What follows belongs to an exercise in optimizing a design on an open flow for a short achievable clock period and few clock cycles; a production flow would make more cautious choices. Where RTL was checked, it was by simulation tests only, not by an equivalence proof against the original. Some runs may be left out. An edit can pass the tests and still lose a function that they never use. The RTL of run 2 was laid out without a check of its function.

--- run.sh ---
#!/bin/bash
# synth_recipe.tcl (not shown) runs the flow's synth.tcl, then flattens the netlist and writes it again
# the make line also repeats each setting of config.mk as NAME=value (left out here)
make -C /OpenROAD-flow-scripts/flow DESIGN_CONFIG=/design/flow/config.mk WORK_HOME=/design/flow/orfs CLKGATE_MAP_FILE= SYNTH_SCRIPT=/design/flow/synth_recipe.tcl finish
--- config.mk ---
export PLATFORM = sky130hd
export DESIGN_NAME = CPU
export DESIGN_NICKNAME = CPU
export VERILOG_FILES = /design/flow/design.v
export SDC_FILE = /design/flow/constraint.sdc
export NUM_CORES = 4
export LEC_CHECK = 0
export CAP_MARGIN = 20
export CORE_MARGIN = 2
export CORE_UTILIZATION = 40
export SLEW_MARGIN = 20
--- constraint.sdc ---
create_clock -name core_clock -period 14.0 [get_ports {CLK}]
set_input_delay 2.8000 -clock core_clock [delete_from_list [all_inputs] [get_ports {CLK}]]
set_output_delay 2.8000 -clock core_clock [all_outputs]
set_load 0.01 [all_outputs]
--- design.v ---
module ALU (
   input  [15:0] A,
   input  [15:0] B,
   input  [3:0]  F,
   input         CIN,
   output reg [15:0] R,
   output        Z,
   output        S,
   output reg    C,
   output reg    V
   );
   reg [15:0] X;
   reg        ci;
   always @(*) begin
      case (F[1:0])
        2'b01:   begin X = 16'h0000; ci = 1'b1; end    
        2'b10:   begin X = 16'hFFFF; ci = 1'b0; end    
        2'b11:   begin X = B;        ci = CIN;  end    
        default: begin X = ~B;       ci = ~CIN; end    
      endcase
   end
   wire [16:0] sum = {1'b0, A} + {1'b0, X} + {16'b0, ci};
   wire        ainv = (F == 4'd2) || (F == 4'd4);    
   wire        add_c = sum[16] ^ ainv;
   wire        add_v = (A[15] == X[15]) && (sum[15] != A[15]);
   always @(*) begin
      C = 1'b0; V = 1'b0;
      case (F)
        4'd0:  R = A;
        4'd1, 4'd2, 4'd3, 4'd4: begin R = sum[15:0]; C = add_c; V = add_v; end
        4'd5:  R = A & B;
        4'd6:  R = A | B;
        4'd7:  R = A ^ B;
        4'd8:  R = ~A;
        4'd9:  begin R = {A[14:0], 1'b0}; C = A[15]; V = A[15] ^ A[14]; end
        4'd10: begin R = {1'b0, A[15:1]}; C = A[0];  V = A[15]; end
        4'd11: begin R = (&A) ? 16'h0000 : {A[15], A[15:1]}; C = A[0]; end
        4'd12: begin R = {A[14:0], CIN};  C = A[15]; V = A[15] ^ A[14]; end
        4'd13: begin R = {CIN, A[15:1]};  C = A[0];  V = A[15] ^ CIN; end
        4'd14: R = {A[7:0], A[15:8]};
        default: R = B;                                   
      endcase
   end
   assign Z = (R == 16'h0000);
   assign S = R[15];
endmodule
module REGFILE (
   input             CLK,
   input             RST,
   input             WE,
   input      [2:0]  WSEL,
   input      [15:0] WDATA,
   input      [7:1]  ASEL,    
   input      [7:1]  BSEL,
   input      [15:0] PC,
   output reg [15:0] ABUS,
   output reg [15:0] BBUS
   );
   reg [15:0] R [1:6];
   integer i;
   always @(posedge CLK or negedge RST)
     if (!RST) begin
        for (i = 1; i < 7; i = i + 1) R[i] <= 16'h0000;
     end else if (WE) begin
        for (i = 1; i < 7; i = i + 1)
          if (WSEL == i) R[i] <= WDATA;
     end
   always @(*) begin
      ABUS = {16{ASEL[7]}} & PC;
      BBUS = {16{BSEL[7]}} & PC;
      for (i = 1; i < 7; i = i + 1) begin
         ABUS = ABUS | ({16{ASEL[i]}} & R[i]);
         BBUS = BBUS | ({16{BSEL[i]}} & R[i]);
      end
   end
endmodule
module DECODE (
   input  [15:0] W,
   output        ALU,     
   output        LDI,     
   output        LD,      
   output        ST,      
   output        BR,      
   output        HALT,    
   output [7:1]  ASEL,    
   output [7:1]  BSEL
   );
   wire [6:0] op = W[15:9];
   assign ALU  = (op >= 7'd1) && (op <= 7'd16);
   assign LDI  = (op == 7'd17);
   assign LD   = (op == 7'd18);
   assign ST   = (op == 7'd19);
   assign BR   = (op >= 7'd20) && (op <= 7'd30);
   assign HALT = (op == 7'd127);
   genvar i;
   generate for (i = 1; i < 8; i = i + 1) begin : g
      assign ASEL[i] = (W[8:6] == i);
      assign BSEL[i] = (W[5:3] == i);
   end endgenerate
endmodule
module CPU (
   input  [15:0] DATA_I,
   output [15:0] DATA_O,
   output [15:0] ADDR,
   output        RD,
   output        WR,
   input         CLK,
   input         RST
   );
   assign RD = 1'b1;
   reg [15:0] FA;        
   reg        DV;        
   reg        LW;        
   reg [2:0]  LDD;
   reg        EV;        
   reg [15:0] IR;
   reg [15:0] EPC;       
   reg        I_ALU, I_LDI, I_LD, I_ST, I_BR, I_HALT;
   reg [7:1]  ASEL, BSEL;
   reg        Z, S, C, V;
   wire [15:0] ABUS, BBUS, FOUT;
   wire        ZOUT, SOUT, COUT, VOUT;
   reg         rf_we;
   reg  [2:0]  rf_wsel;
   reg  [15:0] rf_wdata;
   REGFILE REGFILE1 (.CLK(CLK), .RST(RST), .WE(rf_we), .WSEL(rf_wsel),
                     .WDATA(rf_wdata), .ASEL(ASEL), .BSEL(BSEL), .PC(EPC),
                     .ABUS(ABUS), .BBUS(BBUS));
   ALU ALU1 (.A(ABUS), .B(BBUS), .F(IR[12:9] - 4'd1), .CIN(C),
             .R(FOUT), .Z(ZOUT), .S(SOUT), .C(COUT), .V(VOUT));
   reg cond;
   always @(*)
     case (IR[13:9])
       5'd20:   cond = 1'b1;
       5'd21:   cond = C;
       5'd22:   cond = ~C;
       5'd23:   cond = Z;
       5'd24:   cond = ~Z;
       5'd25:   cond = S;
       5'd26:   cond = ~S;
       5'd27:   cond = V;
       5'd28:   cond = ~V;
       5'd29:   cond = S ^ V;
       5'd30:   cond = (S == V) & ~Z;
       default: cond = 1'b0;
     endcase
   wire ex     = EV & ~LW;                 
   wire mem_op = ex & (I_LD | I_ST);       
   wire need_imm = I_LDI | I_BR;
   wire stall  = LW | (EV & need_imm & ~DV) | (EV & I_HALT);
   wire taken  = ex & I_BR & DV & cond;
   wire fetch  = ~mem_op & ~taken & ~(EV & I_HALT);
   assign ADDR   = mem_op ? ABUS : FA;
   assign DATA_O = BBUS;
   assign WR     = ex & I_ST;
   always @(*) begin
      rf_we = 1'b0; rf_wsel = IR[2:0]; rf_wdata = FOUT;
      if (LW) begin
         rf_we = 1'b1; rf_wsel = LDD; rf_wdata = DATA_I;
      end else if (EV & I_ALU) begin
         rf_we = 1'b1;
      end else if (EV & I_LDI & DV) begin
         rf_we = 1'b1; rf_wdata = DATA_I;
      end
   end
   wire        d_alu, d_ldi, d_ld, d_st, d_br, d_halt;
   wire [7:1]  d_asel, d_bsel;
   DECODE DECODE1 (.W(DATA_I), .ALU(d_alu), .LDI(d_ldi), .LD(d_ld), .ST(d_st),
                   .BR(d_br), .HALT(d_halt), .ASEL(d_asel), .BSEL(d_bsel));
   wire ir_free = ~EV | (ex & ~need_imm & ~I_HALT);
   wire ir_load = DV & ir_free;
   always @(posedge CLK or negedge RST)
     if (!RST) begin
        FA <= 16'h0000; DV <= 1'b0; LW <= 1'b0; LDD <= 3'd0;
        EV <= 1'b0; IR <= 16'h0000; EPC <= 16'h0000;
        I_ALU <= 1'b0; I_LDI <= 1'b0; I_LD <= 1'b0; I_ST <= 1'b0;
        I_BR <= 1'b0; I_HALT <= 1'b0; ASEL <= 7'd0; BSEL <= 7'd0;
        Z <= 1'b0; S <= 1'b0; C <= 1'b0; V <= 1'b0;
     end else begin
        if (taken)      FA <= DATA_I;
        else if (fetch) FA <= FA + 16'd1;
        DV <= fetch;
        LW <= mem_op & I_LD;
        if (mem_op & I_LD) LDD <= IR[2:0];
        if (ex & I_ALU) begin
           Z <= ZOUT; S <= SOUT; C <= COUT; V <= VOUT;
        end
        if (ir_load) begin
           IR <= DATA_I; EPC <= FA;
           I_ALU <= d_alu; I_LDI <= d_ldi; I_LD <= d_ld; I_ST <= d_st;
           I_BR <= d_br; I_HALT <= d_halt; ASEL <= d_asel; BSEL <= d_bsel;
        end
        if (ir_load) EV <= 1'b1;
        else if (~stall) EV <= 1'b0;
     end
endmodule
==> results by group, run 1 <==
Status
  • Status: complete, no violations

Yosys
  • Syn Inst Count: roughly 1200
  • Yosys reg bits: roughly 170
  • Synth warn: 4
  • Mux share of post-synthesis cell area: 9.964%
  • Simple-gate portion of the synthesized area: about 15%

Finish
  • Most frequent cells in the layout: dfrtp_1 (166), nor2_1 (131), a21oi_1 (122)
  • CLK BUF: 20
  • Most common cell after layout, fill and taps aside: dfrtp_1
  • Largest class: multi-input combinational cells
  • Clock Network Area Fraction: roughly 4.5%
  • Multi-input logic portion of the cell area: 52.81%
  • Area of the multi-input gates: 0.006753 mm²
  • Non-filler cells, final: 1641
  • Biggest register: REGFILE1.R
  • NonClk Buf Share: 4.922%
  • Non-clock buffers: 66
  • Fill count: 2835

Critical path
  • Worst setup EP type: output pin
  • Arrival time at the worst endpoint: 3100 ps
  • Worst path required time: between 10000 and 15000 ps
  • Crit-path max FO: 17
  • R2R setup slack: just under 9000 ps

Detailed routing
  • Wirelength per Cell: between 20 and 30 µm
  • Router iterations before antenna repair: 9

Min path
  • WHS Path Cells: 1

Timing
  • Minimum clock period: approximately 6000 ps
  • Final setup viols: 0
  • Worst setup margin: 8102 ps

CTS
  • Clock Latency Late Sink: 440 ps
  • CTS Sinks: about 170
  • Hold buffers post-CTS: 0

Global routing
  • Global-route wire length before repair: around 63000 µm
  • Global-route usage over all layers: between 20% and 30%
  • Vias in the first global route: between 10000 and 15000
  • Grt total ovfl: 0

Floorplan
  • Tap cells: between 300 and 400

Job
  • Maxcap violations: 0

Placed design
  • Port Buffers: 50
  • Post-DP HPWL: about 28000 µm
Testbench counts for the RTL of run 1, summed over its fixed seeds: cycles 34,580.
## run 1: logic make-up after synthesis
logic type,after synthesis
AO/OA/AOI/OAI,391
AND/OR/NAND/NOR,360
flip-flops,166
buffers and inverters,142
multiplexers,102
adder cells (fa/ha/maj),58
XOR/XNOR,29
other,1
## run 1: Yosys cell counts (all sizes together) (9+ instances only)
cell / n / area, µm²
a211oi: 9 / 82.58
a21oi: 124 / 628.1
a221oi: 14 / 135.1
a222oi: 33 / 330.3
a22oi: 67 / 518.0
a31oi: 9 / 71.32
a32oi: 11 / 115.1
buf: 37 / 274.0
clkbuf: 53 / 198.9
dfrtp: 166 / 4154
ha: 56 / 700.7
inv: 52 / 195.2
mux2: 77 / 897.1
mux2i: 25 / 254.0
nand2: 93 / 370.3
nand3: 50 / 312.8
nand4: 12 / 100.1
nor2: 136 / 510.5
nor2b: 10 / 62.56
nor3: 9 / 45.04
o21ai: 39 / 195.2
o41ai: 17 / 148.9
xnor2: 15 / 131.4
xor2: 14 / 130.1
## run 1: worst max-delay path, cell delays in order (launching register included)
cell and delay [ps]:
dfrtp_1 680, a222oi_1 480, nand4_1 500, inv_1 360
a21oi_1 140, clkdlybuf4s50_1 500
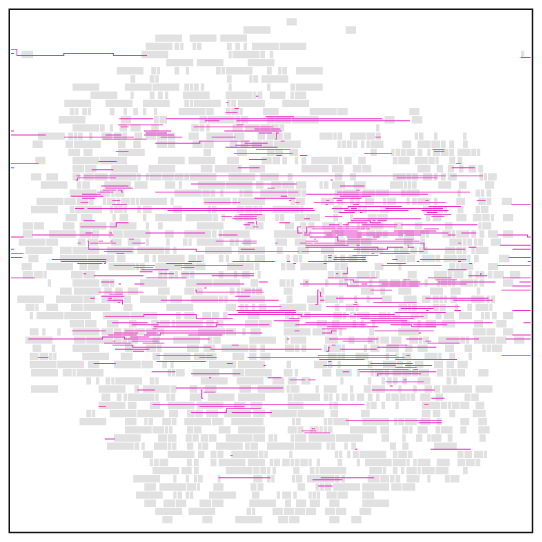
(run_1/layer_met3.png)
(3 px per µm) Cells faint in the background.
The wires run mostly horizontal. The layer holds 11% of the routed length. The layer carries 4390 µm of wire. The longest straight run is 121 µm. 207 nets have wire on it.
GR Layer Usage met3: 6.584%
DR vias: 10760
drt total wl: 41500 µm

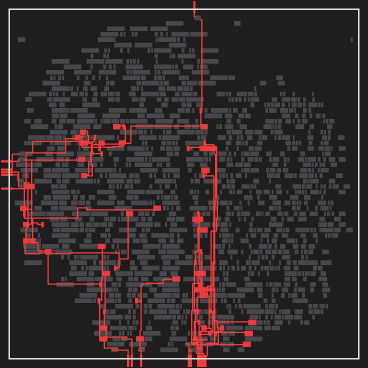
(run_1/io_fan.png)
(2 px per µm)
DATA_I: in red, bits 16, direction input, end cells 66, buffers 16, wire 1660 µm.

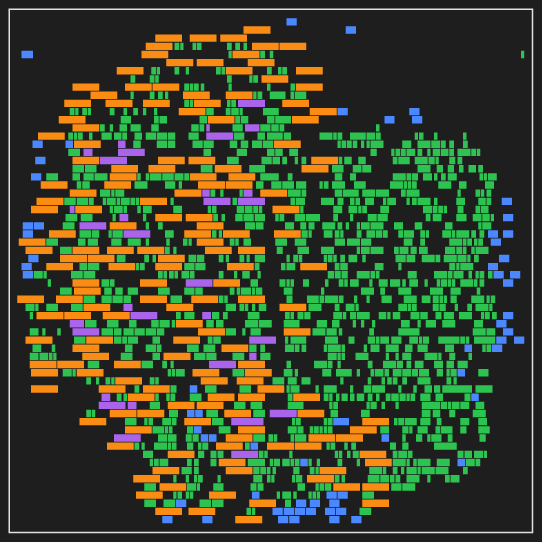
(run_1/placement_by_type.png)
(3 px per µm)
combinational and other logic: in green, cells 993, share of their area 56%. clock drivers and dummy loads: in purple, cells 32, share of their area 4.7%. sequential cells: in orange, cells 166, share of their area 34%. remaining buffers and delay cells: in blue, cells 66, share of their area 5.1%.
site row count: 62
fin area: 0.01279 mm²

--- run 2 (changed files replaced; the others as in run 1) ---
removed: run.sh
==> design.v <==
module ALU (
   input  [15:0] A,
   input  [15:0] B,
   input  [3:0]  F,
   input         CIN,
   output reg [15:0] R,
   output        Z,
   output        S,
   output reg    C,
   output reg    V
   );
   reg [15:0] X;
   reg        ci;
   always @(*) begin
      case (F[1:0])
        2'b01:   begin X = 16'h0000; ci = 1'b1; end    
        2'b10:   begin X = 16'hFFFF; ci = 1'b0; end    
        2'b11:   begin X = B;        ci = CIN;  end    
        default: begin X = ~B;       ci = ~CIN; end    
      endcase
   end
   wire [16:0] sum = {1'b0, A} + {1'b0, X} + {16'b0, ci};
   wire        ainv = (F == 4'd2) || (F == 4'd4);    
   wire        add_c = sum[16] ^ ainv;
   wire        add_v = (A[15] == X[15]) && (sum[15] != A[15]);
   always @(*) begin
      C = 1'b0; V = 1'b0;
      case (F)
        4'd0:  R = A;
        4'd1, 4'd2, 4'd3, 4'd4: begin R = sum[15:0]; C = add_c; V = add_v; end
        4'd5:  R = A & B;
        4'd6:  R = A | B;
        4'd7:  R = A ^ B;
        4'd8:  R = ~A;
        4'd9:  begin R = {A[14:0], 1'b0}; C = A[15]; V = A[15] ^ A[14]; end
        4'd10: begin R = {1'b0, A[15:1]}; C = A[0];  V = A[15]; end
        4'd11: begin R = (&A) ? 16'h0000 : {A[15], A[15:1]}; C = A[0]; end
        4'd12: begin R = {A[14:0], CIN};  C = A[15]; V = A[15] ^ A[14]; end
        4'd13: begin R = {CIN, A[15:1]};  C = A[0];  V = A[15] ^ CIN; end
        4'd14: R = {A[7:0], A[15:8]};
        default: R = B;                                   
      endcase
   end
   assign Z = (R == 16'h0000);
   assign S = R[15];
endmodule
module REGFILE (
   input             CLK,
   input             RST,
   input             WE,
   input      [2:0]  WSEL,
   input      [15:0] WDATA,
   input      [2:0]  NA,
   input      [2:0]  NB,
   input      [15:0] NPC,
   output reg [15:0] NABUS,
   output reg [15:0] NBBUS
   );
   reg [15:0] R [1:6];
   integer i;
   always @(posedge CLK or negedge RST)
     if (!RST) begin
        for (i = 1; i < 7; i = i + 1) R[i] <= 16'h0000;
     end else if (WE) begin
        for (i = 1; i < 7; i = i + 1)
          if (WSEL == i) R[i] <= WDATA;
     end
   reg [15:0] ra, rb;
   always @(*) begin
      ra = NPC;
      rb = NPC;
      for (i = 1; i < 7; i = i + 1) begin
         if (NA == i) ra = R[i];
         if (NB == i) rb = R[i];
      end
      NABUS = (WE && WSEL == NA) ? WDATA : ra;
      NBBUS = (WE && WSEL == NB) ? WDATA : rb;
   end
endmodule
module DECODE (
   input  [15:0] W,
   output        ALU,     
   output        LDI,     
   output        LD,      
   output        ST,      
   output        BR,      
   output        HALT     
   );
   wire [6:0] op = W[15:9];
   assign ALU  = (op >= 7'd1) && (op <= 7'd16);
   assign LDI  = (op == 7'd17);
   assign LD   = (op == 7'd18);
   assign ST   = (op == 7'd19);
   assign BR   = (op >= 7'd20) && (op <= 7'd30);
   assign HALT = (op == 7'd127);
endmodule
module CPU (
   input  [15:0] DATA_I,
   output [15:0] DATA_O,
   output [15:0] ADDR,
   output        RD,
   output        WR,
   input         CLK,
   input         RST
   );
   assign RD = 1'b1;
   reg [15:0] FA;        
   reg        DV;        
   reg        LW;        
   reg [2:0]  LDD;
   reg        EV;        
   reg [15:0] IR;
   reg [15:0] EPC;       
   reg        I_ALU, I_LDI, I_LD, I_ST, I_BR, I_HALT;
   reg [15:0] OPA, OPB;  
   reg [15:0] RES;       
   reg        S, C, V;
   reg [15:0] ADDR_R, DOUT_R;
   reg        WR_R;
   reg        MEMOP;     
   assign ADDR   = ADDR_R;
   assign DATA_O = DOUT_R;
   assign WR     = WR_R;
   wire Z = (RES == 16'h0000);
   wire [15:0] NABUS, NBBUS, FOUT;
   wire        ZOUT, SOUT, COUT, VOUT;
   reg         rf_we;
   reg  [2:0]  rf_wsel;
   reg  [15:0] rf_wdata;
   wire [2:0]  na, nb;
   wire [15:0] npc;
   REGFILE REGFILE1 (.CLK(CLK), .RST(RST), .WE(rf_we), .WSEL(rf_wsel),
                     .WDATA(rf_wdata), .NA(na), .NB(nb), .NPC(npc),
                     .NABUS(NABUS), .NBBUS(NBBUS));
   ALU ALU1 (.A(OPA), .B(OPB), .F(IR[12:9] - 4'd1), .CIN(C),
             .R(FOUT), .Z(ZOUT), .S(SOUT), .C(COUT), .V(VOUT));
   reg cond;
   always @(*)
     case (IR[13:9])
       5'd20:   cond = 1'b1;
       5'd21:   cond = C;
       5'd22:   cond = ~C;
       5'd23:   cond = Z;
       5'd24:   cond = ~Z;
       5'd25:   cond = S;
       5'd26:   cond = ~S;
       5'd27:   cond = V;
       5'd28:   cond = ~V;
       5'd29:   cond = S ^ V;
       5'd30:   cond = (S == V) & ~Z;
       default: cond = 1'b0;
     endcase
   wire ex     = EV & ~LW;                 
   wire need_imm = I_LDI | I_BR;
   wire stall  = LW | (EV & need_imm & ~DV) | (EV & I_HALT);
   wire taken  = ex & I_BR & DV & cond;
   wire fetch  = ~MEMOP & ~taken & ~(EV & I_HALT);
   always @(*) begin
      rf_we = 1'b0; rf_wsel = IR[2:0]; rf_wdata = FOUT;
      if (LW) begin
         rf_we = 1'b1; rf_wsel = LDD; rf_wdata = DATA_I;
      end else if (EV & I_ALU) begin
         rf_we = 1'b1;
      end else if (EV & I_LDI & DV) begin
         rf_we = 1'b1; rf_wdata = DATA_I;
      end
   end
   wire        d_alu, d_ldi, d_ld, d_st, d_br, d_halt;
   DECODE DECODE1 (.W(DATA_I), .ALU(d_alu), .LDI(d_ldi), .LD(d_ld), .ST(d_st),
                   .BR(d_br), .HALT(d_halt));
   wire ir_free = ~EV | (ex & ~need_imm & ~I_HALT);
   wire ir_load = DV & ir_free;
   wire lw_next = MEMOP & I_LD;
   assign na  = ir_load ? DATA_I[8:6] : IR[8:6];
   assign nb  = ir_load ? DATA_I[5:3] : IR[5:3];
   assign npc = ir_load ? FA : EPC;
   wire memop_next = LW ? (EV & (I_LD | I_ST))
                        : (ir_load & ~lw_next & (d_ld | d_st));
   wire st_next    = LW ? I_ST : d_st;
   wire [15:0] fa_next = taken ? DATA_I : fetch ? FA + 16'd1 : FA;
   always @(posedge CLK or negedge RST)
     if (!RST) begin
        FA <= 16'h0000; DV <= 1'b0; LW <= 1'b0; LDD <= 3'd0;
        EV <= 1'b0; IR <= 16'h0000; EPC <= 16'h0000;
        I_ALU <= 1'b0; I_LDI <= 1'b0; I_LD <= 1'b0; I_ST <= 1'b0;
        I_BR <= 1'b0; I_HALT <= 1'b0;
        OPA <= 16'h0000; OPB <= 16'h0000;
        RES <= 16'h0001; S <= 1'b0; C <= 1'b0; V <= 1'b0;
        ADDR_R <= 16'h0000; DOUT_R <= 16'h0000; WR_R <= 1'b0; MEMOP <= 1'b0;
     end else begin
        FA     <= fa_next;
        DV     <= fetch;
        MEMOP  <= memop_next;
        ADDR_R <= memop_next ? NABUS : fa_next;
        DOUT_R <= NBBUS;
        WR_R   <= memop_next & st_next;
        LW     <= lw_next;
        if (lw_next) LDD <= IR[2:0];
        OPA <= NABUS;
        OPB <= NBBUS;
        if (ex & I_ALU) begin
           RES <= FOUT; S <= SOUT; C <= COUT; V <= VOUT;
        end
        if (ir_load) begin
           IR <= DATA_I; EPC <= FA;
           I_ALU <= d_alu; I_LDI <= d_ldi; I_LD <= d_ld; I_ST <= d_st;
           I_BR <= d_br; I_HALT <= d_halt;
        end
        if (ir_load) EV <= 1'b1;
        else if (~stall) EV <= 1'b0;
     end
endmodule
==> flow/run.sh <==
#!/bin/bash
set -euo pipefail
export SETUP_SLACK_MARGIN=${FLOW_SETUP_MARGIN:-10}
bash standard.sh > standard.log 2>&1
==> standard.sh <==
#!/bin/bash
# synth_recipe.tcl (not shown) runs the flow's synth.tcl, then flattens the netlist and writes it again
# the make line also repeats each setting of config.mk as NAME=value (left out here)
make -C /OpenROAD-flow-scripts/flow DESIGN_CONFIG=/design/flow/config.mk WORK_HOME=/design/flow/orfs CLKGATE_MAP_FILE= SYNTH_SCRIPT=/design/flow/synth_recipe.tcl "${@:-finish}"
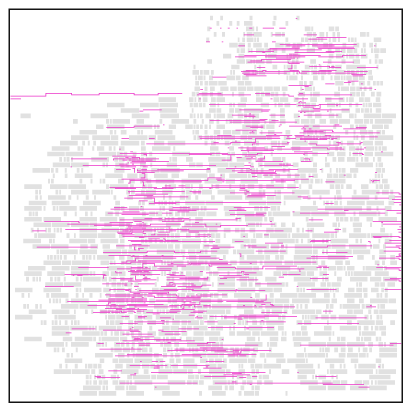
(run_2/layer_met3.png)
(2 px per µm) Cells faint in the background.
The wires run mostly horizontal. The layer holds 11% of the routed length. 376 nets have wire on it. The longest straight run is 92.5 µm. The layer carries 6920 µm of wire.

==> run 2 against run 1 <==
Still clean on timing, DRC and antenna. First-iteration DRC count grew 21%. Cell area increased by 50%. Core utilization rose by 7.9 points. Worst hold slack worse by 40 ps. Worst setup slack improved by 1600 ps.
==> results by group, run 2 <==
Yosys
  • List of most frequent post-synthesis cells: dfrtp_1 (221), nand2_1 (175), nor2_1 (168), a21oi_1 (162), o21ai_0 (90)
  • Most common cell in the netlist: dfrtp_1
  • Ranking of synthesized cells by area: dfrtp_1 (38%), a21oi_1 (5.5%), ha_1 (4.8%)
  • Syn Inst Count: 1700 (+36%)
  • Synth warn: 4 (unchanged)
  • Adder-cell share of the synthesized area: 5.036%
  • Area share of the largest cell type after synthesis: 37.60% (+1.6 points)
  • Simple-gate portion of the synthesized area: 16.77% (+1.5 points)
  • Yosys reg bits: 222 (+34%)
  • Mux share of post-synthesis cell area: 6.482% (-3.5 points)

Status
  • Status: complete, no violations

Timing
  • Final setup viols: 0 (unchanged)
  • RSZ-0062 raised after global routing: yes
  • Worst-margin pin slew: roughly 1300 ps
  • Final Cycle Share: just over 30%
  • Minimum clock period: 4267 ps (-1631 ps)
  • Worst setup margin: 9733 ps (+1631 ps)

Finish
  • Fill count: 3301 (+16%)
  • Multi-input logic portion of the cell area: 50.43% (-2.4 points)
  • Most common cell after layout, fill and taps aside: dfrtp_1
  • Most frequent cells in the layout: dfrtp_1 (203), nand2_1 (167), a21oi_1 (146)
  • CLK BUF: 34 (+70%)
  • Clock Network Area Fraction: 4.246% (-0.25 points)
  • FF+latch area: around 0.0056 mm²
  • Biggest register: REGFILE1.R
  • Share of layout cells above drive strength 1: approximately 29%
  • Largest class: multi-input combinational cells
  • Area of the multi-input gates: 0.009689 mm² (+43%)
  • Non-clock buffers: 237 (+260%)
  • Nets: about 1900
  • NonClk Buf Share: 11.42% (+6.5 points)

Detailed routing
  • Router iterations before antenna repair: 8 (-1)
  • Wirelength per Cell: 27.86 µm (+10%)
  • DR WL met2: between 20000 and 30000 µm
  • Antenna violation net count after detailed routing: 0
  • Drt total wl: 64990 µm (+57%)
  • DR vias: 15460 (+44%)

CTS
  • Clock Latency Late Sink: 550 ps (+110 ps)
  • CTS Sinks: 222 (+34%)
  • Hold buffers post-CTS: 0 (unchanged)

Critical path
  • Crit-path max FO: 7 (-10)
  • R2R setup slack: 10020 ps (+1370 ps)
  • Crit path max-delay family: compound AO/OA/AOI/OAI gates
  • Slowest stage delay, CP: 470 ps (-210 ps)
  • Setup crit start: DATA_I[6]
  • Worst path slowest cell: a2111oi_1
  • Worst setup EP type: flop
  • Critical Path Stages: 13 (+8)
  • Crit-path cells: buf_12 > nand2_4 > nor2_4 > a21oi_4 > buf_6 > inv_12 > buf_4 > nand2_1 > a21oi_1 > a2111oi_1 > buf_4 > o31a_1 > o21ai_1
  • Arrival time at the worst endpoint: 4680 ps (+1580 ps)
  • Most frequent CP cell: buf_4

Global routing
  • Grt total ovfl: 0 (unchanged)
  • Vias in the first global route: 14400 (+39%)
  • Global-route wire length before repair: 94130 µm (+49%)
  • Largest net degree at the start of global routing: 80
  • Global-route usage over all layers: 32.69% (+5.4 points)

Job
  • Maxcap violations: 0 (unchanged)

Min path
  • WHS Path Cells: 2 (+1)

Floorplan
  • Site row count: 70 (+13%)
  • Total Die Area: approximately 0.038 mm²
  • Tap cells: 468 (+22%)

Placed design
  • Port Buffers: 50 (unchanged)
  • Post-DP HPWL: 44070 µm (+55%)
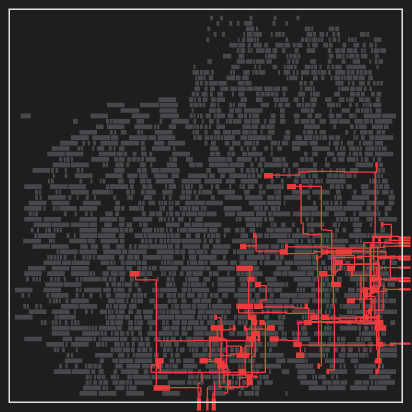
(run_2/io_fan.png)
(2 px per µm)
DATA_I: in red, bits 16, direction input, end cells 75, buffers 23, wire 2160 µm.

run 2: changes by cell type after synthesis, moves of 20 or more:
cell      previous run  this run
nand2_1             90       175
o21ai_0             34        90
dfrtp_1            166       221
a22oi_1             64        13
o22ai_1              7        51
a21oi_1            122       162
clkbuf_1            53        87
nor2_1             136       168
mux2_2              68        37
mux2i_1             24        50
a221oi_1            12        34
nor3_1               9        30
a222oi_1            33        13
run 2: metrics by stage:
stage | hold slack (ps) | cell area [µm²] | utilization [%] | std cells
floorplan | 449.4 | 15050 | - | 1700
global placement | 465.3 | 15710 | 43.12 | 2121
detailed placement | 470.6 | 15720 | 43.15 | 2121
CTS | 484.4 | 18280 | 50.18 | 2289
global route | 515.5 | 19210 | 52.73 | 2333
finish | 479.3 | 19210 | 52.73 | 2333
run 2: per-layer routing:
metal | global-route usage [%] | vias to the layer above
met1 | 45.45 | 7486
met5 | 0 | -
met2 | 47.65 | 1096
li1 | - | 6591
met3 | 7.478 | 285
met4 | 16.69 | 0
==> run 3: a larger rewrite; changed files in full <==
==> design.v <==
module ALU (
   input  [15:0] A,
   input  [15:0] B,
   input  [3:0]  F,
   input         CIN,
   output reg [15:0] R,
   output        Z,
   output        S,
   output reg    C,
   output reg    V
   );
   reg [15:0] X;
   reg        ci;
   always @(*) begin
      case (F[1:0])
        2'b01:   begin X = 16'h0000; ci = 1'b1; end    
        2'b10:   begin X = 16'hFFFF; ci = 1'b0; end    
        2'b11:   begin X = B;        ci = CIN;  end    
        default: begin X = ~B;       ci = ~CIN; end    
      endcase
   end
   wire [16:0] sum = {1'b0, A} + {1'b0, X} + {16'b0, ci};
   wire        ainv = (F == 4'd2) || (F == 4'd4);    
   wire        add_c = sum[16] ^ ainv;
   wire        add_v = (A[15] == X[15]) && (sum[15] != A[15]);
   always @(*) begin
      C = 1'b0; V = 1'b0;
      case (F)
        4'd0:  R = A;
        4'd1, 4'd2, 4'd3, 4'd4: begin R = sum[15:0]; C = add_c; V = add_v; end
        4'd5:  R = A & B;
        4'd6:  R = A | B;
        4'd7:  R = A ^ B;
        4'd8:  R = ~A;
        4'd9:  begin R = {A[14:0], 1'b0}; C = A[15]; V = A[15] ^ A[14]; end
        4'd10: begin R = {1'b0, A[15:1]}; C = A[0];  V = A[15]; end
        4'd11: begin R = (&A) ? 16'h0000 : {A[15], A[15:1]}; C = A[0]; end
        4'd12: begin R = {A[14:0], CIN};  C = A[15]; V = A[15] ^ A[14]; end
        4'd13: begin R = {CIN, A[15:1]};  C = A[0];  V = A[15] ^ CIN; end
        4'd14: R = {A[7:0], A[15:8]};
        default: R = B;                                   
      endcase
   end
   assign Z = (R == 16'h0000);
   assign S = R[15];
endmodule
module REGFILE (
   input             CLK,
   input             RST,
   input      [6:1]  W1SEL,
   input      [15:0] W1DATA,
   input      [6:1]  W2SEL,
   input      [15:0] W2DATA,
   input      [7:1]  ASEL,
   input      [7:1]  BSEL,
   input      [15:0] PC,
   output reg [15:0] ABUS,
   output reg [15:0] BBUS
   );
   reg [15:0] R [1:6];
   integer i;
   always @(posedge CLK or negedge RST)
     if (!RST) begin
        for (i = 1; i < 7; i = i + 1) R[i] <= 16'h0000;
     end else begin
        for (i = 1; i < 7; i = i + 1)
          if (W1SEL[i])      R[i] <= W1DATA;
          else if (W2SEL[i]) R[i] <= W2DATA;
     end
   always @(*) begin
      ABUS = {16{ASEL[7]}} & PC;
      BBUS = {16{BSEL[7]}} & PC;
      for (i = 1; i < 7; i = i + 1) begin
         ABUS = ABUS | ({16{ASEL[i]}} & R[i]);
         BBUS = BBUS | ({16{BSEL[i]}} & R[i]);
      end
   end
endmodule
module DECODE (
   input  [15:0] W,
   output [7:1]  ASEL,    
   output [7:1]  BSEL,
   output [6:1]  DSEL
   );
   genvar i;
   generate for (i = 1; i < 8; i = i + 1) begin : g
      assign ASEL[i] = (W[8:6] == i);
      assign BSEL[i] = (W[5:3] == i);
      if (i < 7) begin : gd
         assign DSEL[i] = (W[2:0] == i);
      end
   end endgenerate
endmodule
module CLASSIFY (
   input  [6:0] OP,
   output       ALU,     
   output       LDI,     
   output       LD,      
   output       ST,      
   output       BR,      
   output       HALT     
   );
   assign ALU  = (OP >= 7'd1) && (OP <= 7'd16);
   assign LDI  = (OP == 7'd17);
   assign LD   = (OP == 7'd18);
   assign ST   = (OP == 7'd19);
   assign BR   = (OP >= 7'd20) && (OP <= 7'd30);
   assign HALT = (OP == 7'd127);
endmodule
module CPU (
   input  [15:0] DATA_I,
   output [15:0] DATA_O,
   output [15:0] ADDR,
   output        RD,
   output        WR,
   input         CLK,
   input         RST
   );
   localparam N = 4;                  
   assign RD = 1'b1;
   reg [15:0] ADDR_R, DOUT_R;
   reg        WR_R;
   reg        PF;                     
   reg        PL;                     
   reg [6:1]  PLD;                    
   reg        DV;                     
   reg        LW;                     
   reg [6:1]  LWD;                    
   reg [15:0] FA;                     
   reg [15:0] HPC;                    
   reg        RDR;                    
   reg [2:0]  QV;                     
   reg [15:0] QW   [0:N-1];           
   reg [7:1]  QA   [0:N-1];
   reg [7:1]  QB   [0:N-1];
   reg [6:1]  QD   [0:N-1];
   reg [15:0] RES;                    
   reg        S, C, V;
   assign ADDR   = ADDR_R;
   assign DATA_O = DOUT_R;
   assign WR     = WR_R;
   wire Z = (RES == 16'h0000);
   wire [15:0] IW   = QW[0];
   wire        HAVE = (QV != 3'd0);
   wire        I_ALU, I_LDI, I_LD, I_ST, I_BR, I_HALT;
   CLASSIFY CLASSIFY1 (.OP(IW[15:9]), .ALU(I_ALU), .LDI(I_LDI), .LD(I_LD),
                       .ST(I_ST), .BR(I_BR), .HALT(I_HALT));
   wire        need_imm = I_LDI | I_BR;
   wire        imm_q    = (QV >= 3'd2);                
   wire        imm_ok   = imm_q | DV;
   wire [15:0] IMM      = imm_q ? QW[1] : DATA_I;
   wire [6:1]  pend     = ({6{PL}} & PLD) | ({6{LW}} & LWD);
   wire        hazard   = |((QA[0][6:1] | QB[0][6:1] | QD[0]) & pend);
   wire        go       = HAVE & ~I_HALT & ~hazard & (~need_imm | imm_ok);
   wire        halted   = HAVE & I_HALT;
   wire [15:0] ABUS, BBUS, FOUT;
   wire        ZOUT, SOUT, COUT, VOUT;
   wire        w1  = go & (I_ALU | I_LDI);
   wire [15:0] w1d = I_LDI ? IMM : FOUT;
   REGFILE REGFILE1 (.CLK(CLK), .RST(RST),
                     .W1SEL({6{w1}} & QD[0]), .W1DATA(w1d),
                     .W2SEL({6{LW}} & LWD), .W2DATA(DATA_I),
                     .ASEL(QA[0]), .BSEL(QB[0]), .PC(HPC),
                     .ABUS(ABUS), .BBUS(BBUS));
   ALU ALU1 (.A(ABUS), .B(BBUS), .F(IW[12:9] - 4'd1), .CIN(C),
             .R(FOUT), .Z(ZOUT), .S(SOUT), .C(COUT), .V(VOUT));
   reg cond;
   always @(*)
     case (IW[13:9])
       5'd20:   cond = 1'b1;
       5'd21:   cond = C;
       5'd22:   cond = ~C;
       5'd23:   cond = Z;
       5'd24:   cond = ~Z;
       5'd25:   cond = S;
       5'd26:   cond = ~S;
       5'd27:   cond = V;
       5'd28:   cond = ~V;
       5'd29:   cond = S ^ V;
       5'd30:   cond = (S == V) & ~Z;
       default: cond = 1'b0;
     endcase
   wire redirect = go & I_BR & cond;
   wire memop    = go & (I_LD | I_ST);
   wire [1:0] used = ~go ? 2'd0 : need_imm ? 2'd2 : 2'd1;
   wire [2:0]  qv_next = redirect ? 3'd0 : QV + {2'b0, DV} - {1'b0, used};
   wire [7:1]  d_asel, d_bsel;
   wire [6:1]  d_dsel;
   DECODE DECODE1 (.W(DATA_I), .ASEL(d_asel), .BSEL(d_bsel), .DSEL(d_dsel));
   reg [15:0] shw [0:N-1];
   reg [7:1]  sha [0:N-1];
   reg [7:1]  shb [0:N-1];
   reg [6:1]  shd [0:N-1];
   reg        tak [0:N-1];
   integer j;
   always @(*)
     for (j = 0; j < N; j = j + 1) begin
        shw[j] = QW[j]; sha[j] = QA[j]; shb[j] = QB[j]; shd[j] = QD[j];
        if (used == 2'd1 && j + 1 < N) begin
           shw[j] = QW[j+1]; sha[j] = QA[j+1]; shb[j] = QB[j+1]; shd[j] = QD[j+1];
        end
        if (used == 2'd2 && j + 2 < N) begin
           shw[j] = QW[j+2]; sha[j] = QA[j+2]; shb[j] = QB[j+2]; shd[j] = QD[j+2];
        end
        tak[j] = ({1'b0, j[2:0]} + {2'b0, used}) >= {1'b0, QV};
     end
   wire fetch = ~halted & ({1'b0, qv_next} + {3'b0, PF} < N);
   wire [15:0] fa_inc = FA + 16'd1;
   always @(posedge CLK or negedge RST)
     if (!RST) begin
        ADDR_R <= 16'h0000; DOUT_R <= 16'h0000; WR_R <= 1'b0;
        PF <= 1'b1; PL <= 1'b0; PLD <= 6'd0; DV <= 1'b0; LW <= 1'b0; LWD <= 6'd0;
        FA <= 16'h0000; HPC <= 16'h0001; RDR <= 1'b0; QV <= 3'd0;
        for (j = 0; j < N; j = j + 1) begin
           QW[j] <= 16'h0000; QA[j] <= 7'd0; QB[j] <= 7'd0; QD[j] <= 6'd0;
        end
        RES <= 16'h0001; S <= 1'b0; C <= 1'b0; V <= 1'b0;
     end else begin
        DV  <= PF & ~redirect;
        LW  <= PL;
        LWD <= PLD;
        DOUT_R <= BBUS;
        WR_R   <= memop & I_ST;
        PL     <= memop & I_LD;
        PLD    <= QD[0];
        if (memop) begin
           ADDR_R <= ABUS; PF <= 1'b0;
        end else if (redirect) begin
           ADDR_R <= IMM; FA <= IMM; PF <= 1'b1;
        end else if (fetch) begin
           ADDR_R <= fa_inc; FA <= fa_inc; PF <= 1'b1;
        end else
           PF <= 1'b0;
        QV <= qv_next;
        for (j = 0; j < N; j = j + 1) begin
           QW[j] <= tak[j] ? DATA_I : shw[j];
           QA[j] <= tak[j] ? d_asel : sha[j];
           QB[j] <= tak[j] ? d_bsel : shb[j];
           QD[j] <= tak[j] ? d_dsel : shd[j];
        end
        RDR <= redirect;
        if (RDR)  HPC <= fa_inc;
        else      HPC <= HPC + {14'b0, used};
        if (go & I_ALU) begin
           RES <= FOUT; S <= SOUT; C <= COUT; V <= VOUT;
        end
     end
endmodule
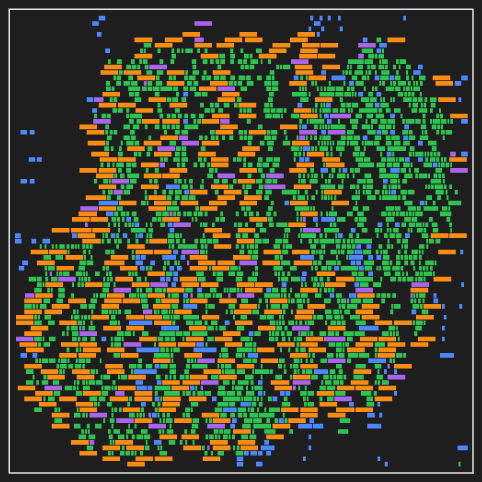
(run_3/placement_by_type.png)
(2 px per µm)
remaining buffers and delay cells: in blue, cells 205, share of their area 8.1%. combinational and other logic: in green, cells 1703, share of their area 51%. sequential cells: in orange, cells 334, share of their area 35%. clock drivers and dummy loads: in purple, cells 73, share of their area 5.5%.

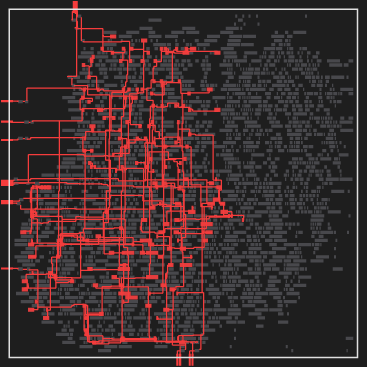
(run_3/io_fan.png)
(1.5 px per µm)
DATA_I: in red, bits 16, direction input, end cells 196, buffers 27, wire 5570 µm.
Port Buffers: 50
# IOs: 52

==> run 3 against run 2 <==
Still clean on timing, DRC and antenna. Clock-buffer cell count grew 25. Maximum frequency grew 3.9%. Critical path depth rose by 3. Synthesized area increased by 40%. Worst setup slack better by 160 ps. Sequential share of layout area up 4.8 points. Non-clock buffer count decreased by 32. Clock skew is 9.7 ps higher. Sequential cell count grew 112. Critical path type is now flop to flop. Highest routed layer unchanged.
==> results by group, run 3 <==
Detailed routing
  • Wirelength per Cell: 26.89 µm (-3.5%)
  • DR vias: 19230 (+24%)
  • Drt total wl: 80550 µm (+24%)
  • Router iterations before antenna repair: 13 (+5)
  • Antenna violation net count after detailed routing: 0 (unchanged)
  • DRT iter0 DRCs: roughly 2600

Critical path
  • Setup crit start: QB[0][1]
  • Worst Setup EP: REGFILE1.R[5][12]
  • Reg2reg path depth: 16
  • R2R setup slack: 9890 ps (-130 ps)
  • Worst setup SP type: flop
  • Arrival time at the worst endpoint: 4540 ps (-140 ps)
  • Worst setup EP type: flop
  • Crit-path max FO: 17 (+10)

Timing
  • Clock skew: 29.53 ps
  • Worst-margin pin slew: 1080 ps (-266.7 ps)
  • Final Cycle Share: 29.33% (-1.1 points)
  • Max Slew Vio Count: 0
  • Final setup viols: 0 (unchanged)
  • Hold Violations, Final: 0
  • Minimum clock period: 4107 ps (-160.3 ps)
  • RSZ-0062 raised after global routing: yes
  • Worst setup margin: 9893 ps (+160.3 ps)
  • Fin Hold WS: 364.0 ps (-115.2 ps)

CTS
  • CTS Sinks: 334 (+50%)
  • Root Buffer: clkbuf_16
  • Clock Latency Late Sink: 600 ps (+50 ps)
  • Hold buffers post-CTS: 0 (unchanged)

Yosys
  • Mux share of post-synthesis cell area: 10.75% (+4.3 points)
  • Yosys reg bits: 334 (+50%)
  • Ranking of synthesized cells by area: dfrtp_1 (40%), mux2i_1 (7.8%), nand2_1 (4.8%)
  • Adder-cell share of the synthesized area: 4.753% (-0.28 points)
  • Main combinational cell family by area after synthesis: compound AO/OA/AOI/OAI gates
  • Most common cell in the netlist: dfrtp_1
  • Post-synthesis sequential area ratio: ~40%
  • Syn Inst Count: 2224 (+31%)
  • Unique cell type count in the Yosys netlist: 86
  • Simple-gate portion of the synthesized area: 15.05% (-1.7 points)
  • Synthesized area per cell: about 9.3 µm²
  • Area share of the largest cell type after synthesis: 40.13% (+2.5 points)
  • List of most frequent post-synthesis cells: dfrtp_1 (331), nand2_1 (266), o21ai_0 (169), mux2i_1 (161), clkbuf_1 (136)
  • Post-synth EDFFs: 0
  • Compound-gate portion of the synthesized area: between 20% and 30%
  • Synth warn: 22 (+18)

Finish
  • Non-clock buffers: 205 (-14%)
  • Multi-input logic portion of the cell area: 48.59% (-1.8 points)
  • CLK BUF: 59 (+74%)
  • Non-filler cells, final: 2996 (+28%)
  • Largest class: multi-input combinational cells
  • Biggest regs: REGFILE1.R (96), QW (55)
  • Nets: 2378 (+24%)
  • NonClk Buf Share: 7.841% (-3.6 points)
  • FF+latch area: 0.008384 mm² (+50%)
  • Final core occ: 48.46% (-4.3 points)
  • Inverters: 63
  • Share of layout cells above drive strength 1: 19.57% (-9.4 points)
  • Clock Network Area Fraction: 5.300% (+1.1 points)
  • Area of the multi-input gates: 0.01206 mm² (+24%)
  • Fin area: 0.02481 mm² (+29%)
  • Most frequent cells in the layout: dfrtp_1 (321), nand2_1 (263), o21ai_0 (149)
  • Most common cell after layout, fill and taps aside: dfrtp_1
  • Biggest register: REGFILE1.R
  • Number of flip-flops under the largest register name: 96
  • Fill count: 4689 (+42%)

Placed design
  • Placed cell areas: 0.02167 mm² (+38%)
  • GPL Wtd Cong: approximately 0.94
  • DP Cell Count: 2815 (+33%)
  • Post-DP HPWL: 51060 µm (+16%)

Global routing
  • Vias in the first global route: 18440 (+28%)
  • GR Layer Usage met3: 6.533% (-0.95 points)
  • Global-route wire length before repair: 118400 µm (+26%)
  • Top Usage Layer GRT: met2
  • Routing usage on met1: 38.86% (-6.6 points)
  • Global-route usage over all layers: 29.36% (-3.3 points)
  • Largest net degree at the start of global routing: 151 (+89%)
  • M2 GR Usage: 44.38% (-3.3 points)
  • Grt total ovfl: 0 (unchanged)
  • Initial antenna violation count: 0

Min path
  • WHS Path Cells: 0 (-2)
  • Worst hold start: PLD[2]

Status
  • Status: complete, no violations

Floorplan
  • Chip width: ~230 µm
  • Tap cells: 680 (+45%)
  • Site row count: 83 (+19%)
  • Total Die Area: 0.05343 mm² (+39%)
  • Initial Util: 40.31%

Job
  • Maxcap violations: 0 (unchanged)
Testbench counts for the RTL of run 3, summed over its fixed seeds: cycles 34,293.
==> run 3: repair_timing <==
item | CTS | global route
setup buffers | 55 | 41
setup endpoints to repair | 335 | 263
pin swaps | 33 | 47
cloned | 7 | 2
gates resized for setup | 221 | 101
==> run 3: worst max-delay path: stages (launching register included) <==
cell      delay (ps)
dfrtp_1          410
buf_4            370
a22oi_1          180
nand3_2          180
buf_4            190
a21oi_2           70
fa_2             410
fa_2             440
a21oi_4          160
o211a_1          230
o211ai_1         170
a21oi_1          200
xor2_1           220
o211ai_1         240
a31oi_2          240
buf_6            170
a21oi_2           60
==> run 3: kinds of logic after synthesis <==
| kind of cell | Yosys count |
|---|---|
| AOI/OAI and AO/OA | 663 |
| xor gates and xnor gates | 44 |
| muxes | 215 |
| buffers and inverters | 252 |
| adders and majority gates | 76 |
| other | 1 |
| DFF | 334 |
| and+or+nand+nor | 639 |
==> run 3: routing by layer <==
metal  vias up  wire length [µm]  part of all wire (%)
li1       8368                 -                     -
met1      9421             32410                    40
met2      1175             35390                    44
met3       268              7910                   9.8
met4         0              4840                   6.0
met5         -                 0                     0
--- run 4 (changed files replaced; the others as in run 3) ---
==> design.v <==
module ALU (
   input  [15:0] A,
   input  [15:0] B,
   input  [15:0] FS,
   input         CIN,
   output [15:0] R,
   output        S,
   output        C,
   output        V
   );
   wire [15:0] X  = ({16{FS[3]}} & B) | ({16{FS[4]}} & ~B) | {16{FS[2]}};
   wire        ci = FS[1] | (FS[3] & CIN) | (FS[4] & ~CIN);
   wire [15:0] g0 = A & X;
   wire [15:0] p0 = A ^ X;
   wire [16:0] gi = {g0, ci};             
   wire [16:0] pi = {p0, 1'b0};
   wire [16:0] g1, p1, g2, p2, g3, p3, g4, p4, g5;
   genvar i;
   generate for (i = 0; i < 17; i = i + 1) begin : pf
      if (i >= 1)  begin : l1a assign g1[i] = gi[i] | (pi[i] & gi[i-1]);  assign p1[i] = pi[i] & pi[i-1]; end
      else         begin : l1b assign g1[i] = gi[i]; assign p1[i] = pi[i]; end
      if (i >= 2)  begin : l2a assign g2[i] = g1[i] | (p1[i] & g1[i-2]);  assign p2[i] = p1[i] & p1[i-2]; end
      else         begin : l2b assign g2[i] = g1[i]; assign p2[i] = p1[i]; end
      if (i >= 4)  begin : l3a assign g3[i] = g2[i] | (p2[i] & g2[i-4]);  assign p3[i] = p2[i] & p2[i-4]; end
      else         begin : l3b assign g3[i] = g2[i]; assign p3[i] = p2[i]; end
      if (i >= 8)  begin : l4a assign g4[i] = g3[i] | (p3[i] & g3[i-8]);  assign p4[i] = p3[i] & p3[i-8]; end
      else         begin : l4b assign g4[i] = g3[i]; assign p4[i] = p3[i]; end
      if (i >= 16) begin : l5a assign g5[i] = g4[i] | (p4[i] & g4[i-16]); end
      else         begin : l5b assign g5[i] = g4[i]; end
   end endgenerate
   wire [15:0] carry = g5[15:0];          
   wire        cout  = g5[16];
   wire [15:0] sum   = p0 ^ carry;
   wire        add_c = cout ^ (FS[2] | FS[4]);    
   wire        add_v = (A[15] == X[15]) & (sum[15] != A[15]);
   wire        arith = FS[1] | FS[2] | FS[3] | FS[4];
   assign R = ({16{FS[0]}}  & A)
            | ({16{arith}}  & sum)
            | ({16{FS[5]}}  & (A & B))
            | ({16{FS[6]}}  & (A | B))
            | ({16{FS[7]}}  & (A ^ B))
            | ({16{FS[8]}}  & ~A)
            | ({16{FS[9]}}  & {A[14:0], 1'b0})
            | ({16{FS[10]}} & {1'b0, A[15:1]})
            | ({16{FS[11]}} & ((&A) ? 16'h0000 : {A[15], A[15:1]}))
            | ({16{FS[12]}} & {A[14:0], CIN})
            | ({16{FS[13]}} & {CIN, A[15:1]})
            | ({16{FS[14]}} & {A[7:0], A[15:8]})
            | ({16{FS[15]}} & B);
   assign S = R[15];
   assign C = (arith & add_c)
            | ((FS[9] | FS[12]) & A[15])
            | ((FS[10] | FS[11] | FS[13]) & A[0]);
   assign V = (arith & add_v)
            | ((FS[9] | FS[12]) & (A[15] ^ A[14]))
            | (FS[10] & A[15])
            | (FS[13] & (A[15] ^ CIN));
endmodule
module REGFILE (
   input             CLK,
   input             RST,
   input      [6:1]  W1SEL,
   input      [15:0] W1DATA,
   input      [6:1]  W2SEL,
   input      [15:0] W2DATA,
   input      [7:1]  ASEL,
   input      [7:1]  BSEL,
   input      [15:0] PC,
   output reg [15:0] ABUS,
   output reg [15:0] BBUS
   );
   reg [15:0] R [1:6];
   integer i;
   always @(posedge CLK or negedge RST)
     if (!RST) begin
        for (i = 1; i < 7; i = i + 1) R[i] <= 16'h0000;
     end else begin
        for (i = 1; i < 7; i = i + 1)
          if (W1SEL[i])      R[i] <= W1DATA;
          else if (W2SEL[i]) R[i] <= W2DATA;
     end
   always @(*) begin
      ABUS = {16{ASEL[7]}} & PC;
      BBUS = {16{BSEL[7]}} & PC;
      for (i = 1; i < 7; i = i + 1) begin
         ABUS = ABUS | ({16{ASEL[i]}} & R[i]);
         BBUS = BBUS | ({16{BSEL[i]}} & R[i]);
      end
   end
endmodule
module DECODE (
   input  [15:0] W,
   output [7:1]  ASEL,    
   output [7:1]  BSEL,
   output [6:1]  DSEL
   );
   genvar i;
   generate for (i = 1; i < 8; i = i + 1) begin : g
      assign ASEL[i] = (W[8:6] == i);
      assign BSEL[i] = (W[5:3] == i);
      if (i < 7) begin : gd
         assign DSEL[i] = (W[2:0] == i);
      end
   end endgenerate
endmodule
module CLASSIFY (
   input  [6:0] OP,
   output       ALU,     
   output       LDI,     
   output       LD,      
   output       ST,      
   output       BR,      
   output       HALT,    
   output [15:0] FS      
   );
   genvar f;
   generate for (f = 0; f < 16; f = f + 1) begin : gf
      assign FS[f] = (OP == f + 1);
   end endgenerate
   assign ALU  = (OP >= 7'd1) && (OP <= 7'd16);
   assign LDI  = (OP == 7'd17);
   assign LD   = (OP == 7'd18);
   assign ST   = (OP == 7'd19);
   assign BR   = (OP >= 7'd20) && (OP <= 7'd30);
   assign HALT = (OP == 7'd127);
endmodule
module CPU (
   input  [15:0] DATA_I,
   output [15:0] DATA_O,
   output [15:0] ADDR,
   output        RD,
   output        WR,
   input         CLK,
   input         RST
   );
   localparam N = 4;                  
   assign RD = 1'b1;
   reg [15:0] ADDR_R, DOUT_R;
   reg        WR_R;
   reg        PF;                     
   reg        PL;                     
   reg [6:1]  PLD;                    
   reg        DV;                     
   reg        LW;                     
   reg [6:1]  LWD;                    
   reg [15:0] FA;                     
   reg [15:0] HPC;                    
   reg        RDR;                    
   reg [2:0]  QV;                     
   reg [15:0] QW   [0:N-1];           
   reg [7:1]  QA   [0:N-1];
   reg [7:1]  QB   [0:N-1];
   reg [6:1]  QD   [0:N-1];
   reg [5:0]  QK   [0:N-1];           
   reg [15:0] QF   [0:N-1];           
   reg [15:0] RES;                    
   reg        S, C, V;
   assign ADDR   = ADDR_R;
   assign DATA_O = DOUT_R;
   assign WR     = WR_R;
   wire Z = (RES == 16'h0000);
   wire [15:0] IW   = QW[0];
   wire        HAVE = (QV != 3'd0);
   wire        I_ALU = QK[0][0], I_LDI = QK[0][1], I_LD = QK[0][2],
               I_ST = QK[0][3], I_BR = QK[0][4], I_HALT = QK[0][5];
   wire        need_imm = I_LDI | I_BR;
   wire        imm_q    = (QV >= 3'd2);                
   wire        imm_ok   = imm_q | DV;
   wire [15:0] IMM      = imm_q ? QW[1] : DATA_I;
   wire [6:1]  pend     = ({6{PL}} & PLD) | ({6{LW}} & LWD);
   wire        hazard   = |((QA[0][6:1] | QB[0][6:1] | QD[0]) & pend);
   wire        go       = HAVE & ~I_HALT & ~hazard & (~need_imm | imm_ok);
   wire        halted   = HAVE & I_HALT;
   wire [15:0] ABUS, BBUS, FOUT;
   wire        SOUT, COUT, VOUT;
   wire        w1  = go & (I_ALU | (I_LDI & imm_q));
   wire [15:0] w1d = I_LDI ? QW[1] : FOUT;
   wire [6:1]  w2sel = LW ? LWD : ({6{go & I_LDI & ~imm_q}} & QD[0]);
   REGFILE REGFILE1 (.CLK(CLK), .RST(RST),
                     .W1SEL({6{w1}} & QD[0]), .W1DATA(w1d),
                     .W2SEL(w2sel), .W2DATA(DATA_I),
                     .ASEL(QA[0]), .BSEL(QB[0]), .PC(HPC),
                     .ABUS(ABUS), .BBUS(BBUS));
   ALU ALU1 (.A(ABUS), .B(BBUS), .FS(QF[0]), .CIN(C),
             .R(FOUT), .S(SOUT), .C(COUT), .V(VOUT));
   reg cond;
   always @(*)
     case (IW[13:9])
       5'd20:   cond = 1'b1;
       5'd21:   cond = C;
       5'd22:   cond = ~C;
       5'd23:   cond = Z;
       5'd24:   cond = ~Z;
       5'd25:   cond = S;
       5'd26:   cond = ~S;
       5'd27:   cond = V;
       5'd28:   cond = ~V;
       5'd29:   cond = S ^ V;
       5'd30:   cond = (S == V) & ~Z;
       default: cond = 1'b0;
     endcase
   wire redirect = go & I_BR & cond;
   wire memop    = go & (I_LD | I_ST);
   wire [1:0] used = ~go ? 2'd0 : need_imm ? 2'd2 : 2'd1;
   wire [2:0]  qv_next = redirect ? 3'd0 : QV + {2'b0, DV} - {1'b0, used};
   wire [7:1]  d_asel, d_bsel;
   wire [6:1]  d_dsel;
   wire [5:0]  d_cls;
   wire [15:0] d_fs;
   DECODE DECODE1 (.W(DATA_I), .ASEL(d_asel), .BSEL(d_bsel), .DSEL(d_dsel));
   CLASSIFY CLASSIFY1 (.OP(DATA_I[15:9]), .ALU(d_cls[0]), .LDI(d_cls[1]),
                       .LD(d_cls[2]), .ST(d_cls[3]), .BR(d_cls[4]),
                       .HALT(d_cls[5]), .FS(d_fs));
   reg [15:0] shw [0:N-1];
   reg [7:1]  sha [0:N-1];
   reg [7:1]  shb [0:N-1];
   reg [6:1]  shd [0:N-1];
   reg [5:0]  shk [0:N-1];
   reg [15:0] shf [0:N-1];
   reg        tak [0:N-1];
   integer j;
   always @(*)
     for (j = 0; j < N; j = j + 1) begin
        shw[j] = QW[j]; sha[j] = QA[j]; shb[j] = QB[j]; shd[j] = QD[j]; shk[j] = QK[j]; shf[j] = QF[j];
        if (used == 2'd1 && j + 1 < N) begin
           shw[j] = QW[j+1]; sha[j] = QA[j+1]; shb[j] = QB[j+1]; shd[j] = QD[j+1];
           shk[j] = QK[j+1]; shf[j] = QF[j+1];
        end
        if (used == 2'd2 && j + 2 < N) begin
           shw[j] = QW[j+2]; sha[j] = QA[j+2]; shb[j] = QB[j+2]; shd[j] = QD[j+2];
           shk[j] = QK[j+2]; shf[j] = QF[j+2];
        end
        tak[j] = ({1'b0, j[2:0]} + {2'b0, used}) >= {1'b0, QV};
     end
   wire [3:0] occ = {1'b0, QV} + {3'b0, DV} + {3'b0, PF};
   wire fetch = ~halted & ((occ < N) | ((occ < N + 1) & go) |
                           ((occ < N + 2) & go & need_imm) | redirect);
   wire [15:0] fa_inc = FA + 16'd1;
   always @(posedge CLK or negedge RST)
     if (!RST) begin
        ADDR_R <= 16'h0000; DOUT_R <= 16'h0000; WR_R <= 1'b0;
        PF <= 1'b1; PL <= 1'b0; PLD <= 6'd0; DV <= 1'b0; LW <= 1'b0; LWD <= 6'd0;
        FA <= 16'h0000; HPC <= 16'h0001; RDR <= 1'b0; QV <= 3'd0;
        for (j = 0; j < N; j = j + 1) begin
           QW[j] <= 16'h0000; QA[j] <= 7'd0; QB[j] <= 7'd0; QD[j] <= 6'd0;
           QK[j] <= 6'd0; QF[j] <= 16'd0;
        end
        RES <= 16'h0001; S <= 1'b0; C <= 1'b0; V <= 1'b0;
     end else begin
        DV  <= PF & ~redirect;
        LW  <= PL;
        LWD <= PLD;
        DOUT_R <= BBUS;
        WR_R   <= memop & I_ST;
        PL     <= memop & I_LD;
        PLD    <= QD[0];
        if (memop) begin
           ADDR_R <= ABUS; PF <= 1'b0;
        end else if (redirect) begin
           ADDR_R <= IMM; FA <= IMM; PF <= 1'b1;
        end else if (fetch) begin
           ADDR_R <= fa_inc; FA <= fa_inc; PF <= 1'b1;
        end else
           PF <= 1'b0;
        QV <= qv_next;
        for (j = 0; j < N; j = j + 1) begin
           QW[j] <= tak[j] ? DATA_I : shw[j];
           QA[j] <= tak[j] ? d_asel : sha[j];
           QB[j] <= tak[j] ? d_bsel : shb[j];
           QD[j] <= tak[j] ? d_dsel : shd[j];
           QK[j] <= tak[j] ? d_cls  : shk[j];
           QF[j] <= tak[j] ? d_fs   : shf[j];
        end
        RDR <= redirect;
        if (RDR)  HPC <= fa_inc;
        else      HPC <= HPC + {14'b0, used};
        if (go & I_ALU) begin
           RES <= FOUT; S <= SOUT; C <= COUT; V <= VOUT;
        end
     end
endmodule
==> flow/run.sh <==
#!/bin/bash
# Standard ORFS layout (standard.sh: its synthesis, floorplan, power
# grid, placement, CTS and routing), with three changes to how the timing
# repair works; the clock, the SDC and the design are the design's:
#  - the repair aims for a larger setup margin, so it sizes for speed;
#  - sizing may swap cells of different footprints;
#  - the port buffers are buf_4 cells instead of delay buffers.
set -euo pipefail
export SETUP_SLACK_MARGIN=${FLOW_SETUP_MARGIN:-11}
bash standard.sh MATCH_CELL_FOOTPRINT=0 \
  "BUFFER_PORTS_ARGS=-inputs -outputs -buffer_cell sky130_fd_sc_hd__buf_4" \
  finish > standard.log 2>&1
==> run 4 against run 3 <==
Synthesized area is 20% higher. Final cell count is 30% higher. Via count is 39% higher. Worst setup slack better by 120 ps. Wire length is 57% higher. Largest cell class unchanged. Still clean on timing, DRC and antenna. Maximum frequency is 3.0% higher. Non-clock buffer count is 260 higher. Clock-buffer cell count is 12 higher.
==> results by group, run 4 <==
Status
  • Status: complete, no violations

Finish
  • Final core occ: 59.84% (+11 points)
  • Most frequent cells in the layout: dfrtp_1 (405), nand2_1 (321), buf_4 (188)
  • Share of layout cells above drive strength 1: 42.27% (+23 points)
  • Biggest regs: REGFILE1.R (96), QF (64), QW (48)
  • Non-filler cells, final: 3888 (+30%)

Floorplan
  • Site row count: 91 (+9.6%)
  • Initial Util: 40.26% (-0.048 points)

Placed design
  • Port Buffers: 50 (unchanged)
  • Post-DP HPWL: 57530 µm (+13%)
  • GPL Wtd Cong: 0.9362 (-0.51%)
  • DP Cell Count: 3430 (+22%)
  • Placed cell areas: 0.02680 mm² (+24%)

Timing
  • Final Cycle Share: 28.48% (-0.85 points)
  • Clock skew: 38.93 ps (+9.408 ps)
  • Fin Hold WS: 392.1 ps (+28.02 ps)
  • Worst setup margin: 10010 ps (+119.0 ps)

Critical path
  • Arrival time at the worst endpoint: 1190 ps (-3350 ps)
  • Worst setup SP type: flop
  • Worst Setup EP: ADDR[1]
  • Worst Path Buf+Inv: 1 (-2)
  • Setup crit start: ADDR_R[1]
  • Worst path slowest cell: dfrtp_1
  • Critical Path Stages: 1 (-15)
  • R2R setup slack: 10060 ps (+170 ps)
  • Crit-path max FO: 2 (-15)

Detailed routing
  • DR vias: 26640 (+39%)
  • Wirelength per Cell: 32.54 µm (+21%)
  • Router iterations before antenna repair: 9 (-4)

Yosys
  • Unique cell type count in the Yosys netlist: 72 (-16%)
  • List of most frequent post-synthesis cells: dfrtp_1 (417), nand2_1 (417), o21ai_0 (393), clkbuf_1 (186), mux2_2 (168)
  • Ranking of synthesized cells by area: dfrtp_1 (42%), o21ai_0 (8.0%), mux2_2 (7.7%)
  • Yosys reg bits: 420 (+26%)
  • Synthesized area per cell: 8.927 µm² (-3.8%)
  • Area share of the largest cell type after synthesis: 42.23% (+2.1 points)
  • Syn Inst Count: 2768 (+24%)

Min path
  • Worst hold start: PLD[2]

CTS
  • CTS Sinks: 420 (+26%)
  • Post-CTS Setup Bufs: 201 (+270%)
  • CTS resizes: 582 (+160%)
  • Clock Latency Late Sink: 640 ps (+40 ps)

Global routing
  • Largest net degree at the start of global routing: 84 (-44%)

Job
  • Maxcap violations: 0 (unchanged)
Testbench counts for the RTL of run 4, summed over its fixed seeds: cycles 34,293.
## run 4: changes by cell type after synthesis, sizes merged, moves of 71 or more
| cell | before | now |
|---|---|---|
| dfrtp | 331 | 417 |
| nand2 | 266 | 417 |
| o21ai | 170 | 395 |
| o211ai | 31 | 102 |
| mux2 | 54 | 170 |
| mux2i | 161 | 40 |
## run 4: final cells by class
cell class,count,area [µm²]
Inverter,62,260.3
Timing Repair Buffer,465,6260
Tap cell,790,988.4
Antenna cell,1,2.502
Multi-Input combinational cell,2061,17000
Clock inverter,18,242.7
Clock buffer,71,1439
Fill cell,4717,24640
Sequential cell,420,10540
## run 4: metal layers
layer	vias up	track usage (%)	part of all wire (%)
li1	10700	-	-
met1	13060	44.73	34
met2	2170	53.41	42
met3	709	9.166	13
met4	6	25.65	9.8
met5	-	0	0.032
## run 4: cell families after synthesis
kind of cell	Yosys count	share of synthesized area (%)
flops	420	42.55
other cells	1	0.01518
xor+xnor	36	1.276
buf+inv	300	5.033
mux	210	9.368
simple gates	845	15.36
compound gates	885	22.68
fa+ha+maj	71	3.717
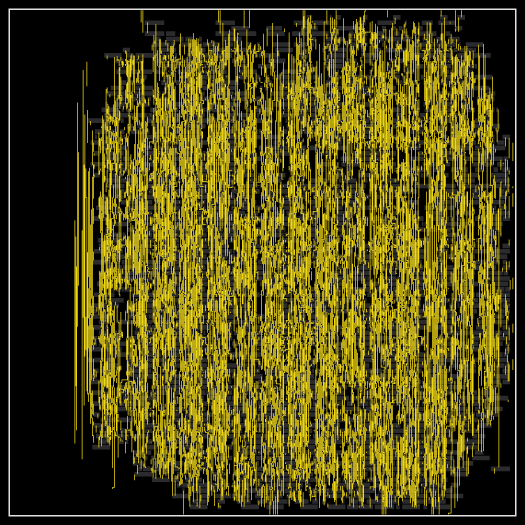
(run_4/layer_met2.png)
(2 px per µm) Cells faint in the background.
The wires run mostly vertical. 2764 nets have wire on it.

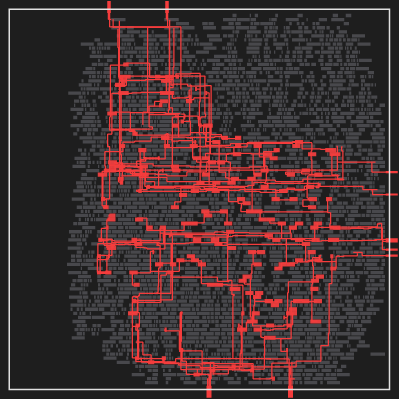
(run_4/io_fan.png)
(1.5 px per µm)
DATA_I: in red, bits 16, direction input, end cells 211, buffers 42, wire 7240 µm.

--- run 5 (changed files replaced; the others as in run 4) ---
==> design.v <==
module ALU (
   input  [15:0] A,
   input  [15:0] B,
   input  [15:0] FS,
   input         CIN,
   output [15:0] R,
   output        S,
   output        C,
   output        V
   );
   wire [15:0] X  = ({16{FS[3]}} & B) | ({16{FS[4]}} & ~B) | {16{FS[2]}};
   wire        ci = FS[1] | (FS[3] & CIN) | (FS[4] & ~CIN);
   wire [15:0] g0 = A & X;
   wire [15:0] p0 = A ^ X;
   wire [16:0] gi = {g0, ci};             
   wire [16:0] pi = {p0, 1'b0};
   wire [16:0] g1, p1, g2, p2, g3, p3, g4, p4, g5;
   genvar i;
   generate for (i = 0; i < 17; i = i + 1) begin : pf
      if (i >= 1)  begin : l1a assign g1[i] = gi[i] | (pi[i] & gi[i-1]);  assign p1[i] = pi[i] & pi[i-1]; end
      else         begin : l1b assign g1[i] = gi[i]; assign p1[i] = pi[i]; end
      if (i >= 2)  begin : l2a assign g2[i] = g1[i] | (p1[i] & g1[i-2]);  assign p2[i] = p1[i] & p1[i-2]; end
      else         begin : l2b assign g2[i] = g1[i]; assign p2[i] = p1[i]; end
      if (i >= 4)  begin : l3a assign g3[i] = g2[i] | (p2[i] & g2[i-4]);  assign p3[i] = p2[i] & p2[i-4]; end
      else         begin : l3b assign g3[i] = g2[i]; assign p3[i] = p2[i]; end
      if (i >= 8)  begin : l4a assign g4[i] = g3[i] | (p3[i] & g3[i-8]);  assign p4[i] = p3[i] & p3[i-8]; end
      else         begin : l4b assign g4[i] = g3[i]; assign p4[i] = p3[i]; end
      if (i >= 16) begin : l5a assign g5[i] = g4[i] | (p4[i] & g4[i-16]); end
      else         begin : l5b assign g5[i] = g4[i]; end
   end endgenerate
   wire [15:0] carry = g5[15:0];          
   wire        cout  = g5[16];
   wire [15:0] sum   = p0 ^ carry;
   wire        add_c = cout ^ (FS[2] | FS[4]);    
   wire        add_v = (A[15] == X[15]) & (sum[15] != A[15]);
   wire        arith = FS[1] | FS[2] | FS[3] | FS[4];
   assign R = ({16{FS[0]}}  & A)
            | ({16{arith}}  & sum)
            | ({16{FS[5]}}  & (A & B))
            | ({16{FS[6]}}  & (A | B))
            | ({16{FS[7]}}  & (A ^ B))
            | ({16{FS[8]}}  & ~A)
            | ({16{FS[9]}}  & {A[14:0], 1'b0})
            | ({16{FS[10]}} & {1'b0, A[15:1]})
            | ({16{FS[11]}} & ((&A) ? 16'h0000 : {A[15], A[15:1]}))
            | ({16{FS[12]}} & {A[14:0], CIN})
            | ({16{FS[13]}} & {CIN, A[15:1]})
            | ({16{FS[14]}} & {A[7:0], A[15:8]})
            | ({16{FS[15]}} & B);
   assign S = R[15];
   assign C = (arith & add_c)
            | ((FS[9] | FS[12]) & A[15])
            | ((FS[10] | FS[11] | FS[13]) & A[0]);
   assign V = (arith & add_v)
            | ((FS[9] | FS[12]) & (A[15] ^ A[14]))
            | (FS[10] & A[15])
            | (FS[13] & (A[15] ^ CIN));
endmodule
module REGFILE (
   input             CLK,
   input             RST,
   input      [6:1]  W1SEL,
   input      [15:0] W1DATA,
   input      [6:1]  W2SEL,
   input      [15:0] W2DATA,
   input      [7:1]  ASEL,
   input      [7:1]  BSEL,
   input      [15:0] PC,
   output reg [15:0] ABUS,
   output reg [15:0] BBUS
   );
   reg [15:0] R [1:6];
   integer i;
   always @(posedge CLK or negedge RST)
     if (!RST) begin
        for (i = 1; i < 7; i = i + 1) R[i] <= 16'h0000;
     end else begin
        for (i = 1; i < 7; i = i + 1)
          if (W1SEL[i])      R[i] <= W1DATA;
          else if (W2SEL[i]) R[i] <= W2DATA;
     end
   always @(*) begin
      ABUS = {16{ASEL[7]}} & PC;
      BBUS = {16{BSEL[7]}} & PC;
      for (i = 1; i < 7; i = i + 1) begin
         ABUS = ABUS | ({16{ASEL[i]}} & R[i]);
         BBUS = BBUS | ({16{BSEL[i]}} & R[i]);
      end
   end
endmodule
module DECODE (
   input  [15:0] W,
   output [7:1]  ASEL,    
   output [7:1]  BSEL,
   output [6:1]  DSEL
   );
   genvar i;
   generate for (i = 1; i < 8; i = i + 1) begin : g
      assign ASEL[i] = (W[8:6] == i);
      assign BSEL[i] = (W[5:3] == i);
      if (i < 7) begin : gd
         assign DSEL[i] = (W[2:0] == i);
      end
   end endgenerate
endmodule
module CLASSIFY (
   input  [6:0] OP,
   output       ALU,     
   output       LDI,     
   output       LD,      
   output       ST,      
   output       BR,      
   output       HALT,    
   output [15:0] FS      
   );
   genvar f;
   generate for (f = 0; f < 16; f = f + 1) begin : gf
      assign FS[f] = (OP == f + 1);
   end endgenerate
   assign ALU  = (OP >= 7'd1) && (OP <= 7'd16);
   assign LDI  = (OP == 7'd17);
   assign LD   = (OP == 7'd18);
   assign ST   = (OP == 7'd19);
   assign BR   = (OP >= 7'd20) && (OP <= 7'd30);
   assign HALT = (OP == 7'd127);
endmodule
module CPU (
   input  [15:0] DATA_I,
   output [15:0] DATA_O,
   output [15:0] ADDR,
   output        RD,
   output        WR,
   input         CLK,
   input         RST
   );
   localparam N  = 4;                 
   localparam NB = 4;                 
   localparam EW = 16 + 7 + 7 + 6 + 6 + 16 + 16 + 1 + 1 + 16 + 2;
   assign RD = 1'b1;
   reg [15:0] ADDR_R, DOUT_R;
   reg        WR_R;
   reg        PF;                     
   reg        PL;                     
   reg [6:1]  PLD;                    
   reg        DV;                     
   reg        LW;                     
   reg [6:1]  LWD;                    
   reg [15:0] FA;                     
   reg [15:0] NXT;                    
   reg [15:0] D_PC1;                  
   reg        D_PR, D_PT;             
   reg [15:0] D_ALT;                  
   reg [1:0]  D_IX;                   
   reg [2:0]  QV;                     
   reg [EW-1:0] Q [0:N-1];
   reg [15:0] RES;                    
   reg        S, C, V;
   reg        BV  [0:NB-1];
   reg [15:0] BTAG[0:NB-1];
   reg [15:0] BTGT[0:NB-1];
   reg        BPT [0:NB-1];
   reg [1:0]  BRP;                    
   assign ADDR   = ADDR_R;
   assign DATA_O = DOUT_R;
   assign WR     = WR_R;
   wire Z = (RES == 16'h0000);
   wire [15:0] IW, F0, P0, ALT0, W1, P1;
   wire [7:1]  A0, B0;
   wire [6:1]  D0;
   wire [5:0]  K0;
   wire        PR0, PT0, PR1;
   wire [1:0]  IX0;
   assign {IW, A0, B0, D0, K0, F0, P0, PR0, PT0, ALT0, IX0} = Q[0];
   assign W1  = Q[1][EW-1 -: 16];
   assign P1  = Q[1][2+16+1+1 +: 16];
   assign PR1 = Q[1][2+16+1];
   wire        HAVE = (QV != 3'd0);
   wire        I_ALU = K0[0], I_LDI = K0[1], I_LD = K0[2],
               I_ST = K0[3], I_BR = K0[4], I_HALT = K0[5];
   wire        bad_head = HAVE & PR0 & ~I_BR;    
   wire        pbr      = PR0 & I_BR;            
   wire        need_imm = I_LDI | (I_BR & ~PR0);
   wire        imm_q    = (QV >= 3'd2);          
   wire        imm_ok   = imm_q | DV;
   wire [15:0] IMM      = imm_q ? W1 : DATA_I;
   wire        IMM_PR   = imm_q ? PR1 : D_PR;
   wire [15:0] IMM_P1   = imm_q ? P1 : D_PC1;
   wire [6:1]  pend     = ({6{PL}} & PLD) | ({6{LW}} & LWD);
   wire        hazard   = |((A0[6:1] | B0[6:1] | D0) & pend);
   wire        go       = HAVE & ~I_HALT & ~bad_head & ~hazard &
                          (~need_imm | imm_ok);
   wire        halted   = HAVE & I_HALT & ~PR0;
   wire [15:0] ABUS, BBUS, FOUT;
   wire        SOUT, COUT, VOUT;
   wire        w1  = go & (I_ALU | (I_LDI & imm_q));
   wire [15:0] w1d = I_LDI ? W1 : FOUT;
   wire [6:1]  w2sel = LW ? LWD : ({6{go & I_LDI & ~imm_q}} & D0);
   REGFILE REGFILE1 (.CLK(CLK), .RST(RST),
                     .W1SEL({6{w1}} & D0), .W1DATA(w1d),
                     .W2SEL(w2sel), .W2DATA(DATA_I),
                     .ASEL(A0), .BSEL(B0), .PC(P0),
                     .ABUS(ABUS), .BBUS(BBUS));
   ALU ALU1 (.A(ABUS), .B(BBUS), .FS(F0), .CIN(C),
             .R(FOUT), .S(SOUT), .C(COUT), .V(VOUT));
   reg cond;
   always @(*)
     case (IW[13:9])
       5'd20:   cond = 1'b1;
       5'd21:   cond = C;
       5'd22:   cond = ~C;
       5'd23:   cond = Z;
       5'd24:   cond = ~Z;
       5'd25:   cond = S;
       5'd26:   cond = ~S;
       5'd27:   cond = V;
       5'd28:   cond = ~V;
       5'd29:   cond = S ^ V;
       5'd30:   cond = (S == V) & ~Z;
       default: cond = 1'b0;
     endcase
   wire taken_u  = go & I_BR & ~PR0 & cond;           
   wire mis_p    = go & pbr & (cond != PT0);          
   wire bad_imm  = go & need_imm & IMM_PR & ~taken_u;  
   wire redirect = taken_u | mis_p | bad_imm | bad_head;
   wire [15:0] rtarget = taken_u ? IMM : mis_p ? ALT0 : bad_imm ? IMM_P1
                                                     : P0 - 16'd1;
   wire memop    = go & (I_LD | I_ST);
   wire [1:0] used = ~go ? 2'd0 : need_imm ? 2'd2 : 2'd1;
   wire [2:0]  qv_next = redirect ? 3'd0 : QV + {2'b0, DV} - {1'b0, used};
   wire [7:1]  d_asel, d_bsel;
   wire [6:1]  d_dsel;
   wire [5:0]  d_cls;
   wire [15:0] d_fs;
   DECODE DECODE1 (.W(DATA_I), .ASEL(d_asel), .BSEL(d_bsel), .DSEL(d_dsel));
   CLASSIFY CLASSIFY1 (.OP(DATA_I[15:9]), .ALU(d_cls[0]), .LDI(d_cls[1]),
                       .LD(d_cls[2]), .ST(d_cls[3]), .BR(d_cls[4]),
                       .HALT(d_cls[5]), .FS(d_fs));
   wire [EW-1:0] d_entry = {DATA_I, d_asel, d_bsel, d_dsel, d_cls, d_fs,
                            D_PC1, D_PR, D_PT, D_ALT, D_IX};
   reg [EW-1:0] shq [0:N-1];
   reg          tak [0:N-1];
   integer j;
   always @(*)
     for (j = 0; j < N; j = j + 1) begin
        shq[j] = Q[j];
        if (used == 2'd1 && j + 1 < N) shq[j] = Q[j+1];
        if (used == 2'd2 && j + 2 < N) shq[j] = Q[j+2];
        tak[j] = ({1'b0, j[2:0]} + {2'b0, used}) >= {1'b0, QV};
     end
   wire [3:0] occ = {1'b0, QV} + {3'b0, DV} + {3'b0, PF};
   wire fetch = ~halted & ((occ < N) | ((occ < N + 1) & go) |
                           ((occ < N + 2) & go & need_imm));
   wire [15:0] fa_inc = FA + 16'd1;
   wire [15:0] fa_2   = FA + 16'd2;
   reg        hit, hpt;
   reg [15:0] htgt;
   reg [1:0]  hix;
   integer k;
   always @(*) begin
      hit = 1'b0; hpt = 1'b0; htgt = 16'h0000; hix = 2'd0;
      for (k = 0; k < NB; k = k + 1)
        if (BV[k] && BTAG[k] == FA) begin
           hit = 1'b1; hpt = hpt | BPT[k]; htgt = htgt | BTGT[k];
           hix = hix | k[1:0];
        end
   end
   wire [15:0] succ_new = ~hit ? fa_inc : hpt ? htgt : fa_2;
   wire [15:0] succ     = PF ? succ_new : NXT;
   always @(posedge CLK or negedge RST)
     if (!RST) begin
        ADDR_R <= 16'h0000; DOUT_R <= 16'h0000; WR_R <= 1'b0;
        PF <= 1'b1; PL <= 1'b0; PLD <= 6'd0; DV <= 1'b0; LW <= 1'b0; LWD <= 6'd0;
        FA <= 16'h0000; NXT <= 16'h0000;
        D_PC1 <= 16'h0000; D_PR <= 1'b0; D_PT <= 1'b0; D_ALT <= 16'h0000; D_IX <= 2'd0;
        QV <= 3'd0;
        for (j = 0; j < N; j = j + 1) Q[j] <= {EW{1'b0}};
        RES <= 16'h0001; S <= 1'b0; C <= 1'b0; V <= 1'b0;
        for (k = 0; k < NB; k = k + 1) begin
           BV[k] <= 1'b0; BTAG[k] <= 16'h0000; BTGT[k] <= 16'h0000; BPT[k] <= 1'b0;
        end
        BRP <= 2'd0;
     end else begin
        DV  <= PF & ~redirect;
        LW  <= PL;
        LWD <= PLD;
        DOUT_R <= BBUS;
        WR_R   <= memop & I_ST;
        PL     <= memop & I_LD;
        PLD    <= D0;
        if (memop) begin
           ADDR_R <= ABUS; PF <= 1'b0;
        end else if (redirect) begin
           ADDR_R <= rtarget; FA <= rtarget; PF <= 1'b1;
        end else if (fetch) begin
           ADDR_R <= succ; FA <= succ; PF <= 1'b1;
        end else
           PF <= 1'b0;
        if (PF) begin
           NXT <= succ_new;
           D_PC1 <= fa_inc; D_PR <= hit; D_PT <= hpt;
           D_ALT <= hpt ? fa_2 : htgt; D_IX <= hix;
        end
        QV <= qv_next;
        for (j = 0; j < N; j = j + 1)
           Q[j] <= tak[j] ? d_entry : shq[j];
        if (go & I_ALU) begin
           RES <= FOUT; S <= SOUT; C <= COUT; V <= VOUT;
        end
        if (go & I_BR & ~PR0) begin
           BV[BRP] <= 1'b1; BTAG[BRP] <= P0 - 16'd1; BTGT[BRP] <= IMM;
           BPT[BRP] <= cond; BRP <= BRP + 2'd1;
        end else if (go & pbr)
           BPT[IX0] <= cond;
        else if (bad_head)
           BV[IX0] <= 1'b0;
     end
endmodule
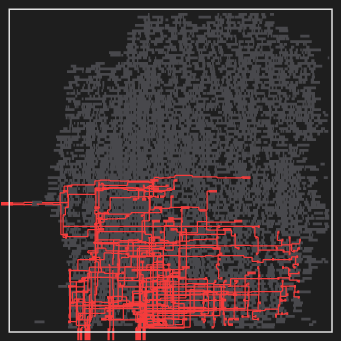
(run_5/io_fan.png)
(1 px per µm)
DATA_I: in red, bits 16, direction input, end cells 209, buffers 48, wire 9560 µm.

==> run 5 against run 4 <==
Die area grew 62%. Sequential cell count rose by 317. Still clean on timing, DRC and antenna. Via count is 56% higher. Clock skew is 3.3 ps higher. Worst hold slack lost 21 ps. First-iteration DRC count rose by 48%. Wire length increased by 52%.
==> results by group, run 5 <==
Placed design
  • GPL Wtd Cong: 0.9472 (+1.2%)
  • Post-DP HPWL: 95710 µm (+66%)
  • Port Buffers: 50 (unchanged)

Global routing
  • Routing usage on met1: 46.33% (+1.6 points)
  • Top Usage Layer GRT: met2
  • Initial antenna violation count: 8
  • Vias in the first global route: around 40000
  • Largest net degree at the start of global routing: 79 (-6.0%)
  • GR Layer Usage met3: 11.92% (+2.8 points)

Critical path
  • Worst path slowest cell: dfrtp_2
  • Critical Path Stages: 16 (+15)
  • Worst setup EP type: flop
  • Reg2reg start: Q[0][28]
  • Worst setup SP type: flop
  • Worst Path Buf+Inv: 2 (+1)
  • Arrival time at the worst endpoint: 4740 ps (+3550 ps)
  • Crit-path cells: a222oi_1 > nand3_2 > and2_1 > a211o_1 > ha_4 > a21o_1 > a21o_1 > a21oi_1 > o21ai_2 > o211ai_1 > a32oi_2 > buf_4 > nor3b_4 > o41ai_4 > buf_6 > o21ai_2
  • Crit-path max FO: 6 (+4)
  • R2R setup slack: 9800 ps (-260 ps)
  • Worst Setup EP: REGFILE1.R[2][15]
  • Setup crit start: Q[0][28]

CTS
  • TritonCTS clock tree: built
  • CTS Sinks: 737 (+75%)
  • Clock Latency Late Sink: 680 ps (+40 ps)
  • Htree depth: 3

Timing
  • Slew HR: 20.41%
  • Final Cycle Share: 30.03% (+1.6 points)
  • Fin Hold WS: 371.2 ps (-20.89 ps)
  • Minimum clock period: between 4000 and 5000 ps
  • Clock skew: 42.25 ps (+3.319 ps)
  • Worst-margin pin slew: around 1200 ps

Floorplan
  • Site row count: 116 (+27%)
  • Initial Util: 40.28% (about the same)

Detailed routing
  • DRT iter0 DRCs: 6286
  • Wirelength per Cell: 30.80 µm (-5.4%)
  • Drt drc: 0
  • Max layer used: met5
  • WL met1: 68960 µm (+58%)
  • DR WL met2: 79240 µm (+47%)
  • Router iterations before antenna repair: 10 (+1)
  • Routed wl met3: 27510 µm (+65%)

Yosys
  • Compound-gate portion of the synthesized area: 22.24% (-0.44 points)
  • List of most frequent post-synthesis cells: nand2_1 (775), dfrtp_1 (735), o21ai_0 (608), nor2_1 (336), a21oi_1 (331)
  • Main combinational cell family by area after synthesis: compound AO/OA/AOI/OAI gates
  • XOR/XNOR Fraction of Synth Area: 2.718% (+1.4 points)
  • Adder-cell share of the synthesized area: 2.354% (-1.4 points)
  • Area share of the largest cell type after synthesis: 45.66% (+3.4 points)
  • Simple-gate portion of the synthesized area: 16.95% (+1.6 points)
  • Syn Inst Count: 4651 (+68%)
  • Mux share of post-synthesis cell area: 5.190% (-4.2 points)
  • Ranking of synthesized cells by area: dfrtp_1 (46%), o21ai_0 (7.6%), nand2_1 (7.2%)
  • Yosys reg bits: 737 (+75%)
  • Synthesized area per cell: 8.661 µm² (-3.0%)
  • Unique cell type count in the Yosys netlist: 82 (+14%)

Finish
  • Fill count: 8472 (+80%)
  • FF+latch area: 0.01852 mm² (+76%)
  • Area of the multi-input gates: 0.02314 mm² (+36%)
  • Area delta synth->final: 33.13%
  • Final core occ: 53.63% (-6.2 points)
  • Most frequent cells in the layout: dfrtp_1 (701), nand2_1 (695), nor2_1 (303)
  • Biggest regs: Q (365), REGFILE1.R (96)
  • Share of layout cells above drive strength 1: 25.23% (-17 points)

Job
  • Maxcap violations: 0 (unchanged)

Status
  • Status: complete, no violations

Min path
  • Worst hold start: PLD[6]
Testbench counts for the RTL of run 5, summed over its fixed seeds: cycles 32,186.
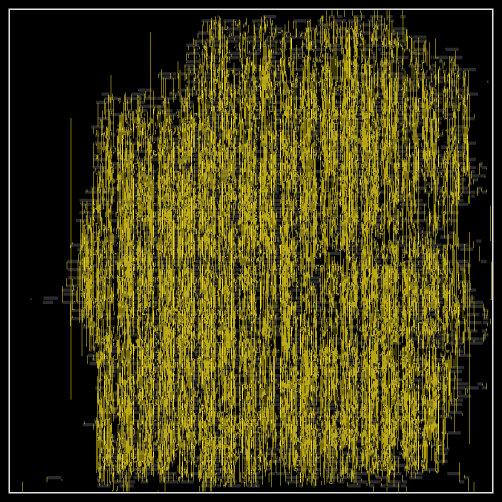
(run_5/layer_met2.png)
(1.5 px per µm) Cells faint in the background.
The longest straight run is 188 µm. The layer carries 79.2 mm of wire.
drt total wl: 192200 µm
M2 GR Usage: 52.36%
DR vias: 41460

run 5: changes by cell type after synthesis, sizes merged, moves of 116 or more:
cell and delta:
a21oi +199, nor2 +222, nand2 +359, mux2 -123
o21ai +223, dfrtp +318, clkbuf +125, mux2i +116
run 5: final cells by class:
class                   instances  share of cell area, %
multi-input cells            3469                  43.15
flip-flops and latches        737                  34.54
inverters                      76                 0.6300
diodes                          7                0.03266
clock buffers                 112                  4.239
well taps                    1298                  3.028
repair buffers                513                  13.83
clock inverters                26                 0.5250
repair inverters                2                0.02800
run 5: through the flow:
| step | setup WS, ps | area [µm²] | std cells |
|---|---|---|---|
| floorplan | 10200 | 41820 | 4651 |
| global placement | 8465 | 42160 | 5671 |
| detailed placement | 8404 | 42170 | 5671 |
| CTS | 9936 | 52350 | 6173 |
| global route | 9704 | 53620 | 6236 |
| finish | 9795 | 53630 | 6240 |
run 5: repair_timing:
item | 4_1_cts | 5_1_grt
pin swaps | 167 | 59
gates resized for setup | 803 | 148
setup endpoints to repair | 1347 | 995
buffers inserted | 228 | 50
gates cloned | 136 | 10
--- run 6 (diff from run 5) ---
--- a/design.v
+++ b/design.v
@@ -3,2 +3,3 @@
    input  [15:0] B,
+   input  [15:0] X,       
    input  [15:0] FS,
@@ -10,3 +11,2 @@
    );
-   wire [15:0] X  = ({16{FS[3]}} & B) | ({16{FS[4]}} & ~B) | {16{FS[2]}};
    wire        ci = FS[1] | (FS[3] & CIN) | (FS[4] & ~CIN);
@@ -67,5 +67,9 @@
    input      [7:1]  BSEL,
+   input      [7:1]  XPSEL,   
+   input      [7:1]  XNSEL,   
+   input             XONES,   
    input      [15:0] PC,
    output reg [15:0] ABUS,
-   output reg [15:0] BBUS
+   output reg [15:0] BBUS,
+   output reg [15:0] XBUS
    );
@@ -84,2 +88,3 @@
       BBUS = {16{BSEL[7]}} & PC;
+      XBUS = ({16{XPSEL[7]}} & PC) | ({16{XNSEL[7]}} & ~PC) | {16{XONES}};
       for (i = 1; i < 7; i = i + 1) begin
@@ -87,2 +92,3 @@
          BBUS = BBUS | ({16{BSEL[i]}} & R[i]);
+         XBUS = XBUS | ({16{XPSEL[i]}} & R[i]) | ({16{XNSEL[i]}} & ~R[i]);
       end
@@ -94,4 +100,9 @@
    output [7:1]  BSEL,
-   output [6:1]  DSEL
+   output [6:1]  DSEL,
+   output [7:1]  XPSEL,   
+   output [7:1]  XNSEL,
+   output        XONES    
    );
+   wire [6:0] op = W[15:9];
+   assign XONES = (op == 7'd3);
    genvar i;
@@ -100,2 +111,4 @@
       assign BSEL[i] = (W[5:3] == i);
+      assign XPSEL[i] = (W[5:3] == i) && (op == 7'd4);
+      assign XNSEL[i] = (W[5:3] == i) && (op == 7'd5);
       if (i < 7) begin : gd
@@ -137,3 +150,3 @@
    localparam NB = 4;                 
-   localparam EW = 16 + 7 + 7 + 6 + 6 + 16 + 16 + 1 + 1 + 16 + 2;
+   localparam EW = 15 + 16 + 7 + 7 + 6 + 6 + 16 + 16 + 1 + 1 + 16 + 2;
    assign RD = 1'b1;
@@ -172,4 +185,6 @@
    wire [1:0]  IX0;
-   assign {IW, A0, B0, D0, K0, F0, P0, PR0, PT0, ALT0, IX0} = Q[0];
-   assign W1  = Q[1][EW-1 -: 16];
+   wire [7:1]  XP0, XN0;
+   wire        XO0;
+   assign {XP0, XN0, XO0, IW, A0, B0, D0, K0, F0, P0, PR0, PT0, ALT0, IX0} = Q[0];
+   assign W1  = Q[1][EW-16 -: 16];
    assign P1  = Q[1][2+16+1+1 +: 16];
@@ -192,3 +207,3 @@
    wire        halted   = HAVE & I_HALT & ~PR0;
-   wire [15:0] ABUS, BBUS, FOUT;
+   wire [15:0] ABUS, BBUS, XBUS, FOUT;
    wire        SOUT, COUT, VOUT;
@@ -201,4 +216,5 @@
                      .ASEL(A0), .BSEL(B0), .PC(P0),
-                     .ABUS(ABUS), .BBUS(BBUS));
-   ALU ALU1 (.A(ABUS), .B(BBUS), .FS(F0), .CIN(C),
+                     .XPSEL(XP0), .XNSEL(XN0), .XONES(XO0),
+                     .ABUS(ABUS), .BBUS(BBUS), .XBUS(XBUS));
+   ALU ALU1 (.A(ABUS), .B(BBUS), .X(XBUS), .FS(F0), .CIN(C),
              .R(FOUT), .S(SOUT), .C(COUT), .V(VOUT));
@@ -231,5 +247,8 @@
    wire [6:1]  d_dsel;
+   wire [7:1]  d_xp, d_xn;
+   wire        d_xo;
    wire [5:0]  d_cls;
    wire [15:0] d_fs;
-   DECODE DECODE1 (.W(DATA_I), .ASEL(d_asel), .BSEL(d_bsel), .DSEL(d_dsel));
+   DECODE DECODE1 (.W(DATA_I), .ASEL(d_asel), .BSEL(d_bsel), .DSEL(d_dsel),
+                   .XPSEL(d_xp), .XNSEL(d_xn), .XONES(d_xo));
    CLASSIFY CLASSIFY1 (.OP(DATA_I[15:9]), .ALU(d_cls[0]), .LDI(d_cls[1]),
@@ -237,3 +256,3 @@
                        .HALT(d_cls[5]), .FS(d_fs));
-   wire [EW-1:0] d_entry = {DATA_I, d_asel, d_bsel, d_dsel, d_cls, d_fs,
+   wire [EW-1:0] d_entry = {d_xp, d_xn, d_xo, DATA_I, d_asel, d_bsel, d_dsel, d_cls, d_fs,
                             D_PC1, D_PR, D_PT, D_ALT, D_IX};
==> run 6 against run 5 <==
Cell area increased by 21%. Core utilization is 3.7 points higher. Final cell count increased by 16%. Clock-buffer cell count rose by 16. Maximum frequency fell by 2.2%. Largest cell class unchanged. Non-clock buffer count up 211.
==> results by group, run 6 <==
Status
  • Status: complete, no violations

Job
  • Maxcap violations: 0 (unchanged)

Yosys
  • Unique cell type count in the Yosys netlist: 104 (+27%)
  • Area share of the largest cell type after synthesis: 43.38% (-2.3 points)
  • Yosys reg bits: 793 (+7.6%)
  • Syn Inst Count: 5243 (+13%)
  • Ranking of synthesized cells by area: dfrtp_1 (43%), nand2_1 (7.7%), o21ai_0 (7.0%)
  • List of most frequent post-synthesis cells: nand2_1 (933), dfrtp_1 (791), o21ai_0 (634), a21oi_1 (471), clkbuf_1 (310)

Global routing
  • Largest net degree at the start of global routing: 83 (+5.1%)
  • Top Usage Layer GRT: met2
  • M2 GR Usage: 55.03% (+2.7 points)

Placed design
  • Placed cell areas: 0.04754 mm² (+13%)
  • GPL Wtd Cong: 0.9349 (-1.3%)
  • Port Buffers: 50 (unchanged)
  • Place WS: 7012 ps (-1391 ps)

Timing
  • Minimum clock period: 4299 ps (+94.34 ps)
  • Final Cycle Share: 30.71% (+0.67 points)
  • Worst setup margin: 9701 ps (-94.34 ps)
  • Fin Hold WS: 386.7 ps (+15.48 ps)

Critical path
  • Worst setup EP type: flop
  • Crit-path max FO: 24 (+18)

CTS
  • Clock Latency Late Sink: 750 ps (+70 ps)
  • CTS Sinks: 793 (+7.6%)

Finish
  • Seq_cells: 793 (+7.6%)
  • Share of layout cells above drive strength 1: 35.34% (+10 points)
  • Clock Network Area Fraction: 4.504% (-0.26 points)
  • Non-filler cells, final: 7211 (+16%)
  • Biggest regs: Q (421), REGFILE1.R (96)
  • NonClk Buf Share: 16.08% (+2.2 points)
  • FF+latch area: 0.01995 mm² (+7.7%)
  • Multi-input gates: 3940 (+14%)
  • Most frequent cells in the layout: dfrtp_1 (745), nand2_1 (650), a21oi_1 (399)
  • Area delta synth->final: 41.74%
  • Multi-input logic portion of the cell area: 45.08% (+1.9 points)
  • CLK BUF: 128 (+14%)

Detailed routing
  • Drt drc: 0 (unchanged)
  • Drt total wl: 247800 µm (+29%)
  • Wirelength per Cell: 34.37 µm (+12%)

Floorplan
  • Tap cells: 1500 (+16%)
Testbench counts for the RTL of run 6, summed over its fixed seeds: cycles 32,186.
## run 6: worst paths after layout
check / start / endpoint / slack, ps / cells after the start
worst max-delay path: QV[0] / Q[0][18] / 9700 / 21
worst min-delay path: PLD[5] / LWD[5] / 390 / 0
worst max register to register: QV[0] / Q[0][18] / 9700 / 21
worst min register to register: PLD[5] / LWD[5] / 390 / 0
max in group asynchronous: RST / Q[0][98] / 11120 / 3
min in group asynchronous: RST / Q[1][31] / 1940 / 1
## run 6: kinds of logic after synthesis
logic type / after synthesis / synth area share, %
AND/OR/NAND/NOR: 1752 / 17.21
multiplexers: 426 / 9.699
other: 1 / 0.008219
AO/OA/AOI/OAI: 1559 / 20.23
buffers and inverters: 529 / 5.191
adder cells (fa/ha/maj): 74 / 2.079
flip-flops: 793 / 43.50
XOR/XNOR: 109 / 2.092
## run 6: timing repair
| action | in CTS | in global routing |
|---|---|---|
| pin swaps | 343 | 260 |
| gates cloned | 189 | 11 |
| hold buffers | 0 | 0 |
| gates resized for setup | 1253 | 665 |
| buffers inserted | 314 | 89 |
| setup endpoints to repair | 1467 | 954 |
## run 6: per-layer routing
metal	share of wire, %	vias up
met4	10	28
met5	0.24	-
li1	-	19460
met1	34	23870
met3	17	1712
met2	39	4576
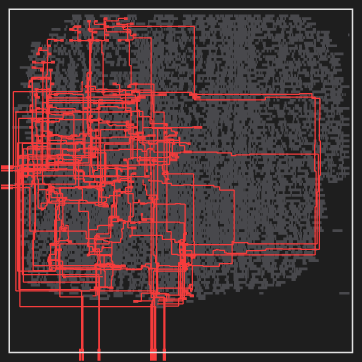
(run_6/io_fan.png)
(1 px per µm)
DATA_I: in red, bits 16, direction input, end cells 241, buffers 47, wire 15600 µm.

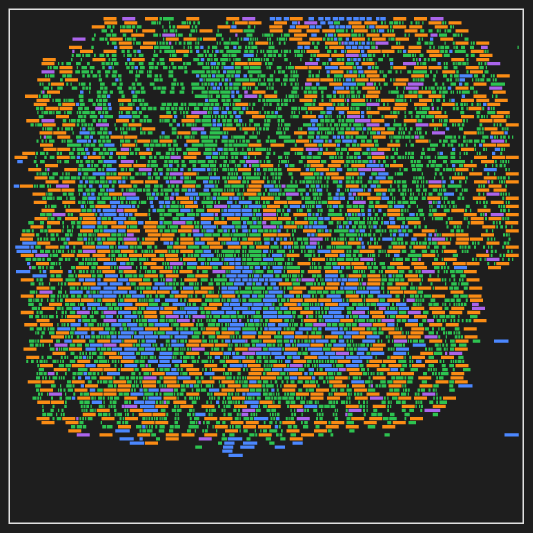
(run_6/placement_by_type.png)
(1.5 px per µm)
combinational and other logic: in green, cells 4019, share of their area 47%. sequential cells: in orange, cells 793, share of their area 32%. clock drivers and dummy loads: in purple, cells 160, share of their area 4.6%. remaining buffers and delay cells: in blue, cells 724, share of their area 17%.
fraction of area in registers: 30.84%
final core occ: 57.33%
site row count: 123

--- run 7 (diff from run 6) ---
--- a/design.v
+++ b/design.v
@@ -150,3 +150,3 @@
    localparam NB = 4;                 
-   localparam EW = 15 + 16 + 7 + 7 + 6 + 6 + 16 + 16 + 1 + 1 + 16 + 2;
+   localparam EW = 15 + 16 + 7 + 7 + 6 + 6 + 16 + 1 + 1 + 16 + 2;
    assign RD = 1'b1;
@@ -187,3 +187,7 @@
    wire        XO0;
-   assign {XP0, XN0, XO0, IW, A0, B0, D0, K0, F0, P0, PR0, PT0, ALT0, IX0} = Q[0];
+   assign {XP0, XN0, XO0, IW, A0, B0, D0, K0, P0, PR0, PT0, ALT0, IX0} = Q[0];
+   genvar gf;
+   generate for (gf = 0; gf < 16; gf = gf + 1) begin : gfs
+      assign F0[gf] = (IW[15:9] == gf + 1);
+   end endgenerate
    assign W1  = Q[1][EW-16 -: 16];
@@ -250,3 +254,2 @@
    wire [5:0]  d_cls;
-   wire [15:0] d_fs;
    DECODE DECODE1 (.W(DATA_I), .ASEL(d_asel), .BSEL(d_bsel), .DSEL(d_dsel),
@@ -255,4 +258,4 @@
                        .LD(d_cls[2]), .ST(d_cls[3]), .BR(d_cls[4]),
-                       .HALT(d_cls[5]), .FS(d_fs));
-   wire [EW-1:0] d_entry = {d_xp, d_xn, d_xo, DATA_I, d_asel, d_bsel, d_dsel, d_cls, d_fs,
+                       .HALT(d_cls[5]), .FS());
+   wire [EW-1:0] d_entry = {d_xp, d_xn, d_xo, DATA_I, d_asel, d_bsel, d_dsel, d_cls,
                             D_PC1, D_PR, D_PT, D_ALT, D_IX};
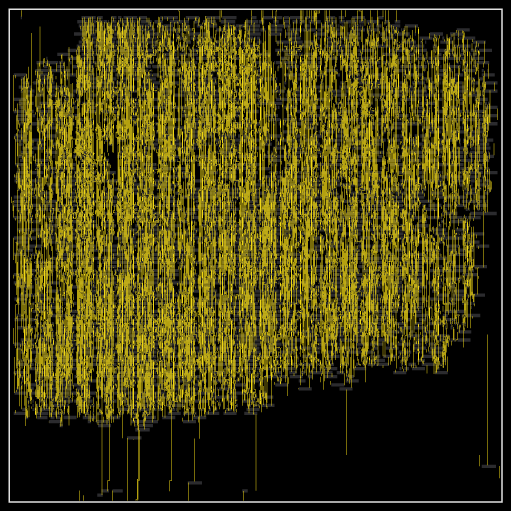
(run_7/layer_met2.png)
(1.5 px per µm) Cells faint in the background.
The layer holds 42% of the routed length. The wires run mostly vertical. The longest straight run is 132 µm. The layer carries 83.5 mm of wire. 4174 nets have wire on it.
drt total wl: 198700 µm
M2 GR Usage: 48.07%
DR vias: 42540

==> run 7 against run 6 <==
Critical endpoint is now ADDR[15]. Synthesized area down 8.3%. Highest routed layer unchanged. Via count down 14%. Sequential share of layout area up 1.6 points.
==> results by group, run 7 <==
Status
  • Status: complete, no violations

Detailed routing
  • Drt drc: 0 (unchanged)
  • Wirelength per Cell: 30.41 µm (-12%)
  • Max layer used: met5
  • Routed wl met3: 26260 µm (-36%)
  • Router iterations before antenna repair: 9
  • DR WL met2: 83460 µm (-14%)
  • WL met1: 72160 µm (-13%)

Finish
  • Multi-input gates: 3557 (-9.7%)
  • NonClk Buf Share: 13.84% (-2.2 points)
  • Biggest regs: Q (363), REGFILE1.R (96)
  • Seq_cells: 735 (-7.3%)
  • Multi-input logic portion of the cell area: 45.44% (+0.35 points)
  • Share of layout cells above drive strength 1: 29.77% (-5.6 points)
  • Non-filler cells, final: 6533 (-9.4%)
  • Final core occ: 55.20% (-2.1 points)
  • Most frequent cells in the layout: nand2_1 (943), dfrtp_1 (669), buf_4 (286)
  • CLK BUF: 122 (-4.7%)
  • Fraction of area in registers: 32.41% (+1.6 points)
  • Area delta synth->final: 36.72%
  • FF+latch area: 0.01854 mm² (-7.0%)

Yosys
  • Unique cell type count in the Yosys netlist: 85 (-18%)
  • Cell Area, Synth: ~0.042 mm²
  • Ranking of synthesized cells by area: dfrtp_1 (44%), nand2_1 (8.7%), o21ai_0 (6.2%)
  • Syn Inst Count: 4762 (-9.2%)
  • Area share of the largest cell type after synthesis: 43.84% (+0.46 points)
  • Yosys reg bits: 735 (-7.3%)

Timing
  • Fin Hold WS: 390.9 ps (+4.293 ps)
  • Setup total negative slack: 0 ps
  • Worst setup margin: 9960 ps (+258.8 ps)
  • Minimum clock period: 4040 ps (-258.8 ps)

Placed design
  • GPL Wtd Cong: 0.9429 (+0.86%)
  • Port Buffers: 50 (unchanged)
  • Place WS: 8302 ps (+1289 ps)

Critical path
  • Critical Path Stages: 1 (-95%)
  • Reg2reg start: Q[0][57]
  • Setup crit start: ADDR_R[15]
  • R2r endpoint: REGFILE1.R[1][12]
  • R2R setup slack: 10000 ps (+300 ps)
  • Worst setup EP type: output pin
  • Worst Setup EP: ADDR[15]

CTS
  • Clock Latency Late Sink: 660 ps (-90 ps)
  • Hold buffers post-CTS: 0 (unchanged)
  • CTS Sinks: 735 (-7.3%)

Job
  • Maxcap violations: 0 (unchanged)

Min path
  • Hold Crit Endpoint: LWD[5]
  • WHS Path Cells: 0 (unchanged)
  • Worst hold start: PLD[5]

Floorplan
  • Tap cells: 1380 (-8.0%)
  • Site row count: 118 (-4.1%)
  • Initial Util: between 40 and 50%

Global routing
  • Largest net degree at the start of global routing: 97 (+17%)
  • Top Usage Layer GRT: met2
Testbench counts for the RTL of run 7, summed over its fixed seeds: cycles 32,186.
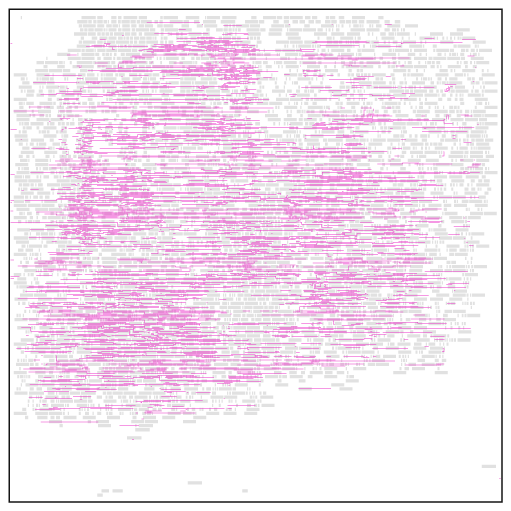
(run_7/layer_met3.png)
(1.5 px per µm) Cells faint in the background.
The longest straight run is 180 µm. The layer holds 13% of the routed length. 812 nets have wire on it. The layer carries 26.3 mm of wire. The wires run mostly horizontal.

-- run 7: changes by cell type after synthesis, moves of 20 or more --
cell / previous run / this run
a21oi_1: 471 / 250
o21ai_0: 634 / 518
nor2_1: 285 / 195
dfrtp_1: 791 / 733
mux2i_1: 297 / 242
nand2_1: 933 / 974
mux2_2: 129 / 161
buf_4: 31 / 9
inv_1: 76 / 97
xnor2_1: 78 / 99
a2111oi_0: 15 / 35
buf_2: 72 / 52
nand4_1: 72 / 52
o22ai_1: 22 / 2
-- run 7: kinds of logic after synthesis --
family | count (synthesis) | synth area share, %
AOI/OAI and AO/OA | 1237 | 18.24
xor gates and xnor gates | 129 | 2.700
adders and majority gates | 74 | 2.267
buffers and inverters | 497 | 4.766
DFF | 735 | 43.96
muxes | 403 | 10.12
other | 1 | 0.008962
and+or+nand+nor | 1686 | 17.94
-- run 7: repair_timing --
action                      CTS  global route
setup endpoints to repair  1377           815
buffers inserted            198           190
cloned                       44            82
pin swaps                   100           172
resized for setup           612           585
--- run 8 (diff from run 7) ---
--- a/design.v
+++ b/design.v
@@ -148,3 +148,3 @@
    );
-   localparam N  = 4;                 
+   localparam N  = 3;                 
    localparam NB = 4;                 
@@ -209,3 +209,3 @@
    wire        go       = HAVE & ~I_HALT & ~bad_head & ~hazard &
-                          (~need_imm | imm_ok);
+                          (~need_imm | imm_ok) & ~(I_LDI & LW);
    wire        halted   = HAVE & I_HALT & ~PR0;
@@ -213,8 +213,9 @@
    wire        SOUT, COUT, VOUT;
-   wire        w1  = go & (I_ALU | (I_LDI & imm_q));
-   wire [15:0] w1d = I_LDI ? W1 : FOUT;
-   wire [6:1]  w2sel = LW ? LWD : ({6{go & I_LDI & ~imm_q}} & D0);
+   wire        w1  = go & I_ALU;
+   wire [15:0] w1d = FOUT;
+   wire [6:1]  w2sel = LW ? LWD : ({6{go & I_LDI}} & D0);
+   wire [15:0] w2d = (LW | ~imm_q) ? DATA_I : W1;
    REGFILE REGFILE1 (.CLK(CLK), .RST(RST),
                      .W1SEL({6{w1}} & D0), .W1DATA(w1d),
-                     .W2SEL(w2sel), .W2DATA(DATA_I),
+                     .W2SEL(w2sel), .W2DATA(w2d),
                      .ASEL(A0), .BSEL(B0), .PC(P0),
@@ -290,5 +291,13 @@
    wire [15:0] succ     = PF ? succ_new : NXT;
-   always @(posedge CLK or negedge RST)
+   wire [15:0] addr_next = memop ? ABUS : redirect ? rtarget : succ;
+   always @(posedge CLK)
      if (!RST) begin
         ADDR_R <= 16'h0000; DOUT_R <= 16'h0000; WR_R <= 1'b0;
+     end else begin
+        if (memop | redirect | fetch) ADDR_R <= addr_next;
+        DOUT_R <= BBUS;
+        WR_R   <= memop & I_ST;
+     end
+   always @(posedge CLK or negedge RST)
+     if (!RST) begin
         PF <= 1'b1; PL <= 1'b0; PLD <= 6'd0; DV <= 1'b0; LW <= 1'b0; LWD <= 6'd0;
@@ -307,4 +316,2 @@
         LWD <= PLD;
-        DOUT_R <= BBUS;
-        WR_R   <= memop & I_ST;
         PL     <= memop & I_LD;
@@ -312,7 +319,7 @@
         if (memop) begin
-           ADDR_R <= ABUS; PF <= 1'b0;
+           PF <= 1'b0;
         end else if (redirect) begin
-           ADDR_R <= rtarget; FA <= rtarget; PF <= 1'b1;
+           FA <= rtarget; PF <= 1'b1;
         end else if (fetch) begin
-           ADDR_R <= succ; FA <= succ; PF <= 1'b1;
+           FA <= succ; PF <= 1'b1;
         end else
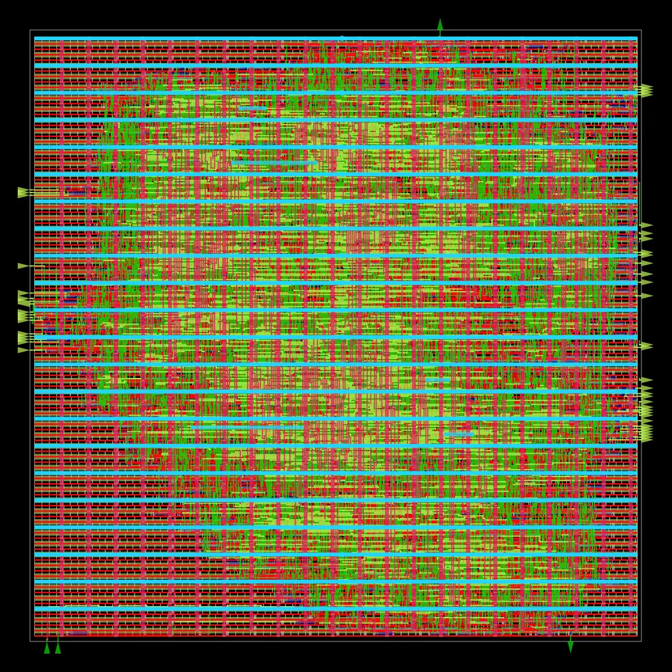
(run_8/chip.png)
fin area: 0.05182 mm²
chip height: 306.2 µm
final core occ: 57.39%

==> run 8 against run 7 <==
Still clean on timing, DRC and antenna. Critical path depth grew 15. Worst setup slack gained 97 ps. Final cell count shrank 14%. Synthesized area shrank 13%. Synthesized cell count shrank 15%. Sequential cell count shrank 93. First-iteration DRC count shrank 20%. Critical endpoint is now REGFILE1.R[3][13].
==> results by group, run 8 <==
Finish
  • Fraction of area in registers: 31.01% (-1.4 points)
  • Biggest register: Q
  • Area of the multi-input gates: 0.02374 mm²
  • Multi-input gates: 2985 (-16%)
  • NonClk Buf Share: 14.84% (+1.0 points)
  • Nets: around 4500
  • CLK BUF: 108 (-11%)
  • Most frequent cells in the layout: dfrtp_1 (551), nand2_1 (446), buf_4 (253)
  • Area delta synth->final: 41.88%
  • FF+latch area: 0.01607 mm² (-13%)
  • Multi-input logic portion of the cell area: 45.81% (+0.37 points)
  • Inserted Diodes: 1
  • Seq_cells: 642 (-13%)
  • Share of layout cells above drive strength 1: 37.03% (+7.3 points)
  • Non-filler cells, final: 5622 (-14%)
  • Biggest regs: Q (270), REGFILE1.R (96)

Min path
  • Worst Hold Class: flop to flop

Timing
  • Worst-margin pin slew: 1160 ps
  • Fin Hold WS: 381.4 ps (-9.591 ps)
  • Slew HR: about 22%
  • Minimum clock period: 3943 ps (-97.17 ps)
  • Final setup viols: 0
  • Hold Violations, Final: 0
  • Setup total negative slack: 0 ps (unchanged)
  • Worst setup margin: 10060 ps (+97.17 ps)

Detailed routing
  • Router iterations before antenna repair: 13 (+4)
  • Max layer used: met5
  • Routed wl met3: 25780 µm (-1.8%)
  • Drt total wl: 173800 µm (-13%)
  • DR WL met2: 70840 µm (-15%)
  • WL met1: 65310 µm (-9.5%)
  • Wirelength per Cell: 30.92 µm (+1.7%)
  • Drt drc: 0 (unchanged)
  • DR vias: 37260 (-12%)
  • Vias per cell: 6.627

Global routing
  • M2 GR Usage: 48.47% (+0.39 points)
  • Initial antenna violation count: 5
  • Vias in the first global route: between 30000 and 40000
  • Largest net degree at the start of global routing: 83 (-14%)
  • Routing usage on met1: 45.91%
  • Top Usage Layer GRT: met2

Critical path
  • Worst setup EP type: flop
  • Worst setup SP type: flop
  • Worst path slowest cell: dfrtp_4
  • Worst path required time: 14550 ps
  • Crit-path max FO: 3
  • Slowest stage delay, CP: roughly 530 ps
  • Crit path kind: flop to flop
  • Arrival time at the worst endpoint: about 4500 ps

CTS
  • Clock slew at reported path FFs: approximately 70 ps
  • CTS Sinks: 642 (-13%)
  • Clock Latency Late Sink: 670 ps (about the same)

Yosys
  • Area leader, netlist: dfrtp_1
  • Ranking of synthesized cells by area: dfrtp_1 (42%), o21ai_0 (7.1%), nand2_1 (6.3%)
  • Cell Area, Synth: 0.03652 mm² (-13%)
  • Unique cell type count in the Yosys netlist: 83 (-2.4%)
  • Synthesized area per cell: 9.060 µm²
  • Area share of the largest cell type after synthesis: 41.59% (-2.2 points)
  • Post-synth EDFFs: 0
  • Syn Inst Count: 4031 (-15%)
  • Yosys reg bits: 642 (-13%)

Status
  • Status: complete, no violations

Job
  • Maxcap violations: 0 (unchanged)

Floorplan
  • Total Die Area: 0.09374 mm²
  • Tap cells: 1176 (-15%)
  • Core region area: 0.09029 mm²
  • # IOs: 52
  • Initial Util: 40.45% (+0.079 points)
  • Site row count: 110 (-6.8%)
  • Chip width: 306.2 µm

Placed design
  • Place WS: 7352 ps (-950.4 ps)
  • Post-DP HPWL: between 80000 and 90000 µm
  • GPL Wtd Cong: 0.9478 (+0.52%)
  • Port Buffers: 50 (unchanged)
Testbench counts for the RTL of run 8, summed over its fixed seeds: cycles 32,384.
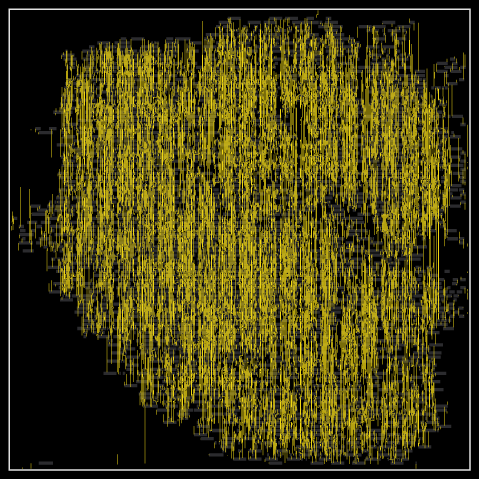
(run_8/layer_met2.png)
(1.5 px per µm) Cells faint in the background.
The wires run mostly vertical. The longest straight run is 100 µm.

run 8: cell types whose count changed after synthesis, sizes merged, moves of 26 or more:
cell and change:
nand2 -366, a21oi -144, dfrtp -126, nand2b +81
clkbuf -71, mux2 -65, mux2i -49, a211oi +36
a311o +36, dfxtp +33, and3 +32, nand3 -28
nor3 -27, a22oi +26
run 8: path summary, 6_finish.rpt:
path | startpoint | end | slack (ps) | cells after the start
setup / recovery | Q[0][85] | REGFILE1.R[3][13] | 10060 | 16
hold / removal | PLD[3] | LWD[3] | 380 | 0
setup reg to reg | Q[0][85] | REGFILE1.R[3][13] | 10060 | 16
hold reg to reg | PLD[3] | LWD[3] | 380 | 0
max in group asynchronous | RST | PLD[4] | 11040 | 4
min in group asynchronous | RST | BTGT[1][1] | 1970 | 1
run 8: cell families after synthesis:
kind of cell	synth area share, %
other	0.02056
AOI/OAI and AO/OA	20.16
xor gates and xnor gates	3.022
adders and majority gates	2.460
muxes	8.249
buffers and inverters	4.906
and+or+nand+nor	17.64
DFF	43.54
run 8: repair_timing:
action	in CTS	in global routing
gates resized for setup	786	462
pin swaps	239	201
setup endpoints to repair	1166	724
hold buffers	0	0
cloned	90	22
buffers inserted	312	82
--- run 9 (diff from run 8) ---
--- a/design.v
+++ b/design.v
@@ -148,3 +148,3 @@
    );
-   localparam N  = 3;                 
+   localparam N  = 4;                 
    localparam NB = 4;                 
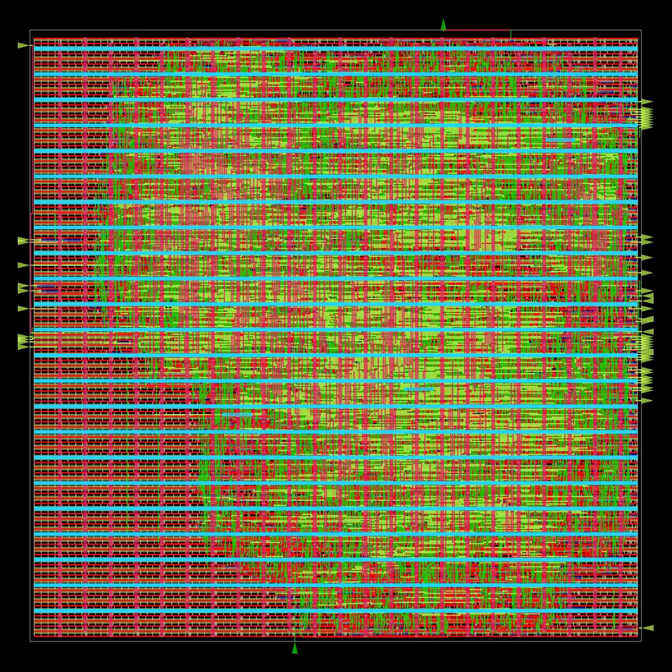
(run_9/chip.png)
non-filler cells, final: 6508
drt total wl: 199300 µm
site row count: 117
Total Die Area: 0.1059 mm²

==> run 9 against run 8 <==
Sequential cell count grew 93. Core utilization shrank 0.41 points. Clock skew grew 9.8 ps. Non-clock buffer count grew 75. Via count grew 15%. Synthesized area grew 13%. Worst setup slack lost 140 ps. Sequential share of layout area grew 0.59 points. First-iteration DRC count grew 36%. Cell area grew 12%. Largest cell class unchanged.
==> results by group, run 9 <==
Detailed routing
  • Drt drc: 0 (unchanged)
  • Wirelength per Cell: 30.63 µm (-0.94%)
  • Routed wl met3: 31000 µm (+20%)
  • WL met1: 73790 µm (+13%)

Min path
  • Worst hold start: PLD[2]
  • Hold Crit Endpoint: LWD[2]
  • WHS Path Cells: 0 (unchanged)
  • Worst Hold Class: flop to flop

Timing
  • Fin Hold WS: 379.9 ps (-1.437 ps)
  • Minimum clock period: 4087 ps (+143.5 ps)
  • Worst-margin pin slew: 1306 ps (+146.1 ps)

Finish
  • Area delta synth->final: 40.85%
  • Biggest register: Q
  • Seq_cells: 735 (+14%)
  • Fin area: 0.05822 mm² (+12%)
  • Final core occ: 56.98% (-0.41 points)
  • Multi-input gates: 3502 (+17%)
  • Nets: 5162 (+15%)
  • FF+latch area: 0.01840 mm² (+14%)

Status
  • Status: complete, no violations

Yosys
  • Unique cell type count in the Yosys netlist: 106 (+28%)
  • Area leader, netlist: dfrtp_1
  • Syn Inst Count: 4673 (+16%)
  • Ranking of synthesized cells by area: dfrtp_1 (42%), nand2_1 (7.8%), mux2i_1 (5.5%)

Global routing
  • M2 GR Usage: 47.65% (-0.82 points)
  • Initial antenna violation count: 4 (-1)
  • Routing usage on met1: 46.16% (+0.25 points)

Placed design
  • Port Buffers: 50 (unchanged)
  • Post-DP HPWL: 95950 µm (+8.0%)
  • GPL Wtd Cong: 0.9566 (+0.93%)

Critical path
  • Setup crit start: Q[0][21]
  • Reg2reg start: Q[0][21]
  • Worst path slowest cell: dfrtp_2
  • Worst setup SP type: flop
  • Slowest stage delay, CP: 490 ps (-40 ps)
  • R2r endpoint: REGFILE1.R[4][6]
  • Worst Setup EP: REGFILE1.R[4][6]

CTS
  • Clock slew at reported path FFs: 70 ps (about the same)
  • Clock Latency Late Sink: 690 ps (+20 ps)

Floorplan
  • Tap cells: 1368 (+16%)
Testbench counts for the RTL of run 9, summed over its fixed seeds: cycles 32,186.
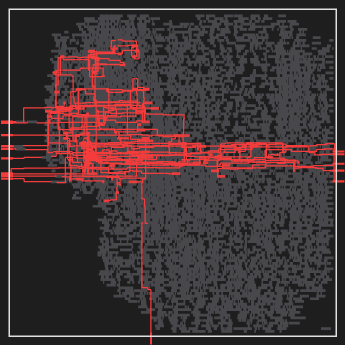
(run_9/io_fan.png)
(1 px per µm)
DATA_I: in red, bits 16, direction input, end cells 132, buffers 57, wire 8020 µm.

run 9: cell count changes in the layout (fill, tap and decap cells not counted), sizes merged, moves of 37 or more:
cell	change
o211ai	+89
nand2b	-69
nand2	+252
nand3	+60
buf	+70
mux2i	+37
o21ai	-70
a21oi	+223
dfrtp	+93
nor2	+89
run 9: kinds of logic (layout without fill, tap and decap cells):
family / count (synthesis) / count (layout) / share of synthesized area (%)
buf+inv: 464 / 900 / 4.710
flops: 735 / 735 / 44.10
compound gates: 1307 / 1313 / 20.04
simple gates: 1622 / 1644 / 17.49
other cells: 1 / 4 / 0.009072
fa+ha+maj: 74 / 74 / 2.294
xor+xnor: 129 / 129 / 2.733
mux: 341 / 341 / 8.624
run 9: worst max-delay path: cells and delay by family, from the launching register on:
kind / cells / cell delay, ps
buf+inv: 7 / 840
compound gates: 6 / 1240
simple gates: 1 / 340
mux: 2 / 470
xor+xnor: 1 / 130
flops: 1 / 490
fa+ha+maj: 1 / 400
run 9: what timing repair did:
action	CTS	global route
gates cloned	99	35
hold buffers	0	0
pin swaps	234	251
setup buffers	336	104
gates resized for setup	885	496
endpoints found under the setup margin	1350	747

==> gallery <==
Top view of the die.
image #1
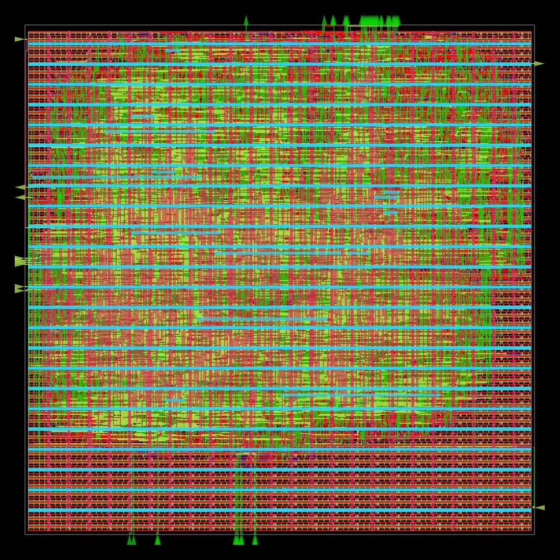
image #2
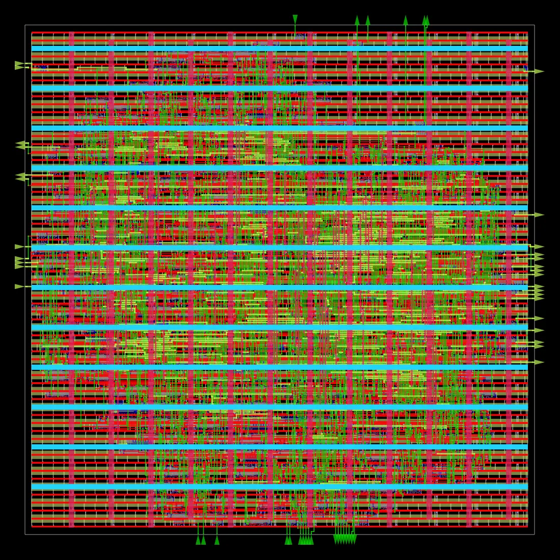
image #3
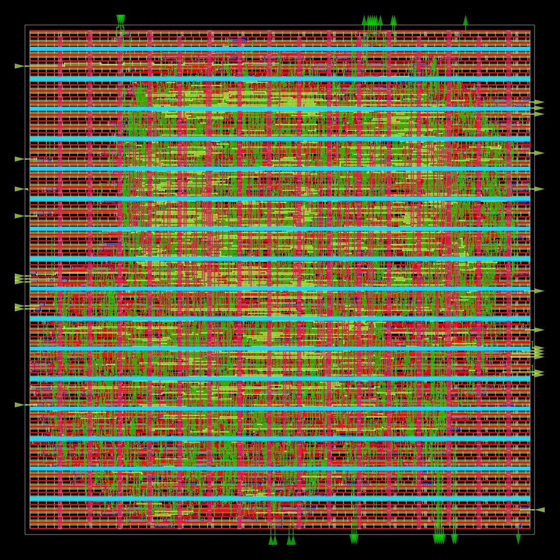
image #4
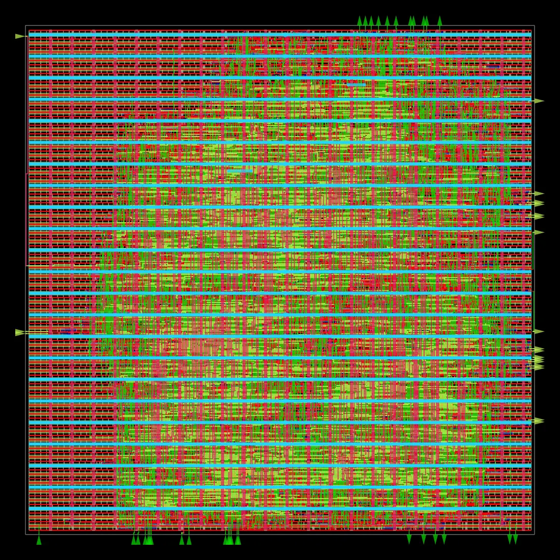
image #5
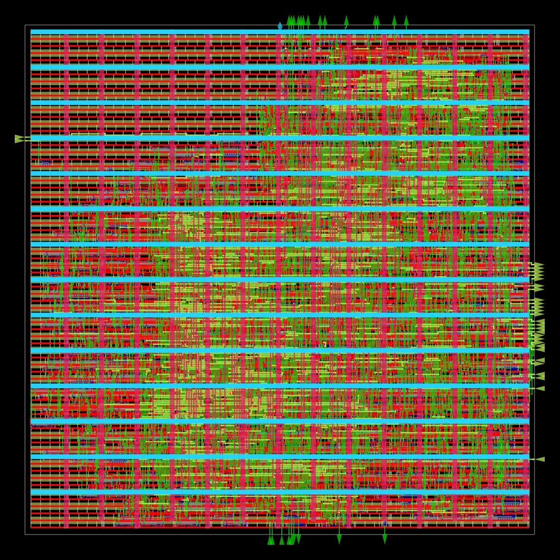
image #6
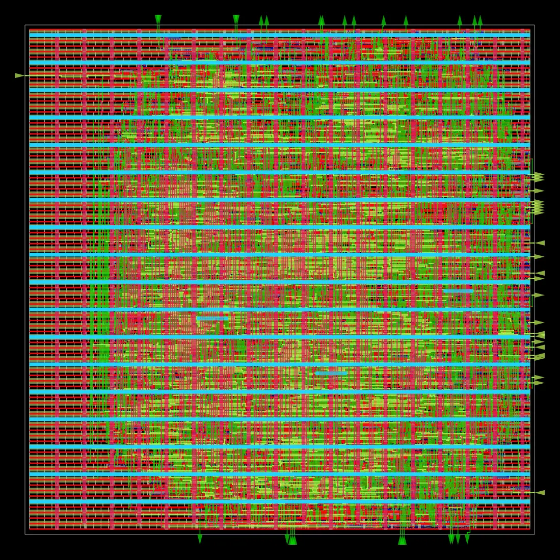
The one with the least wire is image #2.
For run 4, see image #6.
For run 6, see image #1.
For run 2, see image #5.
For run 1, see image #2.
For run 5, see image #4.
For run 3, see image #3.


## Gallery

Cells coloured by class.
panel A
(1.5 px per µm)
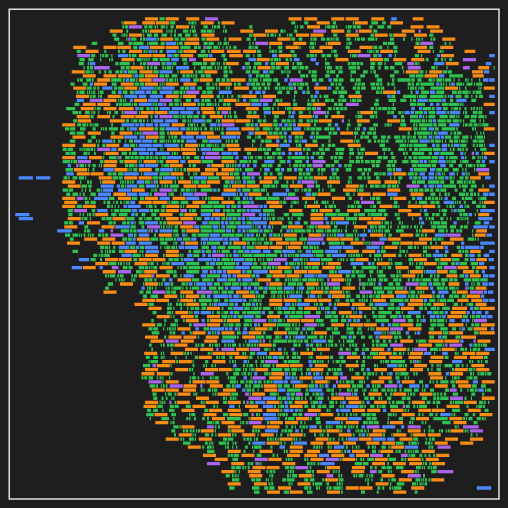
panel B
(1.5 px per µm)
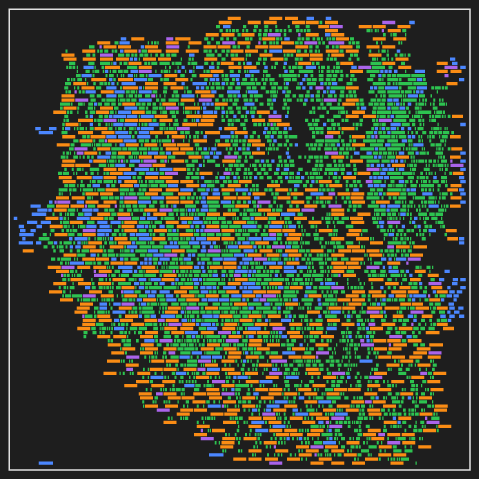
panel C
(2 px per µm)
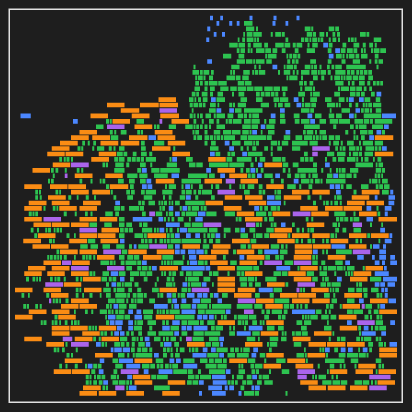
panel D
(2 px per µm)
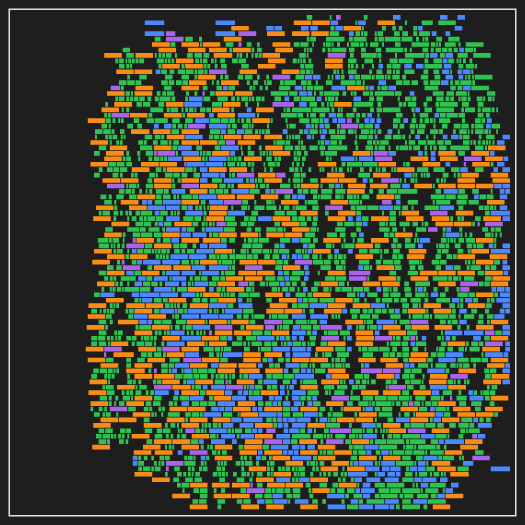
panel E
(1.5 px per µm)
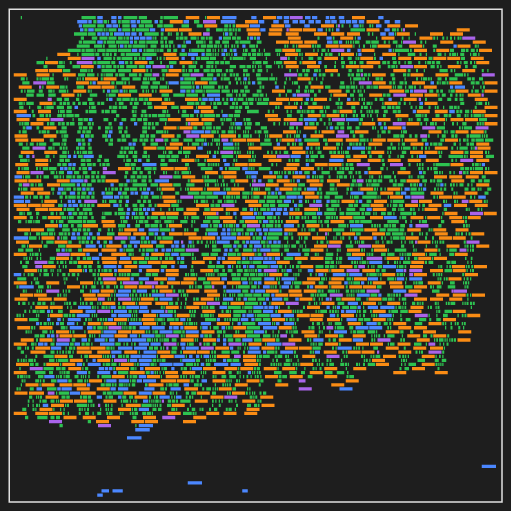
panel F
(1.5 px per µm)
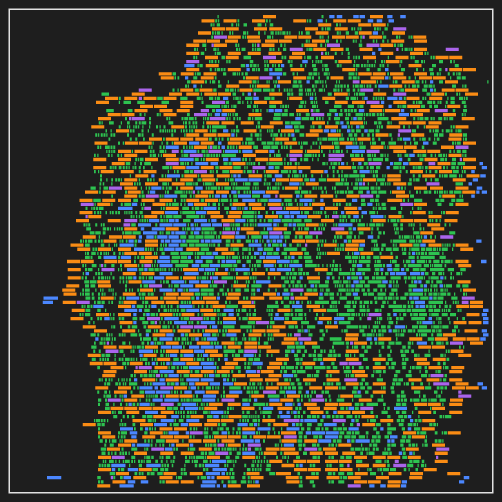
panel B: run 8
panel E: run 7
panel A: run 9
panel C: run 2
panel D: run 4
panel F: run 5
- smallest die: panel C
- fewest sequential cells: panel C

Key to panel F:
combinational and other logic: in green, cells 3547, share of their area 45%. remaining buffers and delay cells: in blue, cells 513, share of their area 14%. sequential cells: in orange, cells 737, share of their area 36%. clock drivers and dummy loads: in purple, cells 138, share of their area 4.9%.

-- what the ideal ports hide --
In the flow no input, the clock included, has a driving cell. The finished layouts below were timed again as built, in two steps.
Step 1: set_driving_cell puts a clkbuf_16 on CLK and a buf_2 on each other input, an assumption about the parent block.
Step 2, shift: input delay + t, output delay - t, t = (earliest + latest rising clock arrival at the registers) / 2. This alone moves slack from input paths to output paths.
Slacks: ideal ports / drivers / drivers and shift; pairs: ideal ports / drivers.
run	t (ns)	setup slack, ns	hold slack, ns	worst setup path at the end
run 1	0.475	8.102 / 8.055 / 8.531	0.519 / 0.519 / 0.519	register to output
run 2	0.587	9.733 / 9.737 / 9.150	0.479 / 0.479 / 0.479	input to register
run 3	0.647	9.893 / 9.893 / 9.382	0.364 / 0.364 / 0.364	input to register
run 4	0.686	10.012 / 9.945 / 9.759	0.392 / 0.392 / 0.392	input to register
run 5	0.728	9.795 / 9.795 / 9.695	0.371 / 0.371 / 0.371	input to register
run 6	0.793	9.701 / 9.701 / 9.230	0.387 / 0.387 / 0.387	input to register
run 7	0.712	9.960 / 9.890 / 9.802	0.391 / 0.391 / 0.391	input to register
run 8	0.725	10.057 / 10.015 / 9.473	0.381 / 0.381 / 0.381	input to register
run 9	0.744	9.913 / 9.913 / 9.733	0.380 / 0.380 / 0.380	input to register
After both steps setup and hold are still met in every run listed. For run 8, which loses most, drivers alone change the setup slack by -0.042 ns; drivers and shift together by -0.584 ns.
